This design comes from an exercise in tuning for small area, a short achievable clock period and few clock cycles per item on the open sky130 flow, not from production work.
In this exercise RTL edits were held to simulation tests only and were not proved equivalent to the original.
The series may have gaps, and a smaller design here may also do less where the tests do not look.
The flow treats the clock pin as an ideal source, which a real chip does not have.

run_1/class_map.png
Fill, decap, tap and diode cells in gray.
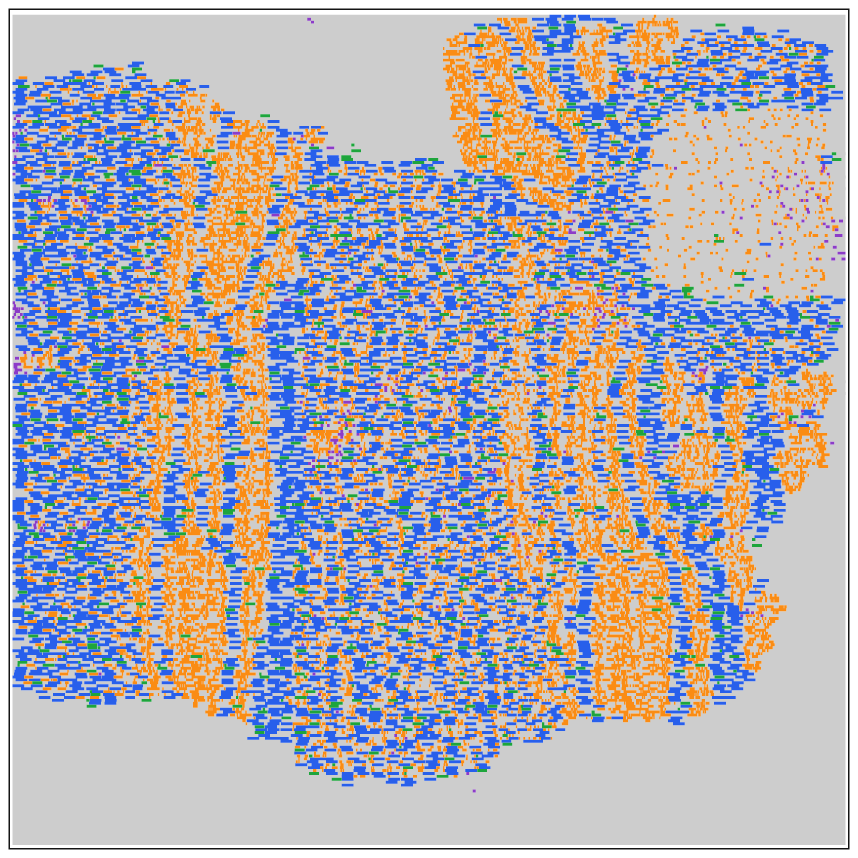
run_1/layers.png
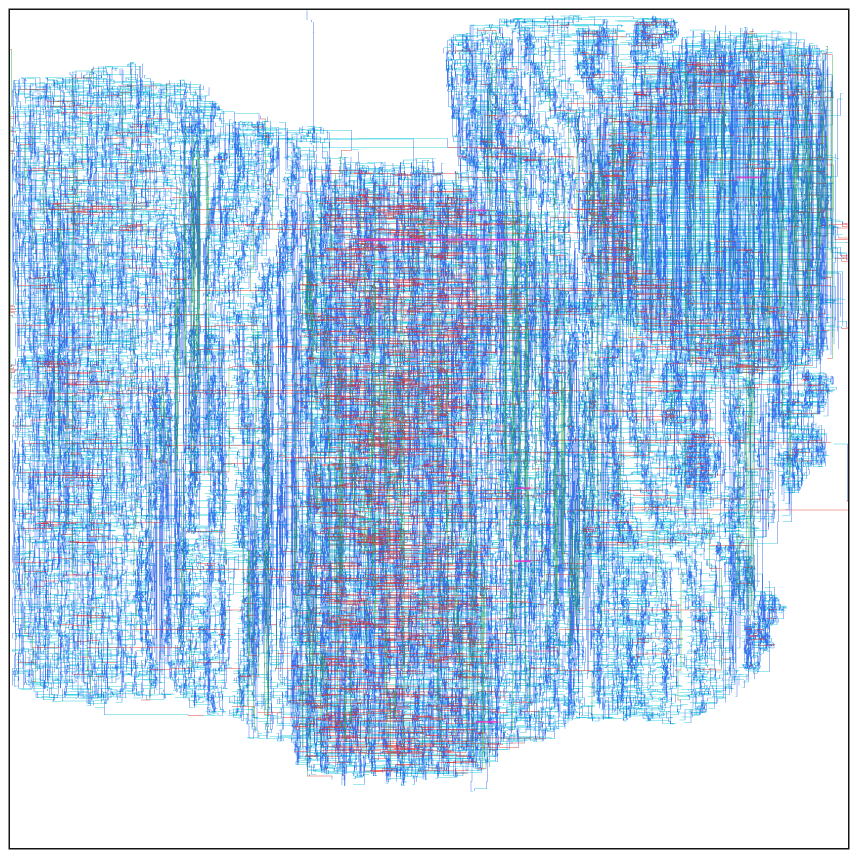
run_1/clock_wires.png
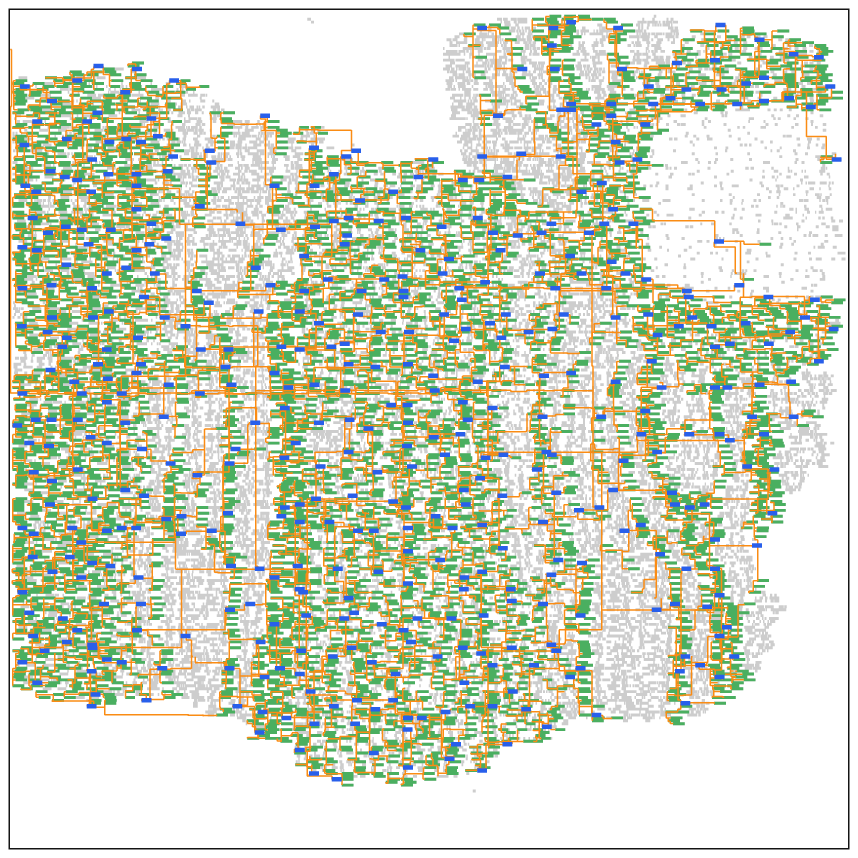
File: design.v
`timescale 1ns/1ps
module idct1d_mac #(
    parameter IN_W   = 16,
    parameter SCALE  = 14,
    parameter ACC_W  = 38,
    parameter OUT_W  = 20
)(
    input  wire                   clk,
    input  wire                   rst,
    input  wire                   start,
    input  wire signed [8*IN_W-1:0] vec_in_flat,
    output reg                     done,
    output reg signed [8*OUT_W-1:0] vec_out_flat
);
    wire signed [IN_W-1:0] x [0:7];
    generate
      genvar gi; 
      for (gi = 0; gi < 8; gi = gi + 1) begin : UNFLAT_IN
        assign x[gi] = vec_in_flat[gi*IN_W +: IN_W];
      end
    endgenerate
    reg signed [IN_W-1:0] x_s0 [0:7];
    reg signed [IN_W+1:0] x_s1 [0:7];
    reg signed [IN_W+2:0] x_s2 [0:7];
    reg signed [IN_W+3:0] x_s3 [0:7];
    reg signed [OUT_W-1:0] y [0:7];
    reg [2:0] state;
    localparam S_IDLE = 3'd0;
    localparam S_S0_LOAD = 3'd1;
    localparam S_S1_BUTTERFLY = 3'd2;
    localparam S_S2_BUTTERFLY = 3'd3;
    localparam S_S3_BUTTERFLY = 3'd4;
    localparam S_S4_OUT = 3'd5;
    localparam S_FINISHED = 3'd6;  
    reg busy;
    integer oi; 
    integer li;
    always @(*) begin
      for (oi = 0; oi < 8; oi = oi + 1) begin
        vec_out_flat[oi*OUT_W +: OUT_W] = y[oi];
      end
    end
    function signed [IN_W+1:0] a_mul (input signed [IN_W+1:0] val);
        begin
            a_mul = (val <<< 1) + (val);  
        end
    endfunction
    function signed [IN_W+2:0] b_mul (input signed [IN_W+2:0] val);
        begin
            b_mul = (val <<< 2) - (val <<< 1) - (val);  
        end
    endfunction
    always @(posedge clk or posedge rst) begin
        if (rst) begin
            state <= S_IDLE;
            done <= 1'b0;
            busy <= 1'b0;
            for (li = 0; li < 8; li = li + 1) begin
                x_s0[li] <= 0;
            end
        end else begin
            done <= 1'b0;
            case (state)
                S_IDLE: begin
                    if (start && !busy) begin
                        busy <= 1'b1;
                        for (li = 0; li < 8; li = li + 1) begin
                            x_s0[li] <= x[li];
                        end
                        state <= S_S1_BUTTERFLY;
                    end
                end
                S_S1_BUTTERFLY: begin
                    x_s1[0] <= x_s0[0] + x_s0[4];
                    x_s1[1] <= x_s0[1] + x_s0[5];
                    x_s1[2] <= x_s0[2] + x_s0[6];
                    x_s1[3] <= x_s0[3] + x_s0[7];
                    x_s1[4] <= x_s0[0] - x_s0[4];
                    x_s1[5] <= x_s0[1] - x_s0[5];
                    x_s1[6] <= x_s0[2] - x_s0[6];
                    x_s1[7] <= x_s0[3] - x_s0[7];
                    state <= S_S2_BUTTERFLY;
                end
                S_S2_BUTTERFLY: begin
                    x_s2[0] <= x_s1[0] + x_s1[2];
                    x_s2[1] <= x_s1[1] + x_s1[3];
                    x_s2[2] <= x_s1[0] - x_s1[2];
                    x_s2[3] <= x_s1[1] - x_s1[3];
                    x_s2[4] <= a_mul(x_s1[4]) + b_mul(x_s1[5]);
                    x_s2[5] <= b_mul(x_s1[4]) - a_mul(x_s1[5]);
                    x_s2[6] <= a_mul(x_s1[6]) + b_mul(x_s1[7]);
                    x_s2[7] <= b_mul(x_s1[6]) - a_mul(x_s1[7]);
                    state <= S_S3_BUTTERFLY;
                end
                S_S3_BUTTERFLY: begin
                    x_s3[0] <= x_s2[0] + x_s2[1];
                    x_s3[1] <= x_s2[0] - x_s2[1];
                    x_s3[2] <= x_s2[2] + x_s2[3];
                    x_s3[3] <= x_s2[2] - x_s2[3];
                    x_s3[4] <= x_s2[4] + x_s2[5];
                    x_s3[5] <= x_s2[4] - x_s2[5];
                    x_s3[6] <= x_s2[6] + x_s2[7];
                    x_s3[7] <= x_s2[6] - x_s2[7];
                    state <= S_S4_OUT;
                end
                S_S4_OUT: begin
                    y[0] <= x_s3[0];
                    y[1] <= x_s3[1];
                    y[2] <= x_s3[2];
                    y[3] <= x_s3[3];
                    y[4] <= x_s3[4];
                    y[5] <= x_s3[5];
                    y[6] <= x_s3[6];
                    y[7] <= x_s3[7];
                    state <= S_FINISHED;
                end
                S_FINISHED: begin
                    busy <= 1'b0;
                    done <= 1'b1;
                    state <= S_IDLE;
                end
            endcase
        end
    end
endmodule
module idct8x8 (
    input  wire clk,
    input  wire rst,
    input  wire in_we,
    input  wire [5:0] in_addr,
    input  wire signed [15:0] in_data,
    input  wire start,
    output reg  done,
    input  wire [5:0] out_addr,
    output wire [7:0] out_data
);
    reg signed [15:0] in_ram [0:63];
    reg signed [19:0] mid_ram [0:63];
    reg [7:0] out_ram [0:63];
    always @(posedge clk) if (in_we) in_ram[in_addr] <= in_data;
    assign out_data = out_ram[out_addr];
    reg signed [8*16-1:0] vec_row_flat;
    wire signed [8*20-1:0] row_vec_out_flat;
    reg row_start;
    wire row_done;
    idct1d_mac #(.IN_W(16), .SCALE(14), .ACC_W(38), .OUT_W(20)) U_ROW (
      .clk(clk), .rst(rst), .start(row_start),
      .vec_in_flat(vec_row_flat),
      .done(row_done),
      .vec_out_flat(row_vec_out_flat)
    );
    reg signed [8*20-1:0] vec_col_flat_in;
    wire signed [8*24-1:0] col_vec_out_flat;
    reg col_start;
    wire col_done;
    idct1d_mac #(.IN_W(20), .SCALE(14), .ACC_W(42), .OUT_W(24)) U_COL (
      .clk(clk), .rst(rst), .start(col_start),
      .vec_in_flat(vec_col_flat_in),
      .done(col_done),
      .vec_out_flat(col_vec_out_flat)
    );
    reg [2:0] state;
    reg [2:0] row, col;
    localparam S_IDLE=0, S_ROW_IN=1, S_ROW_RUN=2, S_COL_IN=3, S_COL_RUN=4, S_DONE=5;
    task pack_row;
      input [2:0] r;
      integer u, addr;
      begin
        for (u=0; u<8; u=u+1) begin
          addr = r*8 + u;
          vec_row_flat[u*16 +: 16] = in_ram[addr];
        end
      end
    endtask
    task unpack_row_to_mid;
      input [2:0] r;
      integer u, addr;
      reg signed [19:0] tmp;
      begin
        for (u=0; u<8; u=u+1) begin
          tmp = row_vec_out_flat[u*20 +: 20];
          addr = r*8 + u;
          mid_ram[addr] = tmp;
        end
      end
    endtask
    task pack_col_from_mid;
      input [2:0] c;
      integer r2, addr;
      begin
        for (r2=0; r2<8; r2=r2+1) begin
          addr = r2*8 + c;
          vec_col_flat_in[r2*20 +: 20] = mid_ram[addr];
        end
      end
    endtask
    function [7:0] clamp8;
      input signed [23:0] v;
      begin
        if (v < 0) clamp8 = 0;
        else if (v > 255) clamp8 = 255;
        else clamp8 = v[7:0];
      end
    endfunction
    task store_col_to_out;
      input [2:0] c;
      integer r2, addr;
      reg signed [23:0] yval, scaled;
      begin
        for (r2=0; r2<8; r2=r2+1) begin
          yval = col_vec_out_flat[r2*24 +: 24];
             scaled = (yval + 4) >>> 3;
          addr = r2*8 + c;
          out_ram[addr] = clamp8(scaled + 128);  
        end
      end
    endtask
    always @(posedge clk or posedge rst) begin
      if (rst) begin
        state <= S_IDLE;
        done <= 0;
        row_start <= 0;
        col_start <= 0;
        row <= 0;
        col <= 0;
        vec_row_flat <= 0;
        vec_col_flat_in <= 0;
      end else begin
        row_start <= 0;
        col_start <= 0;
        done <= 0;
        case (state)
          S_IDLE: if (start) begin row<=0; state<=S_ROW_IN; end
          S_ROW_IN: begin pack_row(row); row_start<=1; state<=S_ROW_RUN; end
          S_ROW_RUN: if (row_done) begin
              unpack_row_to_mid(row);
              if (row!=7) begin row<=row+1; state<=S_ROW_IN; end
              else begin col<=0; state<=S_COL_IN; end
            end
          S_COL_IN: begin pack_col_from_mid(col); col_start<=1; state<=S_COL_RUN; end
          S_COL_RUN: if (col_done) begin
              store_col_to_out(col);
              if (col!=7) begin col<=col+1; state<=S_COL_IN; end
              else state<=S_DONE;
            end
          S_DONE: begin done<=1; state<=S_IDLE; end
        endcase
      end
    end
endmodule
File: run.sh
#!/bin/bash
# synth_recipe.tcl (not shown) runs the flow's synth.tcl, then flattens the netlist and writes it again
# the make line also repeats each setting of config.mk as NAME=value (left out here)
make -C /OpenROAD-flow-scripts/flow DESIGN_CONFIG=/design/flow/config.mk WORK_HOME=/design/flow/orfs CLKGATE_MAP_FILE= SYNTH_SCRIPT=/design/flow/synth_recipe.tcl finish
File: config.mk
export PLATFORM = sky130hd
export DESIGN_NAME = idct8x8
export DESIGN_NICKNAME = idct8x8
export VERILOG_FILES = /design/flow/design.v
export SDC_FILE = /design/flow/constraint.sdc
export NUM_CORES = 8
export LEC_CHECK = 0
export CAP_MARGIN = 20
export CORE_MARGIN = 2
export CORE_UTILIZATION = 40
export SLEW_MARGIN = 20
File: constraint.sdc
create_clock -name core_clock -period 10.0 [get_ports {clk}]
set_input_delay 2.0000 -clock core_clock [delete_from_list [all_inputs] [get_ports {clk}]]
set_output_delay 2.0000 -clock core_clock [all_outputs]
set_load 0.01 [all_outputs]
==> results_dict.tcl, run 1 <==
set metrics [dict create \
    dieHeight_um 780 \
    die_x_um 780 \
    synthXorXnorAreaFrac_pct 3.68 \
    ys_ff_latch 4674 \
    post-route-period-util_pct 80.1 \
    multi_input_area_mm2 0.0949 \
    regArea_mm2 0.137 \
    hold_viol 0 \
    num_vias 160468 \
    final_common_cell "edfxtp_1" \
    netlist_area_mm2 0.241 \
    status "finished clean" \
    grt.overflow.total 0 \
    postCtsSetupRepairBufs 0 \
    drc_errors 0 \
    fin_nets 21412 \
    areaGrowthSynthToFinish_pct 10.8 \
    layout_common_cells "4076 x edfxtp_1, 2252 x nand2_1, 1677 x a21oi_1, 1367 x inv_1, 1238 x ha_1" \
    antenna_found_initial 53 \
    clockBufferDepth 4 \
    portBuffers 40 \
    rsz0062_at_grt "false" \
    gp_congestion 0.943 \
    rows 284 \
    worstMarginPinSlew_ns 1.29 \
    ys_seq_area_share_pct 57.1 \
    synth_compound_area_share_pct 12.5 \
    finalInstanceArea_mm2 0.267 \
    clk_latency_ns 1.11 \
    setup_viol 0 \
    start_util_pct 40.2 \
    timing.max_cap.violations 0 \
    crit_type "in2out" \
    async_flop_share_pct 12.8 \
    path_max_fanout 8 \
    layout-drive-gt1-share_pct 9.38 \
    cp.arrival_ns 6.01 \
    wire_per_inst_um 26.5 \
    netlist_instances 20027 \
]
Testbench counts for the RTL of run 1, summed over its fixed seeds: cycles 33,024, blocks 128.
Back to the opening pictures, class_map.png:
[blue] sequential cells | cells: 4674
[purple] remaining buffers and delay cells | cells: 372
[green] clock drivers and dummy loads | cells: 902
[orange] remaining logic cells | cells: 14276

Back to the opening pictures, layers.png:
[magenta] M5 | wire length: 238 µm
[red] M3 | wire length: 52.6 mm
[green] M4 | wire length: 41.3 mm
[cyan] M1 | wire length: 293 mm
[blue] M2 | wire length: 362 mm

Back to the opening pictures, clock_wires.png:
[green] flip-flops | count: 4674
[orange] clock wires | length: 57.9 mm
[blue] clock-net drivers | count: 480
flops lie: spread over the die
routed clock nets: 481

[run 1: per-stage QoR]
step                      setup WS (ns)  hold WS, ns
final                              1.99        0.348
after global routing               1.94        0.385
after CTS                          2.06        0.366
after detailed placement           2.06        0.405
after global placement             2.01        0.400
after floorplan                   -5.54        0.400
[run 1: cell usage after synthesis (all sizes together) (178+ instances only)]
| master | n | area (µm²) |
|---|---|---|
| nor2 | 1055 | 3960 |
| o21ai | 826 | 4130 |
| ha | 1244 | 15600 |
| a22oi | 235 | 1760 |
| edfxtp | 4076 | 122000 |
| nand3 | 270 | 1360 |
| nor3 | 320 | 1620 |
| a31oi | 249 | 1570 |
| xor2 | 265 | 2330 |
| xnor2 | 739 | 6470 |
| a222oi | 293 | 2930 |
| mux4 | 256 | 5770 |
| mux2i | 206 | 2060 |
| clkbuf | 864 | 3250 |
| mux2 | 182 | 2050 |
| nor2b | 181 | 1130 |
| nand2 | 2280 | 8620 |
| buf | 214 | 987 |
| inv | 1370 | 5140 |
| a21o | 200 | 1500 |
| fa | 332 | 6650 |
| a21oi | 1698 | 8500 |
| dfrtp | 598 | 15000 |
| a221oi | 178 | 1560 |
[run 1: sequential cells by signal (all words and copies together) (netlist names), 128 cells and up, named ones only]
signal,cells
U_COL.x_s3,176
U_COL.x_s0,160
vec_row_flat,128
vec_col_flat_in,160
U_COL.x_s2,180
U_COL.y,176
mid_ram,1244
U_COL.x_s1,164
U_ROW.x_s1,132
U_ROW.y,153
U_ROW.x_s0,128
in_ram,1024
U_ROW.x_s2,148
U_ROW.x_s3,153
out_ram,512
[run 1: layer usage]
metal  GRT usage, %  up-vias  routed length (µm)  share of wire, %
li1               -    72955                   -                 -
met1           30.2    79687              293000                39
met2           40.5     6465              362000                48
met3           3.23     1349               52600               7.0
met4           11.4       12               41300               5.5
met5              0        -                 238             0.032
[run 1: worst paths after layout]
kind,from,end,slack (ns),cells past startpoint
worst max-delay path,out_addr[3],out_data[7],1.99,10
worst min-delay path,U_ROW.x_s3[2][11]$_DFFE_PP_,U_ROW.y[2][11]$_DFFE_PP_,0.35,0
worst max register to register,U_COL.x_s1[5][0]$_DFFE_PP_,U_COL.x_s2[5][22]$_DFFE_PP_,3.24,19
max in group asynchronous,rst,U_ROW.x_s0[3][1]$_DFFE_PP0P_,5.77,7
worst min register to register,U_ROW.x_s3[2][11]$_DFFE_PP_,U_ROW.y[2][11]$_DFFE_PP_,0.35,0
min in group asynchronous,rst,row[1]$_DFFE_PP0P_,1.61,4
[run 1: critical path, stage by stage]
cell and delay, ns:
clkdlybuf4s50_1 0.63, nor2b_1 0.31, nand3_1 0.25, nor2_1 1.03, a22oi_1 0.22, nand4_1 0.18
nor4_1 0.06, buf_4 0.16, a21oi_1 0.48, clkdlybuf4s50_1 0.66
[run 1: area by class of cell]
class	instances	share of cell area, %
timing repair buffer	372	1.17
clock inverter	296	1.16
tap	8008	3.76
inverter	1371	1.93
antenna	42	0.0394
clock buffer	606	4.84
sequential	4674	51.5
multi-input combinational	12905	35.6
[run 1: cell families after synthesis]
group / after synthesis
simple gates: 5030
mux: 644
flops: 4674
buf+inv: 2449
fa+ha+maj: 1576
compound gates: 4646
xor+xnor: 1007
other cells: 1
run_1/placed.png
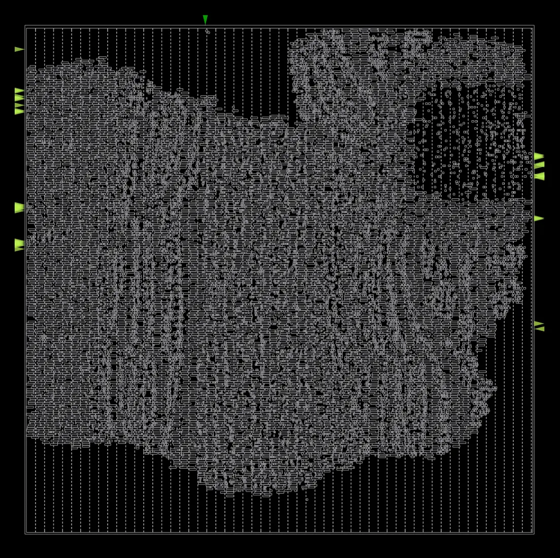

==> run 2: a larger rewrite; changed files in full <==
==> design.v <==
`timescale 1ns/1ps
module idct8x8 (
    input  wire clk,
    input  wire rst,
    input  wire in_we,
    input  wire [5:0] in_addr,
    input  wire signed [15:0] in_data,
    input  wire start,
    output reg  done,
    input  wire [5:0] out_addr,
    output wire [7:0] out_data
);
    localparam WW = 19;                
    reg [64*WW-1:0] w;                 
    reg rowph, colph;
    reg [3:0] cnt;
    wire idle = ~rowph & ~colph;
    wire dov  = rowph | (start & idle);
    wire doh  = colph;
    reg s_row, s_odd, s_even;
    always @(posedge clk or posedge rst) begin
        if (rst) begin
            s_row <= 1'b1; s_odd <= 1'b0; s_even <= 1'b0;
        end else begin
            s_row  <= ~(colph | (dov & cnt == 4'd8)) | (colph & cnt == 4'd8);
            s_odd  <= (dov & cnt == 4'd8) | (colph & cnt <= 4'd2);
            s_even <= colph & cnt >= 4'd3 & cnt <= 4'd7;
        end
    end
    reg [159:0] v;
    integer i;
    always @(*) begin
        for (i = 0; i < 8; i = i + 1)
            v[i*20 +: 20] = ({20{s_row}}  & {{4{w[((i+4)%8)*WW+15]}}, w[((i+4)%8)*WW +: 16]})
                          | ({20{s_odd}}  & {w[(i*8)*WW +: WW], 1'b0})
                          | ({20{s_even}} & {w[(i*8)*WW+WW-1], w[(i*8)*WW +: WW]});
    end
    reg [87:0] g;
    reg [83:0] d;
    reg [7:0] f;
    function signed [1:0] wrapf;
        input signed [20:0] dd;
        input rm;
        begin
            if (rm) wrapf = (dd >= 21'sd43691) ? 2'sd1 : (dd <= -21'sd43691) ? -2'sd1 : 2'sd0;
            else    wrapf = (dd >= 21'sd699051) ? 2'sd1 : (dd <= -21'sd699051) ? -2'sd1 : 2'sd0;
        end
    endfunction
    function [21:0] add4;
        input signed [19:0] a0, b0, c0, d0;
        input neg;
        reg [21:0] a, b, c, dd, s1, c1, s2, c2;
        begin
            a = {{2{a0[19]}}, a0};
            b = {{2{b0[19]}}, b0};
            c = {{2{c0[19]}}, c0} ^ {22{neg}};
            dd = {{2{d0[19]}}, d0} ^ {22{neg}};
            s1 = a ^ b ^ c;
            c1 = {(a[20:0] & b[20:0]) | (a[20:0] & c[20:0]) | (b[20:0] & c[20:0]), neg};
            s2 = s1 ^ c1 ^ dd;
            c2 = {(s1[20:0] & c1[20:0]) | (s1[20:0] & dd[20:0]) | (c1[20:0] & dd[20:0]), neg};
            add4 = s2 + c2;
        end
    endfunction
    wire signed [19:0] x0 = v[0 +: 20], x1 = v[20 +: 20], x2 = v[40 +: 20], x3 = v[60 +: 20];
    wire signed [19:0] x4 = v[80 +: 20], x5 = v[100 +: 20], x6 = v[120 +: 20], x7 = v[140 +: 20];
    reg signed [20:0] dd [0:3];
    always @(*) begin
        g[0 +: 22]  = add4(x0, x4, x2, x6, 1'b0);
        g[22 +: 22] = add4(x1, x5, x3, x7, 1'b0);
        g[44 +: 22] = add4(x0, x4, x2, x6, 1'b1);
        g[66 +: 22] = add4(x1, x5, x3, x7, 1'b1);
        dd[0] = x0 - x4;
        dd[1] = x1 - x5;
        dd[2] = x2 - x6;
        dd[3] = x3 - x7;
        for (i = 0; i < 4; i = i + 1) begin
            d[i*21 +: 21] = dd[i];
            f[i*2 +: 2] = wrapf(dd[i], ~colph);
        end
    end
    reg [87:0] pg;
    reg [83:0] pd;
    reg [7:0] pf;
    reg rm2;
    always @(posedge clk) begin
        pg <= g;
        pd <= d;
        pf <= f;
        rm2 <= ~colph;
    end
    reg [91:0] y;
    reg [91:0] h;
    reg [63:0] px;
    function [7:0] pixel;
        input [23:0] yy;
        reg same, hi;
        reg [7:0] q;
        begin
            same = (yy[23:10] == 14'd0) | (yy[23:10] == 14'h3fff);
            q = yy[10:3] + {7'd0, yy[2]};
            hi = ~yy[23] & yy[2] & (yy[9:3] == 7'h7f);
            pixel = (~same | hi) ? {8{~yy[23]}} : {~q[7], q[6:0]};
        end
    endfunction
    function [22:0] addcorr;
        input [22:0] b;
        input signed [2:0] t;
        input rm;
        reg [5:0] a;
        begin
            a = rm ? {{3{t[2]}}, t} : {t[1:0], 4'd0};
            addcorr = {b[22:17] + a, b[16:0]};
        end
    endfunction
    wire signed [21:0] g0 = pg[0 +: 22], g1 = pg[22 +: 22], g2 = pg[44 +: 22], g3 = pg[66 +: 22];
    wire signed [20:0] d0 = pd[0 +: 21], d1 = pd[21 +: 21], d2 = pd[42 +: 21], d3 = pd[63 +: 21];
    wire signed [1:0] f0 = pf[0 +: 2], f1 = pf[2 +: 2], f2 = pf[4 +: 2], f3 = pf[6 +: 2];
    function [22:0] addbk;
        input [22:0] a, b;
        input ci;
        reg [22:0] p, g, p0;
        integer ii, jj;
        begin
            p = a ^ b; g = a & b; p0 = p;
            g[0] = g[0] | (p[0] & ci);
            for (ii = 1; ii <= 5; ii = ii + 1)
                for (jj = 2**ii - 1; jj < 23; jj = jj + 2**ii) begin
                    g[jj] = g[jj] | p[jj] & g[jj - 2**(ii-1)];
                    p[jj] = p[jj] & p[jj - 2**(ii-1)];
                end
            for (ii = 5; ii > 0; ii = ii - 1)
                for (jj = 2**ii + 2**(ii-1) - 1; jj < 23; jj = jj + 2**ii) begin
                    g[jj] = g[jj] | p[jj] & g[jj - 2**(ii-1)];
                    p[jj] = p[jj] & p[jj - 2**(ii-1)];
                end
            addbk = p0 ^ {g[21:0], ci};
        end
    endfunction
    reg signed [22:0] yy [0:3];
    reg signed [22:0] hh [0:3];
    always @(*) begin
        yy[0] = addbk({g0[21], g0}, {g1[21], g1}, 1'b0);
        yy[1] = addbk({g0[21], g0}, ~{g1[21], g1}, 1'b1);
        yy[2] = addbk({g2[21], g2}, {g3[21], g3}, 1'b0);
        yy[3] = addbk({g2[21], g2}, ~{g3[21], g3}, 1'b1);
        hh[0] = addcorr(addbk({d0[20], d0, 1'b0}, ~{{2{d1[20]}}, d1}, 1'b1), f1 - f0, rm2);
        hh[1] = addcorr(addbk({{2{d0[20]}}, d0}, {d1[20], d1, 1'b0}, 1'b0), -f0 - f1, rm2);
        hh[2] = addcorr(addbk({d2[20], d2, 1'b0}, ~{{2{d3[20]}}, d3}, 1'b1), f3 - f2, rm2);
        hh[3] = addcorr(addbk({{2{d2[20]}}, d2}, {d3[20], d3, 1'b0}, 1'b0), -f2 - f3, rm2);
        for (i = 0; i < 4; i = i + 1) begin
            y[i*23 +: 23] = yy[i];
            h[i*23 +: 23] = hh[i];
            px[i*8 +: 8] = pixel({yy[i][22], yy[i]});
            px[(i+4)*8 +: 8] = pixel({hh[i], 1'b0});
        end
    end
    function [5:0] phys;
        input [5:0] a;
        phys = {a[5:3], a[2:0] + 3'd4};
    endfunction
    wire [5:0] pin = phys(in_addr);
    reg [63:0] wsel, hsel;
    always @(*) begin
        for (i = 0; i < 64; i = i + 1) begin
            wsel[i] = ~dov & ~doh & in_we & (pin == i);
            hsel[i] = ~dov & ~doh & ~(in_we & (pin == i));
        end
    end
    wire [64*WW-1:0] wn;
    genvar gr, gc;
    generate
        for (gr = 0; gr < 8; gr = gr + 1) begin : R
            for (gc = 0; gc < 8; gc = gc + 1) begin : C
                localparam integer K = (gr*8 + gc)*WW;
                wire [WW-1:0] vs, hs;
                if (gr == 7) begin
                    if (gc >= 4) assign vs = y[(gc-4)*23 +: WW];
                    else         assign vs = h[gc*23 +: WW];
                end else         assign vs = w[K+8*WW +: WW];
                if (gc == 7) assign hs = {w[K+8 +: WW-8], px[gr*8 +: 8]};
                else         assign hs = w[K+WW +: WW];
                assign wn[K +: 16] = ({16{dov}} & vs[15:0]) | ({16{doh}} & hs[15:0])
                                   | ({16{wsel[gr*8+gc]}} & in_data) | ({16{hsel[gr*8+gc]}} & w[K +: 16]);
                assign wn[K+16 +: WW-16] = dov ? vs[WW-1:16] : hs[WW-1:16];
            end
        end
    endgenerate
    always @(posedge clk) w <= wn;
    always @(posedge clk or posedge rst) begin
        if (rst) begin
            rowph <= 1'b0;
            colph <= 1'b0;
            cnt <= 4'd0;
            done <= 1'b0;
        end else begin
            done <= 1'b0;
            if (dov) begin
                if (cnt == 4'd8) begin rowph <= 1'b0; colph <= 1'b1; cnt <= 4'd0; end
                else begin rowph <= 1'b1; cnt <= cnt + 4'd1; end
            end else if (doh) begin
                if (cnt == 4'd8) begin colph <= 1'b0; done <= 1'b1; cnt <= 4'd0; end
                else cnt <= cnt + 4'd1;
            end
        end
    end
    wire [511:0] pix;
    generate
        for (gr = 0; gr < 64; gr = gr + 1) begin : P
            assign pix[gr*8 +: 8] = w[phys(gr)*WW +: 8];
        end
    endgenerate
    idct_rdmux u_rd (.d(pix), .a(out_addr), .q(out_data));
endmodule
module idct_rdmux (
    input  wire [511:0] d,
    input  wire [5:0] a,
    output reg  [7:0] q
);
    reg [7:0] lo, hi;
    reg [7:0] part [0:7];
    integer i, j;
    always @(*) begin
        for (i = 0; i < 8; i = i + 1) begin
            lo[i] = (a[2:0] == i);
            hi[i] = (a[5:3] == i);
        end
        for (j = 0; j < 8; j = j + 1) begin
            part[j] = 8'd0;
            for (i = 0; i < 8; i = i + 1) part[j] = part[j] | ({8{lo[i]}} & d[(j*8+i)*8 +: 8]);
        end
        q = 8'd0;
        for (j = 0; j < 8; j = j + 1) q = q | ({8{hi[j]}} & part[j]);
    end
endmodule
==> config.mk <==
export PLATFORM = sky130hd
export DESIGN_NAME = idct8x8
export DESIGN_NICKNAME = idct8x8
export VERILOG_FILES = /design/flow/design.v
export SDC_FILE = /design/flow/constraint.sdc
export NUM_CORES = 8
export LEC_CHECK = 0
export CAP_MARGIN = 20
export CELL_PAD_IN_SITES_DETAIL_PLACEMENT = 1
export CORE_MARGIN = 2
export CORE_UTILIZATION = 35
export CTS_CLUSTER_DIAMETER = 80
export CTS_CLUSTER_SIZE = 24
export PLACE_DENSITY = 0.5
export SETUP_SLACK_MARGIN = 4.2
export SLEW_MARGIN = 20
export SYNTH_HIERARCHICAL = 1
run_2/placed.png
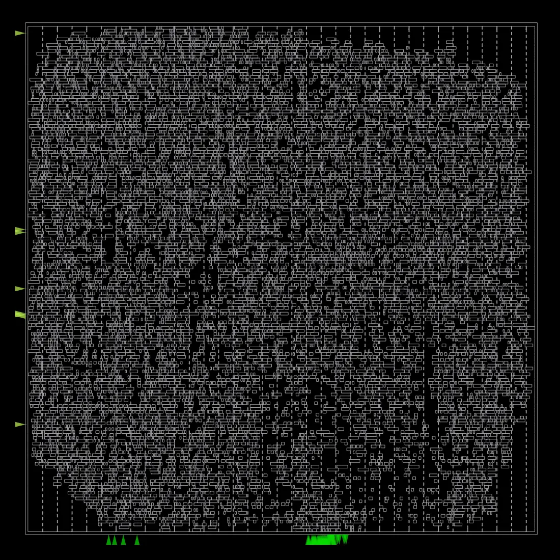
num tapcells: 3009
total of fill cells in the finished design: 26026
sequential cell area share: 30.8%
seq_cells: 1407

==> run 2 against run 1 <==
Against the previous run:
- area after synthesis is 67% lower
- still clean on timing, DRC and antenna
- cell area is 65% lower
- critical path type unchanged
- first-iteration DRC count is 2.0% higher
- hold slack better by 0.073 ns
- flip-flop and latch count is 3267 lower
==> results_dict.tcl, run 2 <==
set metrics [dict create \
    status "finished clean" \
    largest_register_ffs 1216 \
    rows 175 \
    path_cells "buf_16 > buf_16 > nor2b_4 > bufbuf_16 > a221oi_1 > o22ai_1 > o211ai_1 > nand4_1 > buf_2" \
    hold-path-cell-count 2 \
    r2r_start "pd[21]$_DFF_P_" \
    fin_nets 9967 \
    clockBufferDepth 3 \
    antenna_found_initial 79 \
    ys_ff_latch 1407 \
    hold_viol 0 \
    netlist_area_mm2 0.0800 \
    crit_type "in2out" \
    worst-path-buf-inv 4 \
    synthXorXnorAreaFrac_pct 3.10 \
    num_vias 83385 \
    rsz0062_at_grt "true" \
    cp_common_cell "buf_16" \
    worstMarginPinSlew_ns 1.36 \
    synth.area.top_cells "dfxtp_1 34%, a222oi_1 13%, nand2_1 11%, fa_1 6.6%, ha_1 6.5%" \
    yosysMostFrequentCell "nand2_1" \
    layout_common_cells "2390 x nand2_1, 1369 x dfxtp_1, 1077 x a222oi_1, 634 x inv_1, 415 x ha_1" \
    layout-drive-gt1-share_pct 11.6 \
    timing.max_cap.violations 0 \
    setup_viol 0 \
    yosysTopAreaCell "dfxtp_1" \
    drc_errors 0 \
    final_common_cell "nand2_1" \
    path_delay_family "compound AO/OA/AOI/OAI gates" \
    synth_compound_area_share_pct 24.5 \
    ff2ff_path_depth 27 \
    synthTopCellsByCount "2398 x nand2_1, 1373 x dfxtp_1, 1077 x a222oi_1, 638 x inv_1, 582 x clkbuf_1" \
    path_max_fanout 8 \
    areaGrowthSynthToFinish_pct 15.4 \
    post-route-period-util_pct 62.1 \
    critPathMaxStageDelay_ns 0.46 \
]
Testbench counts for the RTL of run 2, summed over its fixed seeds: cycles 18,688, blocks 128.
run_2/class_map.png
Fill, decap, tap and diode cells in gray.
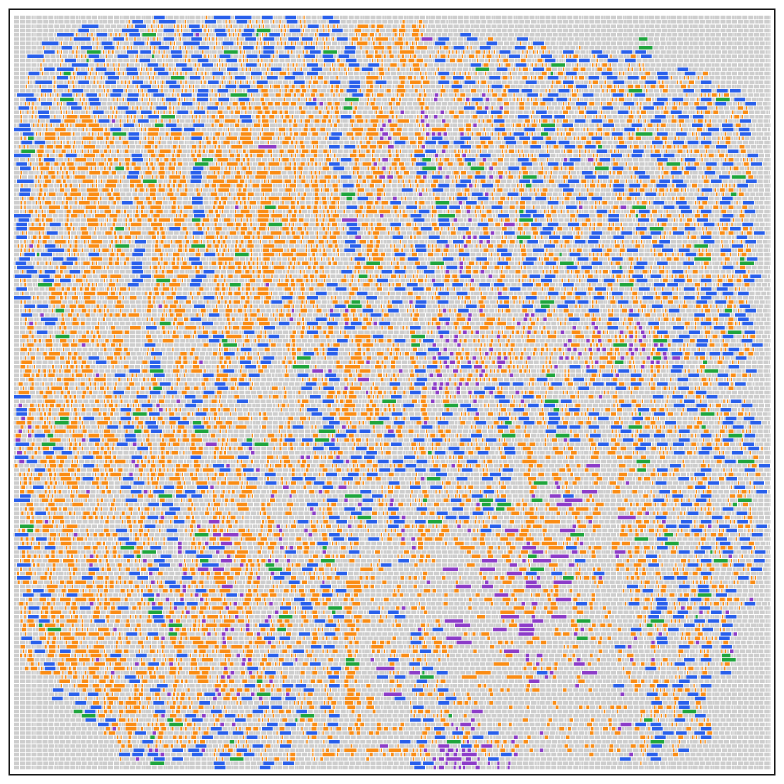
[orange] remaining logic cells | cells: 7223
[purple] remaining buffers and delay cells | cells: 516
[blue] sequential cells | cells: 1407
[green] clock drivers and dummy loads | cells: 203

[run 2: cell count changes after synthesis, sizes merged, moves of 589 or more]
cell / before / now
a222oi: 293 / 1077
o21ai: 826 / 216
dfxtp: 0 / 1373
edfxtp: 4076 / 24
dfrtp: 598 / 9
a21oi: 1698 / 262
ha: 1244 / 416
nor2: 1055 / 304
inv: 1370 / 640
[run 2: layout make-up]
class	instances	area, µm²	area share [%]
well taps	3009	3760	4.08
multi-input cells	6581	48400	52.5
repair buffers	516	5080	5.50
flip-flops and latches	1407	28500	30.8
clock buffers	121	2820	3.06
diodes	48	120	0.130
inverters	642	2430	2.64
clock inverters	82	1200	1.30
[run 2: timing repair]
action,in CTS,in global routing
buffers inserted,90,25
endpoints found under the setup margin,257,241
resized for setup,323,99
gates cloned,23,6
pin swaps,90,74
[run 2: cell families (layout without fill, tap and decap cells)]
kind of cell    Yosys count  after routing
mux                      44             44
flops                  1407           1407
xor+xnor                283            283
simple gates           3243           3243
other cells               0             48
fa+ha+maj               678            678
compound gates         2333           2333
buf+inv                1301           1361
[run 2: worst max path at each step]
stage,startpoint,to,slack (ns),cells past startpoint
after floorplan,s_even$_DFF_PP0_,pg[21]$_DFF_P_,4.36,23
after global placement,out_addr[0],out_data[7],2.42,8
after detailed placement,out_addr[1],out_data[7],2.58,8
after CTS,out_addr[2],out_data[7],3.99,9
after global routing,out_addr[2],out_data[4],3.95,9
final,out_addr[1],out_data[4],3.79,9
[run 2: routing by layer]
| layer | part of all wire (%) | global-route usage [%] | up-vias |
|---|---|---|---|
| li1 | - | - | 34253 |
| met1 | 40 | 53.9 | 42525 |
| met2 | 41 | 57.7 | 5513 |
| met3 | 13 | 14.5 | 1056 |
| met4 | 5.5 | 19.5 | 38 |
| met5 | 0.092 | 0 | - |
[run 2: Yosys stat by module (local to each module, per instance)]
module / copies in the design / cells inside / flip-flops and latches
idct8x8: 1 / 8712 / 1407
idct_rdmux: 1 / 577 / 0
[run 2: tightest hold or removal path, delay by kind of cell (launching register included)]
family	cells	cell delay (ns)
AND/OR/NAND/NOR	2	0.08
flip-flops	1	0.32
[run 2: through the flow]
step / cells / setup slack (ns) / hold slack [ns] / instance area [µm²]
finish: 12406 / 3.79 / 0.421 / 92300
global route: 12375 / 3.95 / 0.445 / 92300
CTS: 12317 / 3.99 / 0.426 / 91300
detailed placement: 12001 / 2.58 / 0.407 / 84400
global placement: 11995 / 2.42 / 0.401 / 84400
floorplan: 9289 / 4.36 / 0.392 / 80000
==> run 3: a larger rewrite; changed files in full <==
==> design.v <==
`timescale 1ns/1ps
module idct8x8 (
    input  wire clk,
    input  wire rst,
    input  wire in_we,
    input  wire [5:0] in_addr,
    input  wire signed [15:0] in_data,
    input  wire start,
    output reg  done,
    input  wire [5:0] out_addr,
    output wire [7:0] out_data
);
    localparam WW = 19;                
    reg [64*WW-1:0] w;                 
    reg rowph, colph;
    reg [3:0] cnt;
    wire idle = ~rowph & ~colph;
    wire dov  = rowph | (start & idle);
    wire doh  = colph;
    reg s_row, s_odd;
    always @(posedge clk or posedge rst) begin
        if (rst) begin
            s_row <= 1'b1; s_odd <= 1'b0;
        end else begin
            s_row  <= ~(colph | (dov & cnt == 4'd8)) | (colph & cnt == 4'd8);
            s_odd  <= (dov & cnt == 4'd8) | (colph & cnt <= 4'd2);
        end
    end
    reg [159:0] v;
    integer i;
    always @(*) begin
        for (i = 0; i < 8; i = i + 1)
            v[i*20 +: 20] = s_row ? {{4{w[((i+4)%8)*WW+15]}}, w[((i+4)%8)*WW +: 16]}
                          : s_odd ? {w[(i*8)*WW +: WW], 1'b0}
                          : {w[(i*8)*WW+WW-1], w[(i*8)*WW +: WW]};
    end
    reg [87:0] g;
    reg [83:0] d;
    function [22:0] addbk;
        input [22:0] a, b;
        input ci;
        reg [22:0] p, g, p0;
        integer ii, jj;
        begin
            p = a ^ b; g = a & b; p0 = p;
            g[0] = g[0] | (p[0] & ci);
            for (ii = 1; ii <= 5; ii = ii + 1)
                for (jj = 2**ii - 1; jj < 23; jj = jj + 2**ii) begin
                    g[jj] = g[jj] | p[jj] & g[jj - 2**(ii-1)];
                    p[jj] = p[jj] & p[jj - 2**(ii-1)];
                end
            for (ii = 5; ii > 0; ii = ii - 1)
                for (jj = 2**ii + 2**(ii-1) - 1; jj < 23; jj = jj + 2**ii) begin
                    g[jj] = g[jj] | p[jj] & g[jj - 2**(ii-1)];
                    p[jj] = p[jj] & p[jj - 2**(ii-1)];
                end
            addbk = p0 ^ {g[21:0], ci};
        end
    endfunction
    function [21:0] add4;
        input signed [19:0] a0, b0, c0, d0;
        input neg;
        reg [21:0] a, b, c, dd, s1, c1, s2, c2;
        begin
            a = {{2{a0[19]}}, a0};
            b = {{2{b0[19]}}, b0};
            c = {{2{c0[19]}}, c0} ^ {22{neg}};
            dd = {{2{d0[19]}}, d0} ^ {22{neg}};
            s1 = a ^ b ^ c;
            c1 = {(a[20:0] & b[20:0]) | (a[20:0] & c[20:0]) | (b[20:0] & c[20:0]), neg};
            s2 = s1 ^ c1 ^ dd;
            c2 = {(s1[20:0] & c1[20:0]) | (s1[20:0] & dd[20:0]) | (c1[20:0] & dd[20:0]), neg};
            add4 = addbk({s2[21], s2}, {c2[21], c2}, 1'b0);
        end
    endfunction
    wire signed [19:0] x0 = v[0 +: 20], x1 = v[20 +: 20], x2 = v[40 +: 20], x3 = v[60 +: 20];
    wire signed [19:0] x4 = v[80 +: 20], x5 = v[100 +: 20], x6 = v[120 +: 20], x7 = v[140 +: 20];
    reg signed [20:0] dd [0:3];
    always @(*) begin
        g[0 +: 22]  = add4(x0, x4, x2, x6, 1'b0);
        g[22 +: 22] = add4(x1, x5, x3, x7, 1'b0);
        g[44 +: 22] = add4(x0, x4, x2, x6, 1'b1);
        g[66 +: 22] = add4(x1, x5, x3, x7, 1'b1);
        dd[0] = addbk({{3{x0[19]}}, x0}, ~{{3{x4[19]}}, x4}, 1'b1);
        dd[1] = addbk({{3{x1[19]}}, x1}, ~{{3{x5[19]}}, x5}, 1'b1);
        dd[2] = addbk({{3{x2[19]}}, x2}, ~{{3{x6[19]}}, x6}, 1'b1);
        dd[3] = addbk({{3{x3[19]}}, x3}, ~{{3{x7[19]}}, x7}, 1'b1);
        for (i = 0; i < 4; i = i + 1) begin
            d[i*21 +: 21] = dd[i];
        end
    end
    reg [87:0] pg;
    reg [83:0] pd;
    reg rm2;
    always @(posedge clk) begin
        pg <= g;
        pd <= d;
        rm2 <= ~colph;
    end
    reg [91:0] y;
    reg [91:0] h;
    reg [63:0] px;
    function [7:0] pixel;
        input [23:0] yy;
        reg same, hi;
        reg [7:0] q;
        begin
            same = (yy[23:10] == 14'd0) | (yy[23:10] == 14'h3fff);
            q = yy[10:3] + {7'd0, yy[2]};
            hi = ~yy[23] & yy[2] & (yy[9:3] == 7'h7f);
            pixel = (~same | hi) ? {8{~yy[23]}} : {~q[7], q[6:0]};
        end
    endfunction
    function [22:0] addcorr;
        input [22:0] b;
        input signed [2:0] t;
        input rm;
        reg [5:0] a;
        begin
            a = rm ? {{3{t[2]}}, t} : {t[1:0], 4'd0};
            addcorr = {b[22:17] + a, b[16:0]};
        end
    endfunction
    wire signed [21:0] g0 = pg[0 +: 22], g1 = pg[22 +: 22], g2 = pg[44 +: 22], g3 = pg[66 +: 22];
    wire signed [20:0] d0 = pd[0 +: 21], d1 = pd[21 +: 21], d2 = pd[42 +: 21], d3 = pd[63 +: 21];
    function signed [1:0] wrapf;
        input signed [20:0] dd;
        input rm;
        begin
            if (rm) wrapf = (dd >= 21'sd43691) ? 2'sd1 : (dd <= -21'sd43691) ? -2'sd1 : 2'sd0;
            else    wrapf = (dd >= 21'sd699051) ? 2'sd1 : (dd <= -21'sd699051) ? -2'sd1 : 2'sd0;
        end
    endfunction
    wire signed [1:0] f0 = wrapf(d0, rm2), f1 = wrapf(d1, rm2), f2 = wrapf(d2, rm2), f3 = wrapf(d3, rm2);
    reg signed [22:0] yy [0:3];
    reg signed [22:0] hh [0:3];
    always @(*) begin
        yy[0] = addbk({g0[21], g0}, {g1[21], g1}, 1'b0);
        yy[1] = addbk({g0[21], g0}, ~{g1[21], g1}, 1'b1);
        yy[2] = addbk({g2[21], g2}, {g3[21], g3}, 1'b0);
        yy[3] = addbk({g2[21], g2}, ~{g3[21], g3}, 1'b1);
        hh[0] = addcorr(addbk({d0[20], d0, 1'b0}, ~{{2{d1[20]}}, d1}, 1'b1), f1 - f0, rm2);
        hh[1] = addcorr(addbk({{2{d0[20]}}, d0}, {d1[20], d1, 1'b0}, 1'b0), -f0 - f1, rm2);
        hh[2] = addcorr(addbk({d2[20], d2, 1'b0}, ~{{2{d3[20]}}, d3}, 1'b1), f3 - f2, rm2);
        hh[3] = addcorr(addbk({{2{d2[20]}}, d2}, {d3[20], d3, 1'b0}, 1'b0), -f2 - f3, rm2);
        for (i = 0; i < 4; i = i + 1) begin
            y[i*23 +: 23] = yy[i];
            h[i*23 +: 23] = hh[i];
            px[i*8 +: 8] = pixel({yy[i][22], yy[i]});
            px[(i+4)*8 +: 8] = pixel({hh[i], 1'b0});
        end
    end
    function [5:0] phys;
        input [5:0] a;
        phys = {a[5:3], a[2:0] + 3'd4};
    endfunction
    wire [5:0] pin = phys(in_addr);
    reg [63:0] wsel, hsel;
    always @(*) begin
        for (i = 0; i < 64; i = i + 1) begin
            wsel[i] = ~dov & ~doh & in_we & (pin == i);
            hsel[i] = ~dov & ~doh & ~(in_we & (pin == i));
        end
    end
    wire [64*WW-1:0] wn;
    genvar gr, gc;
    generate
        for (gr = 0; gr < 8; gr = gr + 1) begin : R
            for (gc = 0; gc < 8; gc = gc + 1) begin : C
                localparam integer K = (gr*8 + gc)*WW;
                wire [WW-1:0] vs, hs;
                if (gr == 7) begin
                    if (gc >= 4) assign vs = y[(gc-4)*23 +: WW];
                    else         assign vs = h[gc*23 +: WW];
                end else         assign vs = w[K+8*WW +: WW];
                if (gc == 7) assign hs = {w[K+8 +: WW-8], px[gr*8 +: 8]};
                else         assign hs = w[K+WW +: WW];
                assign wn[K +: 16] = ({16{dov}} & vs[15:0]) | ({16{doh}} & hs[15:0])
                                   | ({16{wsel[gr*8+gc]}} & in_data) | ({16{hsel[gr*8+gc]}} & w[K +: 16]);
                assign wn[K+16 +: WW-16] = dov ? vs[WW-1:16] : hs[WW-1:16];
            end
        end
    endgenerate
    always @(posedge clk) w <= wn;
    always @(posedge clk or posedge rst) begin
        if (rst) begin
            rowph <= 1'b0;
            colph <= 1'b0;
            cnt <= 4'd0;
            done <= 1'b0;
        end else begin
            done <= 1'b0;
            if (dov) begin
                if (cnt == 4'd8) begin rowph <= 1'b0; colph <= 1'b1; cnt <= 4'd0; end
                else begin rowph <= 1'b1; cnt <= cnt + 4'd1; end
            end else if (doh) begin
                if (cnt == 4'd8) begin colph <= 1'b0; done <= 1'b1; cnt <= 4'd0; end
                else cnt <= cnt + 4'd1;
            end
        end
    end
    wire [511:0] pix;
    generate
        for (gr = 0; gr < 64; gr = gr + 1) begin : P
            assign pix[gr*8 +: 8] = w[phys(gr)*WW +: 8];
        end
    endgenerate
    idct_rdmux u_rd (.d(pix), .a(out_addr), .q(out_data));
endmodule
module idct_rdmux (
    input  wire [511:0] d,
    input  wire [5:0] a,
    output reg  [7:0] q
);
    reg [7:0] lo, hi;
    reg [7:0] part [0:7];
    integer i, j;
    always @(*) begin
        for (i = 0; i < 8; i = i + 1) begin
            lo[i] = (a[2:0] == i);
            hi[i] = (a[5:3] == i);
        end
        for (j = 0; j < 8; j = j + 1) begin
            part[j] = 8'd0;
            for (i = 0; i < 8; i = i + 1) part[j] = part[j] | ({8{lo[i]}} & d[(j*8+i)*8 +: 8]);
        end
        q = 8'd0;
        for (j = 0; j < 8; j = j + 1) q = q | ({8{hi[j]}} & part[j]);
    end
endmodule
==> config.mk <==
export PLATFORM = sky130hd
export DESIGN_NAME = idct8x8
export DESIGN_NICKNAME = idct8x8
export VERILOG_FILES = /design/flow/design.v
export SDC_FILE = /design/flow/constraint.sdc
export NUM_CORES = 8
export LEC_CHECK = 0
export CAP_MARGIN = 20
export CORE_MARGIN = 2
export CORE_UTILIZATION = 45
export CTS_BUF_LIST = sky130_fd_sc_hd__clkbuf_8
export CTS_CLUSTER_DIAMETER = 60
export CTS_CLUSTER_SIZE = 16
export MIN_ROUTING_LAYER = met2
export SETUP_SLACK_MARGIN = 4.0
export SLEW_MARGIN = 20
export SYNTH_HIERARCHICAL = 1
==> run 3 against run 2 <==
Against the previous run:
- the flow now stops in global routing (5_1_grt)
- area after synthesis down 0.17%
- synthesized cell count down 1.9%
==> results_dict.tcl, run 3 <==
set metrics [dict create \
    status "did not finish" \
    haltStage "global routing (5_1_grt)" \
    tool.error "[ERROR GRT-0116] Global routing finished with congestion. Check the congestion regions in the DRC Viewer." \
    synthXorXnorAreaFrac_pct 2.54 \
    synth_compound_area_share_pct 23.0 \
    synthTopCellsByCount "2459 x nand2_1, 1365 x dfxtp_1, 980 x a222oi_1, 541 x inv_1, 516 x clkbuf_1" \
    synth_top_family_by_area "compound AO/OA/AOI/OAI gates" \
    netlist_instances 9112 \
    clk_root_buffer_cell "clkbuf_8" \
    synthAdderAreaFrac_pct 14.2 \
    synth.top_cell.area_share_pct 34.2 \
    clockBufferDepth 3 \
    dieHeight_um 425 \
    dpl.hpwl_um 336000 \
    cts_buffers 141 \
    ys_ff_latch 1398 \
    grt.overflow.total 3547 \
    htree_levels 4 \
    cts_num_sinks 1398 \
    portBuffers 40 \
    rows 154 \
    start_util_pct 45.3 \
    ys_seq_area_share_pct 35.4 \
    ys_warn_count 12 \
    grtUsageTotal_pct 89.9 \
    grt_pass1_vias 126175 \
    dp_slack_ns 2.41 \
    yosysTopAreaCell "dfxtp_1" \
    grt_first_pass_wirelength_um 799000 \
    placed_area_mm2 0.0826 \
    synth.area.top_cells "dfxtp_1 34%, a222oi_1 12%, nand2_1 12%, fa_1 8.4%, ha_1 5.8%" \
    async_flop_share_pct 0.644 \
    ios 41 \
    synthMuxAreaShare_pct 2.64 \
    avgSynthCellArea_um2 8.77 \
    synth-simple-area-share_pct 16.3 \
    netlist_area_mm2 0.0799 \
    gp_congestion 1.31 \
    die_x_um 425 \
    synth_ff_type "dfxtp_1" \
    synth_edf_count 24 \
    grt_max_degree 231 \
    synth_cell_types 110 \
    yosysMostFrequentCell "nand2_1" \
]
Testbench counts for the RTL of run 3, summed over its fixed seeds: cycles 18,688, blocks 128.
==> run 3: cell types whose count changed after synthesis, sizes merged, moves of 62 or more <==
cell	change
o21a	+69
xnor2	-70
buf	+72
clkbuf	-66
nand2	+62
mux2i	+121
inv	-97
fa	+72
a222oi	-97
==> run 3: Yosys stat by module (local to each module, per instance) <==
module      copies in the design  cells  flip-flops and latches  area (µm²)
idct8x8                        1   8535                    1398       75600
idct_rdmux                     1    577                       0        4240
==> run 3: cells by family after synthesis <==
family,after synthesis
buf+inv,1208
compound gates,2201
simple gates,3179
flops,1398
xor+xnor,229
fa+ha+maj,703
mux,194
==> run 3: worst min-delay path by stage <==
stage	startpoint	endpoint	slack [ns]	cells after the start
CTS	w[113]$_DFF_P_	w[94]$_DFF_P_	0.43	2
detailed placement	w[113]$_DFF_P_	w[94]$_DFF_P_	0.40	2
global placement	w[112]$_DFF_P_	w[93]$_DFF_P_	0.40	2
floorplan	w[130]$_DFF_P_	w[111]$_DFF_P_	0.39	2
==> run 3: per-stage QoR <==
stage | hold slack [ns] | std cells | util (%)
3_3_place_gp | 0.404 | 11052 | 46.8
3_5_place_dp | 0.397 | 11055 | 46.9
4_1_cts | 0.426 | 11371 | 49.5
2_1_floorplan | 0.392 | 9112 | -
==> run 3: per-layer routing <==
metal,track usage (%),overflow
met5,87.4,320
met4,71.3,154
met3,103,2884
met2,89.0,189
met1,-,-
==> run 3: what timing repair did <==
action,4_1_cts
hold endpoints to repair,0
hold buffers,0
gates resized for setup,166
pin swaps,37
cloned,18
buffers inserted,56
endpoints found under the setup margin,36
## Run 4: what changed since run 3
--- a/config.mk
+++ b/config.mk
@@ -11,7 +11,6 @@
 export CTS_BUF_LIST = sky130_fd_sc_hd__clkbuf_8
 export CTS_CLUSTER_DIAMETER = 60
 export CTS_CLUSTER_SIZE = 16
-export MIN_ROUTING_LAYER = met2
 export SETUP_SLACK_MARGIN = 4.0
 export SLEW_MARGIN = 20
 export SYNTH_HIERARCHICAL = 1
run_4/class_map.png
Fill, decap, tap and diode cells in gray.
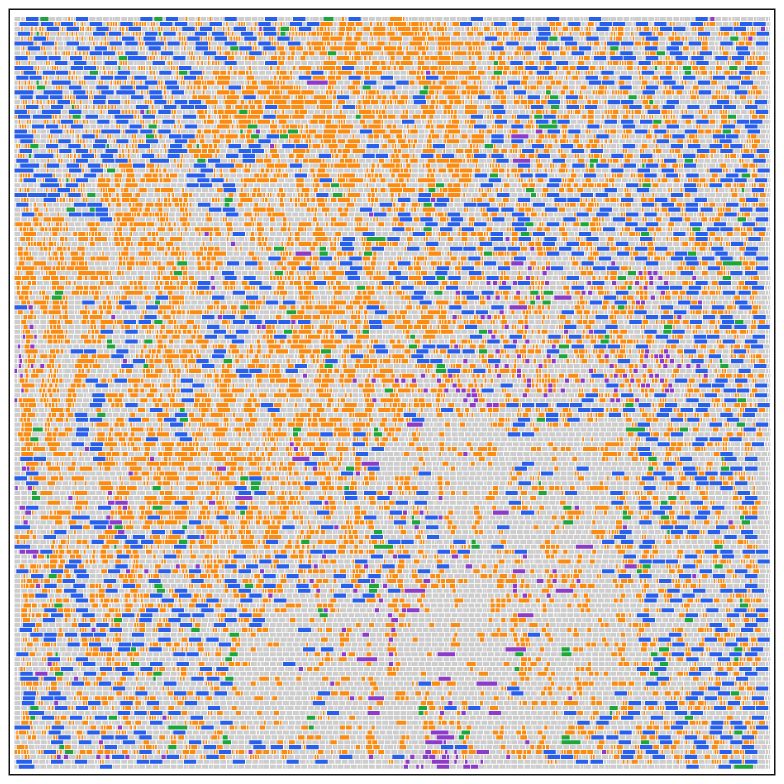
[green] clock drivers and dummy loads | cells: 255
[blue] sequential cells | cells: 1398
[orange] remaining logic cells | cells: 7053
[purple] remaining buffers and delay cells | cells: 326

run_4/clock_wires.png
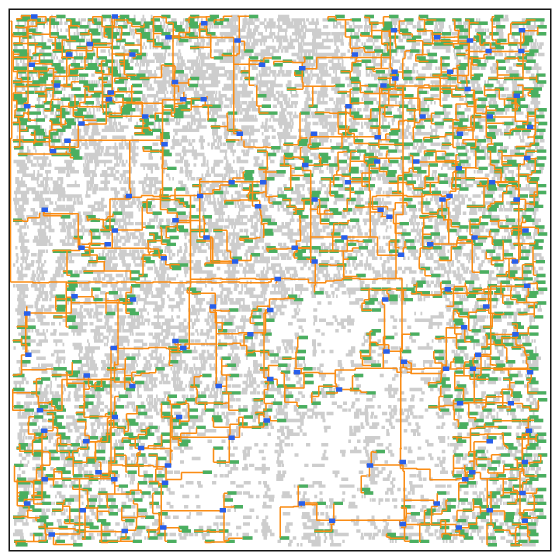
[orange] clock wires | length: 19500 µm
[blue] clock-net drivers | count: 143
[green] flip-flops | count: 1398
routed clock nets: 144

==> run 4 against run 3 <==
Against the previous run:
- now clean on timing, DRC and antenna
- area after synthesis is the same
- synthesized cell count is the same
==> results_dict.tcl, run 4 <==
set metrics [dict create \
    status "finished clean" \
    htree_levels 4 \
    final_common_cell "nand2_1" \
    drc_errors 0 \
    rows 154 \
    grt_max_degree 194 \
    final_cell_count_no_fill 11395 \
    cts_buffers 143 \
    dieHeight_um 425 \
    ys_ff_latch 1398 \
    synth_cell_types 110 \
    cp.arrival_ns 4.14 \
    worstReg2RegEnd "pg[21]$_DFF_P_" \
    grtUsageTotal_pct 46.9 \
    avgSynthCellArea_um2 8.77 \
    ys_seq_area_share_pct 35.4 \
    synth.area.top_cells "dfxtp_1 34%, a222oi_1 12%, nand2_1 12%, fa_1 8.4%, ha_1 5.8%" \
    topRoutingLayerUsed "met5" \
    antenna_found_initial 52 \
    synthTopCellsByCount "2459 x nand2_1, 1365 x dfxtp_1, 980 x a222oi_1, 541 x inv_1, 516 x clkbuf_1" \
    post-route-period-util_pct 61.4 \
    yosysTopAreaCell "dfxtp_1" \
    areaGrowthSynthToFinish_pct 9.58 \
    wl_met3_um 75200 \
    placed_cells 11058 \
    fin_hold_ws_ns 0.425 \
    r2r_start "s_row$_DFF_PP1_" \
    dpl.hpwl_um 331000 \
    netlist_instances 9112 \
    synth_ff_type "dfxtp_1" \
]
-- run 4: cell counts after synthesis --
No cell type changed its count.
-- run 4: worst max-delay path by stage --
stage	endpoint	start	slack, ns	cells past startpoint
final	out_data[4]	out_addr[1]	3.86	7
after global routing	pg[21]$_DFF_P_	s_row$_DFF_PP1_	3.95	19
after CTS	out_data[2]	out_addr[3]	3.89	8
after detailed placement	out_data[7]	out_addr[2]	2.32	8
after global placement	out_data[7]	out_addr[2]	2.37	8
after floorplan	pg[65]$_DFF_P_	s_odd$_DFF_PP0_	4.15	22
-- run 4: metrics by stage --
step	setup slack (ns)	instance area [µm²]
after CTS	3.89	86900
after global placement	2.37	82500
after global routing	3.95	87500
final	3.86	87500
after detailed placement	2.32	82600
after floorplan	4.15	79900
-- run 4: layout make-up --
| type | count | area [µm²] |
|---|---|---|
| Antenna cell | 23 | 57.6 |
| Clock buffer | 154 | 2120 |
| Clock inverter | 101 | 1100 |
| Fill cell | 16827 | 88800 |
| Inverter | 543 | 2060 |
| Multi-Input combinational cell | 6510 | 47800 |
| Sequential cell | 1398 | 28300 |
| Tap cell | 2340 | 2930 |
| Timing Repair Buffer | 326 | 3120 |
-- run 4: Yosys stat by module, one instance, submodules excluded --
module,flip-flops and latches,times used,area [µm²],cells
idct_rdmux,0,1,4240,577
idct8x8,1398,1,75600,8535
-- run 4: cell families after synthesis --
family | count (synthesis) | share of synthesized area (%)
flip-flops | 1398 | 35.4
multiplexers | 194 | 2.64
buffers and inverters | 1208 | 5.91
AND/OR/NAND/NOR | 3179 | 16.3
AO/OA/AOI/OAI | 2201 | 23.0
adder cells (fa/ha/maj) | 703 | 14.2
XOR/XNOR | 229 | 2.54
-- run 4: layer usage --
| metal | GRT usage (%) | up-vias |
|---|---|---|
| li1 | - | 33013 |
| met4 | 18.2 | 28 |
| met5 | 0 | - |
| met1 | 65.6 | 39076 |
| met3 | 21.9 | 974 |
| met2 | 61.4 | 6771 |
-- run 4: critical path: stages --
cell	delay, ns
buf_12	0.19
and2_2	0.63
a221oi_1	0.20
nor2_1	0.42
a32oi_2	0.26
nand4_1	0.24
buf_2	0.17
-- run 4: timing repair --
item | 4_1_cts | 5_1_grt
pin swaps | 35 | 26
buffers inserted | 24 | 14
endpoints found under the setup margin | 43 | 38
endpoints found under the hold margin | 0 | 0
gates cloned | 15 | 5
resized for setup | 165 | 81
run_4/chip.png
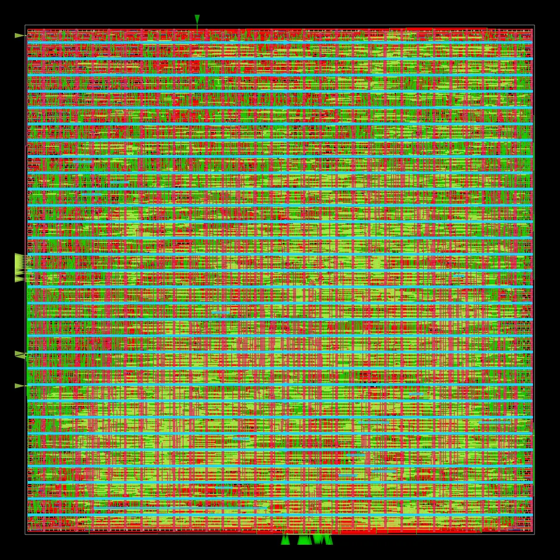

## Run 5: what changed since run 4
==> flow/run.sh (new file) <==
#!/bin/bash
# The standard layout, with an extra gate-sizing pass after clock tree synthesis:
# flow/size.tcl upsizes cells on near-critical paths (their footprint may change)
# and legalizes the placement; the standard flow then routes and finishes.
set -eo pipefail
R="$PWD/orfs/results/sky130hd/idct8x8/base"
bash standard.sh cts 2>&1 | tee flow_make_cts.log
ODB_IN="$R/4_cts.odb" ODB_OUT="$R/4_cts_sized.odb" SDC="$R/4_cts.sdc" \
  SIZE_WINDOW=0.15 SIZE_PASSES=4 SIZE_PATHS=60 \
  openroad -no_init -exit flow/size.tcl 2>&1 | tee flow_size.log
cp "$R/4_cts_sized.odb" "$R/4_cts.odb"
touch "$R/4_cts.odb" "$R/4_cts.sdc"
bash standard.sh finish 2>&1 | tee flow_make_finish.log
==> flow/size.tcl (new file) <==
# Upsizes combinational cells on near-critical paths after clock tree synthesis, one
# cell at a time, keeping a change only when its path gets faster and the worst slack does not drop.
read_liberty /OpenROAD-flow-scripts/flow/platforms/sky130hd/lib/sky130_fd_sc_hd__tt_025C_1v80.lib
read_db $::env(ODB_IN)
read_sdc $::env(SDC)
source /OpenROAD-flow-scripts/flow/platforms/sky130hd/setRC.tcl
set_propagated_clock [all_clocks]
estimate_parasitics -placement
set block [ord::get_db_block]
proc wns {} { return [expr {[sta::worst_slack_cmd max]*1e9}] }
proc eslack {vtx} { return [expr {[sta::vertex_worst_slack $vtx max]*1e9}] }
proc bigger {m} {
  if {![regexp {^(sky130_fd_sc_hd__[a-z0-9]+)_([0-9]+)$} $m -> base n]} { return "" }
  set best ""; set bk 1000
  foreach lib [[ord::get_db] getLibs] { foreach mm [$lib getMasters] { set nm [$mm getName]; if {[regexp "^${base}_(\[0-9\]+)\$" $nm -> k] && $k > $n && $k < $bk} { set best $nm; set bk $k } } }
  return $best
}
set t0 [clock seconds]
puts "start wns [format %.4f [wns]]"
set tried {}
for {set pass 0} {$pass < $::env(SIZE_PASSES)} {incr pass} {
  set w0 [wns]
  set kept 0; set trials 0
  set work {}
  foreach pe [find_timing_paths -path_group core_clock -sort_by_slack -group_path_count $::env(SIZE_PATHS) -endpoint_path_count 1] {
    set ps [expr {[$pe slack]*1e9}]
    if {$ps > $w0 + $::env(SIZE_WINDOW)} break
    set en [get_full_name [$pe pin]]
    set insts {}
    foreach pin [[$pe path] pins] {
      set pn [get_full_name $pin]
      set k [string last "/" $pn]
      if {$k < 0} continue
      set port [string range $pn [expr {$k+1}] end]
      if {$port ni {X Y}} continue
      lappend insts [string range $pn 0 [expr {$k-1}]]
    }
    lappend work [list $en $insts]
  }
  foreach wk $work {
    lassign $wk en insts
    if {[string first / $en] >= 0} { set endpin [get_pins [string map {[ \\[ ] \\]} $en]] } else { set endpin [get_ports $en] }
    foreach iname $insts {
      set inst [$block findInst $iname]
      if {$inst eq "NULL"} continue
      set m [[$inst getMaster] getName]
      if {[string match "*clkbuf*" $m] || [string match "*dly*" $m]} continue
      set b [bigger $m]
      if {$b eq ""} continue
      if {[dict exists $tried "$iname $b"]} continue
      dict set tried "$iname $b" 1
      set wb [wns]
      set sb [get_property $endpin slack_max]
      replace_cell $iname $b
      estimate_parasitics -placement
      incr trials
      set sa [get_property $endpin slack_max]
      if {[wns] >= $wb - 0.0005 && $sa > $sb + 0.003} { incr kept } else { replace_cell $iname $m; estimate_parasitics -placement }
    }
  }
  puts "pass $pass: trials $trials kept $kept wns [format %.4f [wns]] ([expr {[clock seconds]-$t0}] s)"
  if {$kept == 0} break
}
if {[info exists ::env(ODB_OUT)]} {
  detailed_placement
  estimate_parasitics -placement
  puts "after dpl wns [format %.4f [wns]]"
  write_db $::env(ODB_OUT)
}
==> standard.sh (new file) <==
#!/bin/bash
# synth_recipe.tcl (not shown) runs the flow's synth.tcl, then flattens the netlist and writes it again
# the make line also repeats each setting of config.mk as NAME=value (left out here)
make -C /OpenROAD-flow-scripts/flow DESIGN_CONFIG=/design/flow/config.mk WORK_HOME=/design/flow/orfs CLKGATE_MAP_FILE= SYNTH_SCRIPT=/design/flow/synth_recipe.tcl "${@:-finish}"
removed: run.sh
run_5/chip.png
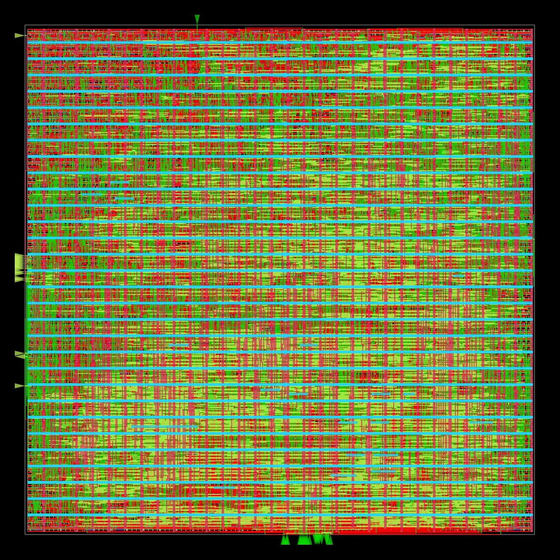
overall routed net length: 441000 µm
boundary pin count: 41
post-layout util: 49.7%
final instance area: 0.0877 mm²

run_5/placed.png
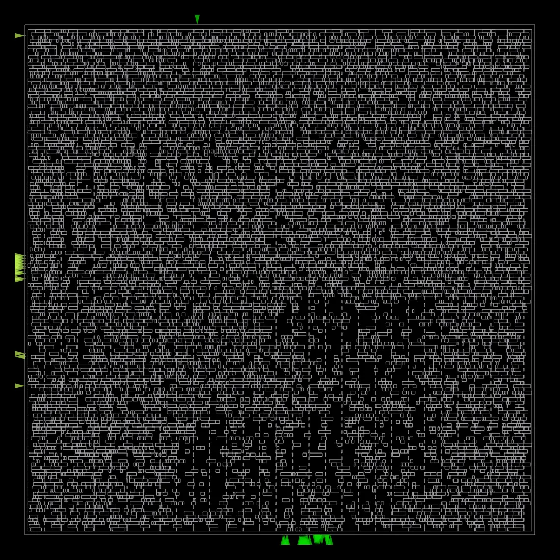
post-route non-filler standard cell count: 11400
seq_cells: 1398

==> run 5 against run 4 <==
Against the previous run:
- clock skew down 0.0063 ns
- first-iteration DRC count down 0.72%
- critical path depth up 2
- cell area up 0.21%
- count of clock-buffer cells in the layout unchanged
- via count about the same
- routed wire length about the same
- flip-flop and latch count unchanged
- synthesized cell count unchanged
- critical path type is now in2reg
==> results_dict.tcl, run 5 <==
set metrics [dict create \
    antenna_found_initial 61 \
    worstReg2RegEnd "pg[65]$_DFF_P_" \
    cts_buffers 143 \
    ys_warn_count 12 \
    async_flop_share_pct 0.644 \
    setup_viol 0 \
    r2r_start "s_row$_DFF_PP1_" \
    path_delay_family "simple AND/OR/NAND/NOR gates" \
    synth-simple-area-share_pct 16.3 \
    netlist_instances 9112 \
    status "finished clean" \
    dpl.hpwl_um 331000 \
    final_common_cell "nand2_1" \
    synth_compound_area_share_pct 23.0 \
    crit_type "in2reg" \
    hold-path-cell-count 2 \
    gp_congestion 1.09 \
    placed_cells 11058 \
    netlist_area_mm2 0.0799 \
    num_vias 79897 \
    path_max_fanout 82 \
    synth_cell_types 110 \
    post-route-period-util_pct 61.2 \
    grt_first_pass_wirelength_um 594000 \
    synth_top_family_by_area "compound AO/OA/AOI/OAI gates" \
    min_from "w[131]$_DFF_P_" \
    grt_pass1_vias 71474 \
    rows 154 \
    clk_root_buffer_cell "clkbuf_8" \
    htree_levels 4 \
    synth.top_cell.area_share_pct 34.2 \
    avgSynthCellArea_um2 8.77 \
    die_x_um 425 \
    synth_edf_count 24 \
    min_to "w[112]$_DFF_P_" \
    yosysTopAreaCell "dfxtp_1" \
    grt_max_degree 194 \
]
run 5: cell type report:
type	instances	area [µm²]	area share (%)
flip-flops and latches	1398	28300	32.3
repair buffers	317	3060	3.49
clock buffers	154	2120	2.42
inverters	543	2060	2.35
clock inverters	101	1100	1.25
well taps	2340	2930	3.34
diodes	37	92.6	0.106
multi-input cells	6510	48000	54.8
run 5: worst max-delay path by stage:
stage	from	end	slack (ns)	cells after the start
3_5_place_dp	out_addr[2]	out_data[7]	2.32	8
6_report	start	w[146]$_DFF_P_	3.88	9
3_3_place_gp	out_addr[2]	out_data[7]	2.37	8
4_1_cts	out_addr[3]	out_data[2]	3.89	8
5_1_grt	s_odd$_DFF_PP0_	pg[65]$_DFF_P_	3.96	20
2_1_floorplan	s_odd$_DFF_PP0_	pg[65]$_DFF_P_	4.15	22
run 5: kinds of logic after synthesis:
logic type	count (synthesis)
AND/OR/NAND/NOR	3179
AO/OA/AOI/OAI	2201
flip-flops	1398
buffers and inverters	1208
adder cells (fa/ha/maj)	703
XOR/XNOR	229
multiplexers	194
run 5: layer usage:
metal	GRT usage [%]	wire length, µm	vias to the layer above
met3	22.0	74500	1079
met1	65.6	178000	38968
met4	18.6	21600	38
li1	-	-	33024
met5	0	310	-
met2	61.2	166000	6788
run 5: what timing repair did:
| action | in CTS | in global routing |
|---|---|---|
| setup buffers | 24 | 4 |
| setup endpoints to repair | 43 | 37 |
| gates cloned | 15 | 4 |
| resized for setup | 165 | 86 |
| pin swaps | 35 | 16 |
run 5: per-stage QoR:
step | utilization (%) | setup slack (ns)
2_1_floorplan | - | 4.15
3_3_place_gp | 46.8 | 2.37
3_5_place_dp | 46.8 | 2.32
4_1_cts | 49.3 | 3.89
5_1_grt | 49.7 | 3.96
6_report | 49.7 | 3.88
run 5: worst min-delay path, cell delays in order, from the launching register on:
cell     delay [ns]
dfxtp_1        0.32
nand2_1        0.04
nand2_1        0.04
run 5: Yosys stat by module (local to each module, per instance):
module	copies in the design	cell area (µm²)
idct8x8	1	75600
idct_rdmux	1	4240
run_5/layers.png
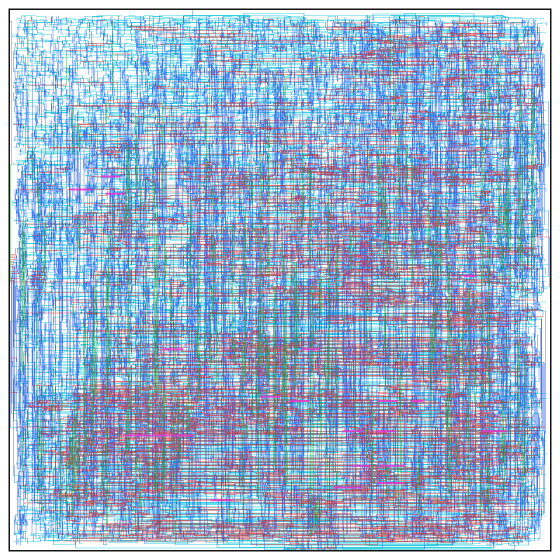

## Run 6: what changed since run 5
--- a/config.mk
+++ b/config.mk
@@ -11,6 +11,6 @@
 export CTS_BUF_LIST = sky130_fd_sc_hd__clkbuf_8
 export CTS_CLUSTER_DIAMETER = 60
 export CTS_CLUSTER_SIZE = 16
-export SETUP_SLACK_MARGIN = 4.0
+export SETUP_SLACK_MARGIN = 4.2
 export SLEW_MARGIN = 20
 export SYNTH_HIERARCHICAL = 1
run_6/layers.png
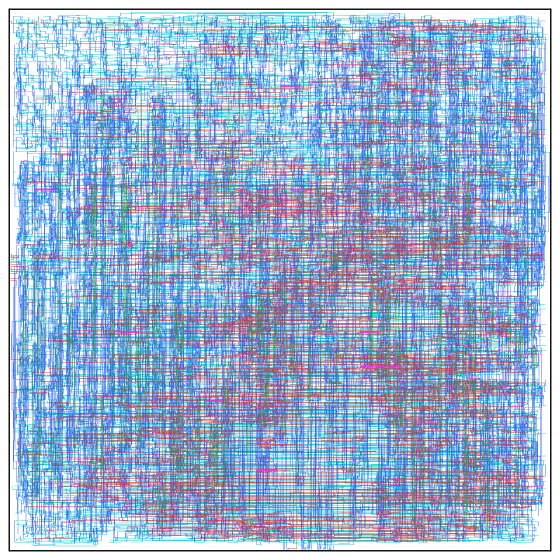
[red] M3 | wire length: 72.3 mm
[cyan] M1 | wire length: 175 mm
[blue] M2 | wire length: 169 mm
[green] M4 | wire length: 19500 µm
[magenta] M5 | wire length: 138 µm

run_6/floorplan.png
Scale bar: 100 µm. Pins as bars on the die edge. Tap cells in gray.
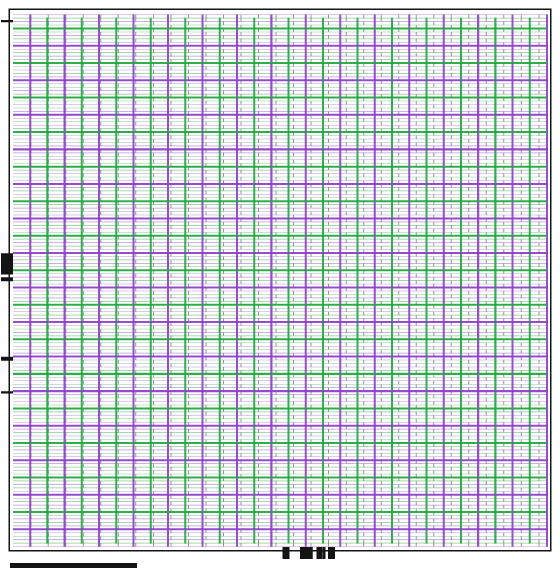
[purple] VSS
[green] VDD
rows: 154
tap cells: 2340
met1 rails: 155
met5 straps: 30
met4 straps: 31

==> run 6 against run 5 <==
Against the previous run:
- synthesized cell count is the same
- final cell count grew 0.29%
- critical path type is now reg2reg
- critical endpoint is now pg[65]$_DFF_P_
- highest routed layer unchanged
==> results_dict.tcl, run 6 <==
set metrics [dict create \
    finalInstanceArea_mm2 0.0891 \
    cp.arrival_ns 6.89 \
    setup_viol 0 \
    crit_type "reg2reg" \
    placed_cells 11050 \
    status "finished clean" \
    dieHeight_um 425 \
    synth.area.top_cells "dfxtp_1 34%, a222oi_1 12%, nand2_1 12%, fa_1 8.4%, ha_1 5.8%" \
    ios 41 \
    dpl.hpwl_um 327000 \
    htree_levels 4 \
    clk_root_buffer_cell "clkbuf_8" \
    ys_seq_area_share_pct 35.4 \
    fillCellCount 16611 \
    synthTopCellsByCount "2459 x nand2_1, 1365 x dfxtp_1, 980 x a222oi_1, 541 x inv_1, 516 x clkbuf_1" \
    worstMarginPinSlew_ns 1.34 \
    portBuffers 40 \
    grt.overflow.total 0 \
    antenna_found_initial 47 \
    wire_per_inst_um 38.2 \
    grt_pass1_vias 72579 \
    clk_latency_ns 1.03 \
    die_x_um 425 \
    yosysTopAreaCell "dfxtp_1" \
    wl_um 436000 \
    placed_area_mm2 0.0825 \
    hold_buffers 0 \
    rows 154 \
]
[run 6: cell counts after synthesis]
No cell type changed its count.
[run 6: layer usage]
metal	GRT usage [%]	vias to the layer above	wire [µm]
met4	17.0	18	19500
met5	0	-	138
met1	63.9	39658	175000
met3	20.6	1072	72300
met2	62.7	6668	169000
li1	-	33078	-
[run 6: logic make-up (layout without fill, tap and decap cells)]
group / Yosys count / after routing / synth area share (%)
AO/OA/AOI/OAI: 2201 / 2201 / 23.0
XOR/XNOR: 229 / 229 / 2.54
adder cells (fa/ha/maj): 703 / 703 / 14.2
buffers and inverters: 1208 / 1160 / 5.91
flip-flops: 1398 / 1398 / 35.4
multiplexers: 194 / 194 / 2.64
other: 0 / 24 / 0
AND/OR/NAND/NOR: 3179 / 3184 / 16.3
[run 6: final timing paths]
check	end	start
max	pg[65]$_DFF_P_	s_odd$_DFF_PP0_
min	w[92]$_DFF_P_	w[111]$_DFF_P_
max reg2reg	pg[65]$_DFF_P_	s_odd$_DFF_PP0_
min in group asynchronous	cnt[1]$_DFFE_PP0P_	rst
min reg2reg	w[92]$_DFF_P_	w[111]$_DFF_P_
max in group asynchronous	s_odd$_DFF_PP0_	rst
[run 6: worst max-delay path, stage by stage (launching register included)]
cell      delay, ns
dfrtp_4        0.62
buf_6          0.22
buf_16         0.20
mux2i_1        0.24
nor2_1         0.06
a21oi_1        0.79
fa_1           0.56
ha_1           0.46
o21ai_0        0.25
nand2b_1       0.10
a31o_4         0.29
o31a_4         0.40
o41ai_4        0.42
o211a_1        0.29
a21oi_4        0.08
a31o_1         0.24
fa_2           0.37
xnor2_2        0.14
xnor2_1        0.12
[run 6: modules after synthesis, one instance, submodules excluded]
module,area [µm²],times used
idct_rdmux,4240,1
idct8x8,75600,1
[run 6: final cells by class]
type / instances / area share [%]
diodes: 24 / 0.0674
flip-flops and latches: 1398 / 31.8
inverters: 543 / 2.33
repair buffers: 367 / 4.35
well taps: 2340 / 3.28
clock inverters: 95 / 1.10
clock buffers: 155 / 2.39
multi-input cells: 6511 / 54.7
[run 6: timing repair]
action,in CTS,in global routing
pin swaps,50,56
setup endpoints to repair,85,28
resized for setup,253,139
buffers inserted,49,29
gates cloned,23,7
[run 6: per-stage QoR]
step | utilization (%) | hold slack [ns]
floorplan | - | 0.392
global placement | 46.8 | 0.400
detailed placement | 46.8 | 0.399
CTS | 49.7 | 0.421
global route | 50.5 | 0.438
finish | 50.6 | 0.420
run_6/chip.png
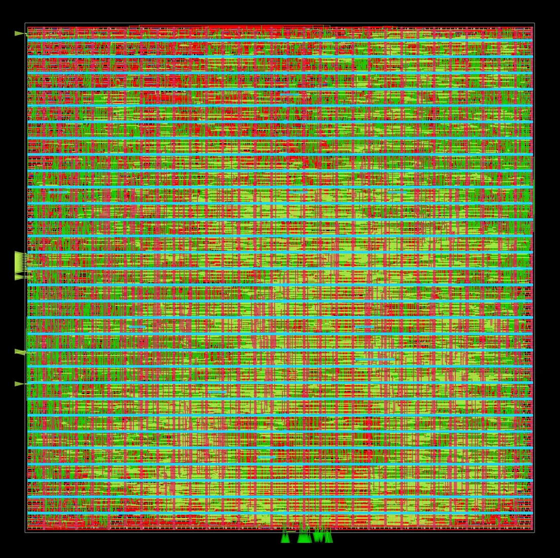

## Run 7: what changed since run 6
--- a/design.v
+++ b/design.v
@@ -15,22 +15,24 @@
     reg rowph, colph;
     reg [3:0] cnt;
     wire idle = ~rowph & ~colph;
-    wire dov  = rowph | (start & idle);
+    wire dov  = rowph;                 
     wire doh  = colph;
-    reg s_row, s_odd;
+    reg s_row0, s_row1, s_odd;
     always @(posedge clk or posedge rst) begin
         if (rst) begin
-            s_row <= 1'b1; s_odd <= 1'b0;
+            s_row0 <= 1'b1; s_row1 <= 1'b0; s_odd <= 1'b0;
         end else begin
-            s_row  <= ~(colph | (dov & cnt == 4'd8)) | (colph & cnt == 4'd8);
-            s_odd  <= (dov & cnt == 4'd8) | (colph & cnt <= 4'd2);
+            s_row0 <= (idle & ~start) | (colph & cnt == 4'd8);
+            s_row1 <= (idle & start) | (rowph & cnt != 4'd7);
+            s_odd  <= (rowph & cnt == 4'd7) | (colph & cnt <= 4'd2);
         end
     end
     reg [159:0] v;
     integer i;
     always @(*) begin
         for (i = 0; i < 8; i = i + 1)
-            v[i*20 +: 20] = s_row ? {{4{w[((i+4)%8)*WW+15]}}, w[((i+4)%8)*WW +: 16]}
+            v[i*20 +: 20] = s_row0 ? {{4{w[((i+4)%8)*WW+15]}}, w[((i+4)%8)*WW +: 16]}
+                          : s_row1 ? {{4{w[(8+(i+4)%8)*WW+15]}}, w[(8+(i+4)%8)*WW +: 16]}
                           : s_odd ? {w[(i*8)*WW +: WW], 1'b0}
                           : {w[(i*8)*WW+WW-1], w[(i*8)*WW +: WW]};
     end
@@ -190,9 +192,11 @@
             done <= 1'b0;
         end else begin
             done <= 1'b0;
-            if (dov) begin
-                if (cnt == 4'd8) begin rowph <= 1'b0; colph <= 1'b1; cnt <= 4'd0; end
-                else begin rowph <= 1'b1; cnt <= cnt + 4'd1; end
+            if (idle) begin
+                if (start) begin rowph <= 1'b1; cnt <= 4'd0; end
+            end else if (dov) begin
+                if (cnt == 4'd7) begin rowph <= 1'b0; colph <= 1'b1; cnt <= 4'd0; end
+                else cnt <= cnt + 4'd1;
             end else if (doh) begin
                 if (cnt == 4'd8) begin colph <= 1'b0; done <= 1'b1; cnt <= 4'd0; end
                 else cnt <= cnt + 4'd1;
--- a/config.mk
+++ b/config.mk
@@ -11,6 +11,6 @@
 export CTS_BUF_LIST = sky130_fd_sc_hd__clkbuf_8
 export CTS_CLUSTER_DIAMETER = 60
 export CTS_CLUSTER_SIZE = 16
-export SETUP_SLACK_MARGIN = 4.2
+export SETUP_SLACK_MARGIN = 4.0
 export SLEW_MARGIN = 20
 export SYNTH_HIERARCHICAL = 1
run_7/chip.png
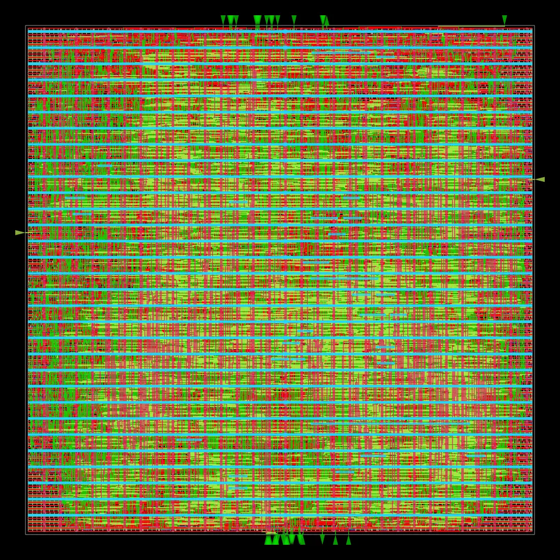
Core Rows: 156
post-route non-filler standard cell count: 11506

run_7/placed.png
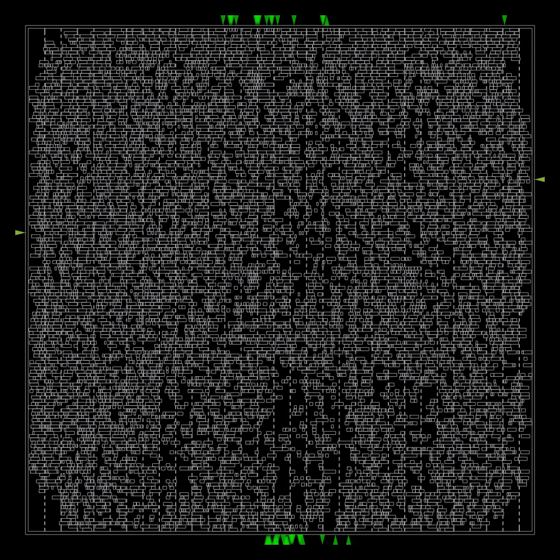
post-layout util: 50.1%
num tapcells: 2370
Core Box Area: 0.180 mm²
total of fill cells in the finished design: 17008

==> run 7 against run 6 <==
Against the previous run:
- count of clock-buffer cells in the layout increased by 1
- flip-flop and latch count rose by 1
- final cell count up 0.64%
- area after synthesis rose by 2.0%
- via count increased by 1.2%
- non-clock buffer count is 24 lower
- global-route usage decreased by 0.41 points
- maximum frequency decreased by 1.1%
- hold slack better by 0.031 ns
==> results_dict.tcl, run 7 <==
set metrics [dict create \
    synth_cell_types 103 \
    ff2ff_path_depth 19 \
    path_max_fanout 23 \
    regArea_mm2 0.0284 \
    status "finished clean" \
    final_common_cell "nand2_1" \
    grtUsageMet1_pct 62.4 \
    timing.max_cap.violations 0 \
    clk_root_buffer_cell "clkbuf_8" \
    grt_pass1_vias 73696 \
    start_util_pct 45.2 \
    grt_max_degree 216 \
    ys_ff_latch 1399 \
    netlist_area_mm2 0.0814 \
    layout-drive-gt1-share_pct 12.3 \
    grt.overflow.total 0 \
    synthTopCellsByCount "2032 x nand2_1, 1365 x dfxtp_1, 1002 x a222oi_1, 590 x clkbuf_1, 545 x inv_1" \
    dpl.hpwl_um 325000 \
    worstMarginPinSlew_ns 1.37 \
    portBuffers 40 \
    wire_per_inst_um 38.4 \
    netlist_instances 9158 \
    synth_edf_count 24 \
    ys_seq_area_share_pct 34.7 \
    cts_num_sinks 1399 \
    synth.area.top_cells "dfxtp_1 34%, a222oi_1 12%, nand2_1 9.4%, fa_1 8.2%, ha_1 5.7%" \
    ys_warn_count 12 \
    grt_most_used_layer "met1" \
    crit_type "in2out" \
    clk_latency_ns 1.05 \
    clockBufferDepth 3 \
    ios 41 \
    areaGrowthSynthToFinish_pct 10.9 \
    yosysTopAreaCell "dfxtp_1" \
    htree_levels 4 \
    hold-path-cell-count 0 \
    hold_viol 0 \
    largest_register_ffs 1216 \
    async_flop_share_pct 0.715 \
    grtUsageMet2_pct 59.5 \
    synth.top_cell.area_share_pct 33.6 \
    wl_um 442000 \
    post-route-period-util_pct 60.7 \
    dieHeight_um 429 \
]
Testbench counts for the RTL of run 7, summed over its fixed seeds: cycles 18,688, blocks 128.
==> run 7: cell count changes in the layout (fill, tap and decap cells not counted), moves of 44 or more <==
cell	change
nand2_1	-424
nor2b_1	+167
mux2_2	+129
a211oi_1	+95
mux2i_1	-73
o31a_1	+72
a21oi_1	+65
nor2_1	+48
o21ai_0	-44
==> run 7: worst paths after layout <==
check | slack (ns) | to | startpoint
min in group asynchronous | 1.48 | done$_DFF_PP0_ | rst
min | 0.45 | w[455]$_DFFE_PP_ | w[607]$_DFFE_PP_
max reg2reg | 4.07 | w[900]$_DFF_P_ | pd[30]$_DFF_P_
max in group asynchronous | 7.85 | s_odd$_DFF_PP0_ | rst
max | 3.93 | out_data[2] | out_addr[1]
min reg2reg | 0.45 | w[455]$_DFFE_PP_ | w[607]$_DFFE_PP_
==> run 7: what timing repair did <==
action                                  4_1_cts  5_1_grt
pin swaps                                    37       36
setup buffers                                37       26
endpoints found under the setup margin       71       50
gates cloned                                 18        3
hold buffers                                  0        0
resized for setup                           214       79
==> run 7: layout make-up <==
class | instances | share of cell area, %
antenna | 55 | 0.152
inverter | 548 | 2.29
tap | 2370 | 3.28
sequential | 1399 | 31.4
clock inverter | 108 | 1.14
clock buffer | 156 | 2.38
timing repair buffer | 343 | 3.87
multi-input combinational | 6527 | 55.5
==> run 7: metal layers <==
metal | part of all wire [%] | wire, µm | up-vias
met3 | 17 | 75300 | 1266
met2 | 38 | 166000 | 6808
li1 | - | - | 33565
met1 | 39 | 174000 | 39756
met4 | 5.9 | 26000 | 58
met5 | 0.14 | 609 | -
==> run 7: worst max-delay path, cell delays in order <==
cell	delay, ns
buf_8	0.15
buf_12	0.17
and2_4	0.17
buf_12	0.17
a221oi_4	0.31
o22ai_2	0.13
o211ai_1	0.55
nand4_2	0.19
buf_2	0.18
==> run 7: logic make-up after synthesis <==
logic type,share of synthesized area (%)
AND/OR/NAND/NOR,15.9
AO/OA/AOI/OAI,23.7
adder cells (fa/ha/maj),13.9
XOR/XNOR,2.46
multiplexers,3.48
flip-flops,34.7
buffers and inverters,5.82
==> run 7: Yosys stat by module (local to each module, per instance) <==
module,times used,area [µm²],flops+latches,cells inside
idct_rdmux,1,4240,0,577
idct8x8,1,77200,1399,8581
==> run 7: metrics by stage <==
stage                     setup WS, ns  cells  hold WS, ns  instance area (µm²)
after floorplan                   4.05   9158        0.422                81400
after global routing              3.99  11460        0.461                90200
after CTS                         3.94  11419        0.445                89100
after detailed placement          2.44  11100        0.430                84200
final                             3.93  11506        0.451                90300
after global placement            2.51  11098        0.425                84100

static timing again, ports no longer ideal:
The flow's constraints put no driver on any port. The routed layouts listed below were extracted and timed again, unchanged, in two steps. Step 1 assumes that a clkbuf_16 drives the clock port and a buf_2 every other input. Step 2 also shifts input and output timing later by t, the mid clock arrival at the registers, as if the neighbouring blocks saw the same clock. a / b / c = ideal ports / drivers / drivers and shift; a / b = the first two.
run	shift t [ns]	setup WS [ns]	hold WS [ns]	worst setup path after step 2
run 1	1.173	1.992 / 1.957 / 1.957	0.348 / 0.348 / 0.348	input to output
run 2	0.924	3.794 / 3.611 / 3.419	0.421 / 0.421 / 0.421	input to register
run 4	1.091	3.859 / 3.642 / 2.952	0.425 / 0.425 / 0.425	input to register
run 5	1.092	3.876 / 3.796 / 2.847	0.425 / 0.425 / 0.425	input to register
run 6	1.091	3.998 / 3.781 / 3.641	0.420 / 0.420 / 0.420	input to register
run 7	1.096	3.931 / 3.827 / 3.781	0.451 / 0.451 / 0.451	input to register
After both steps every run listed still meets setup and hold. For run 5, which loses most, drivers alone change the setup slack by -0.080 ns; drivers and shift together by -1.029 ns.
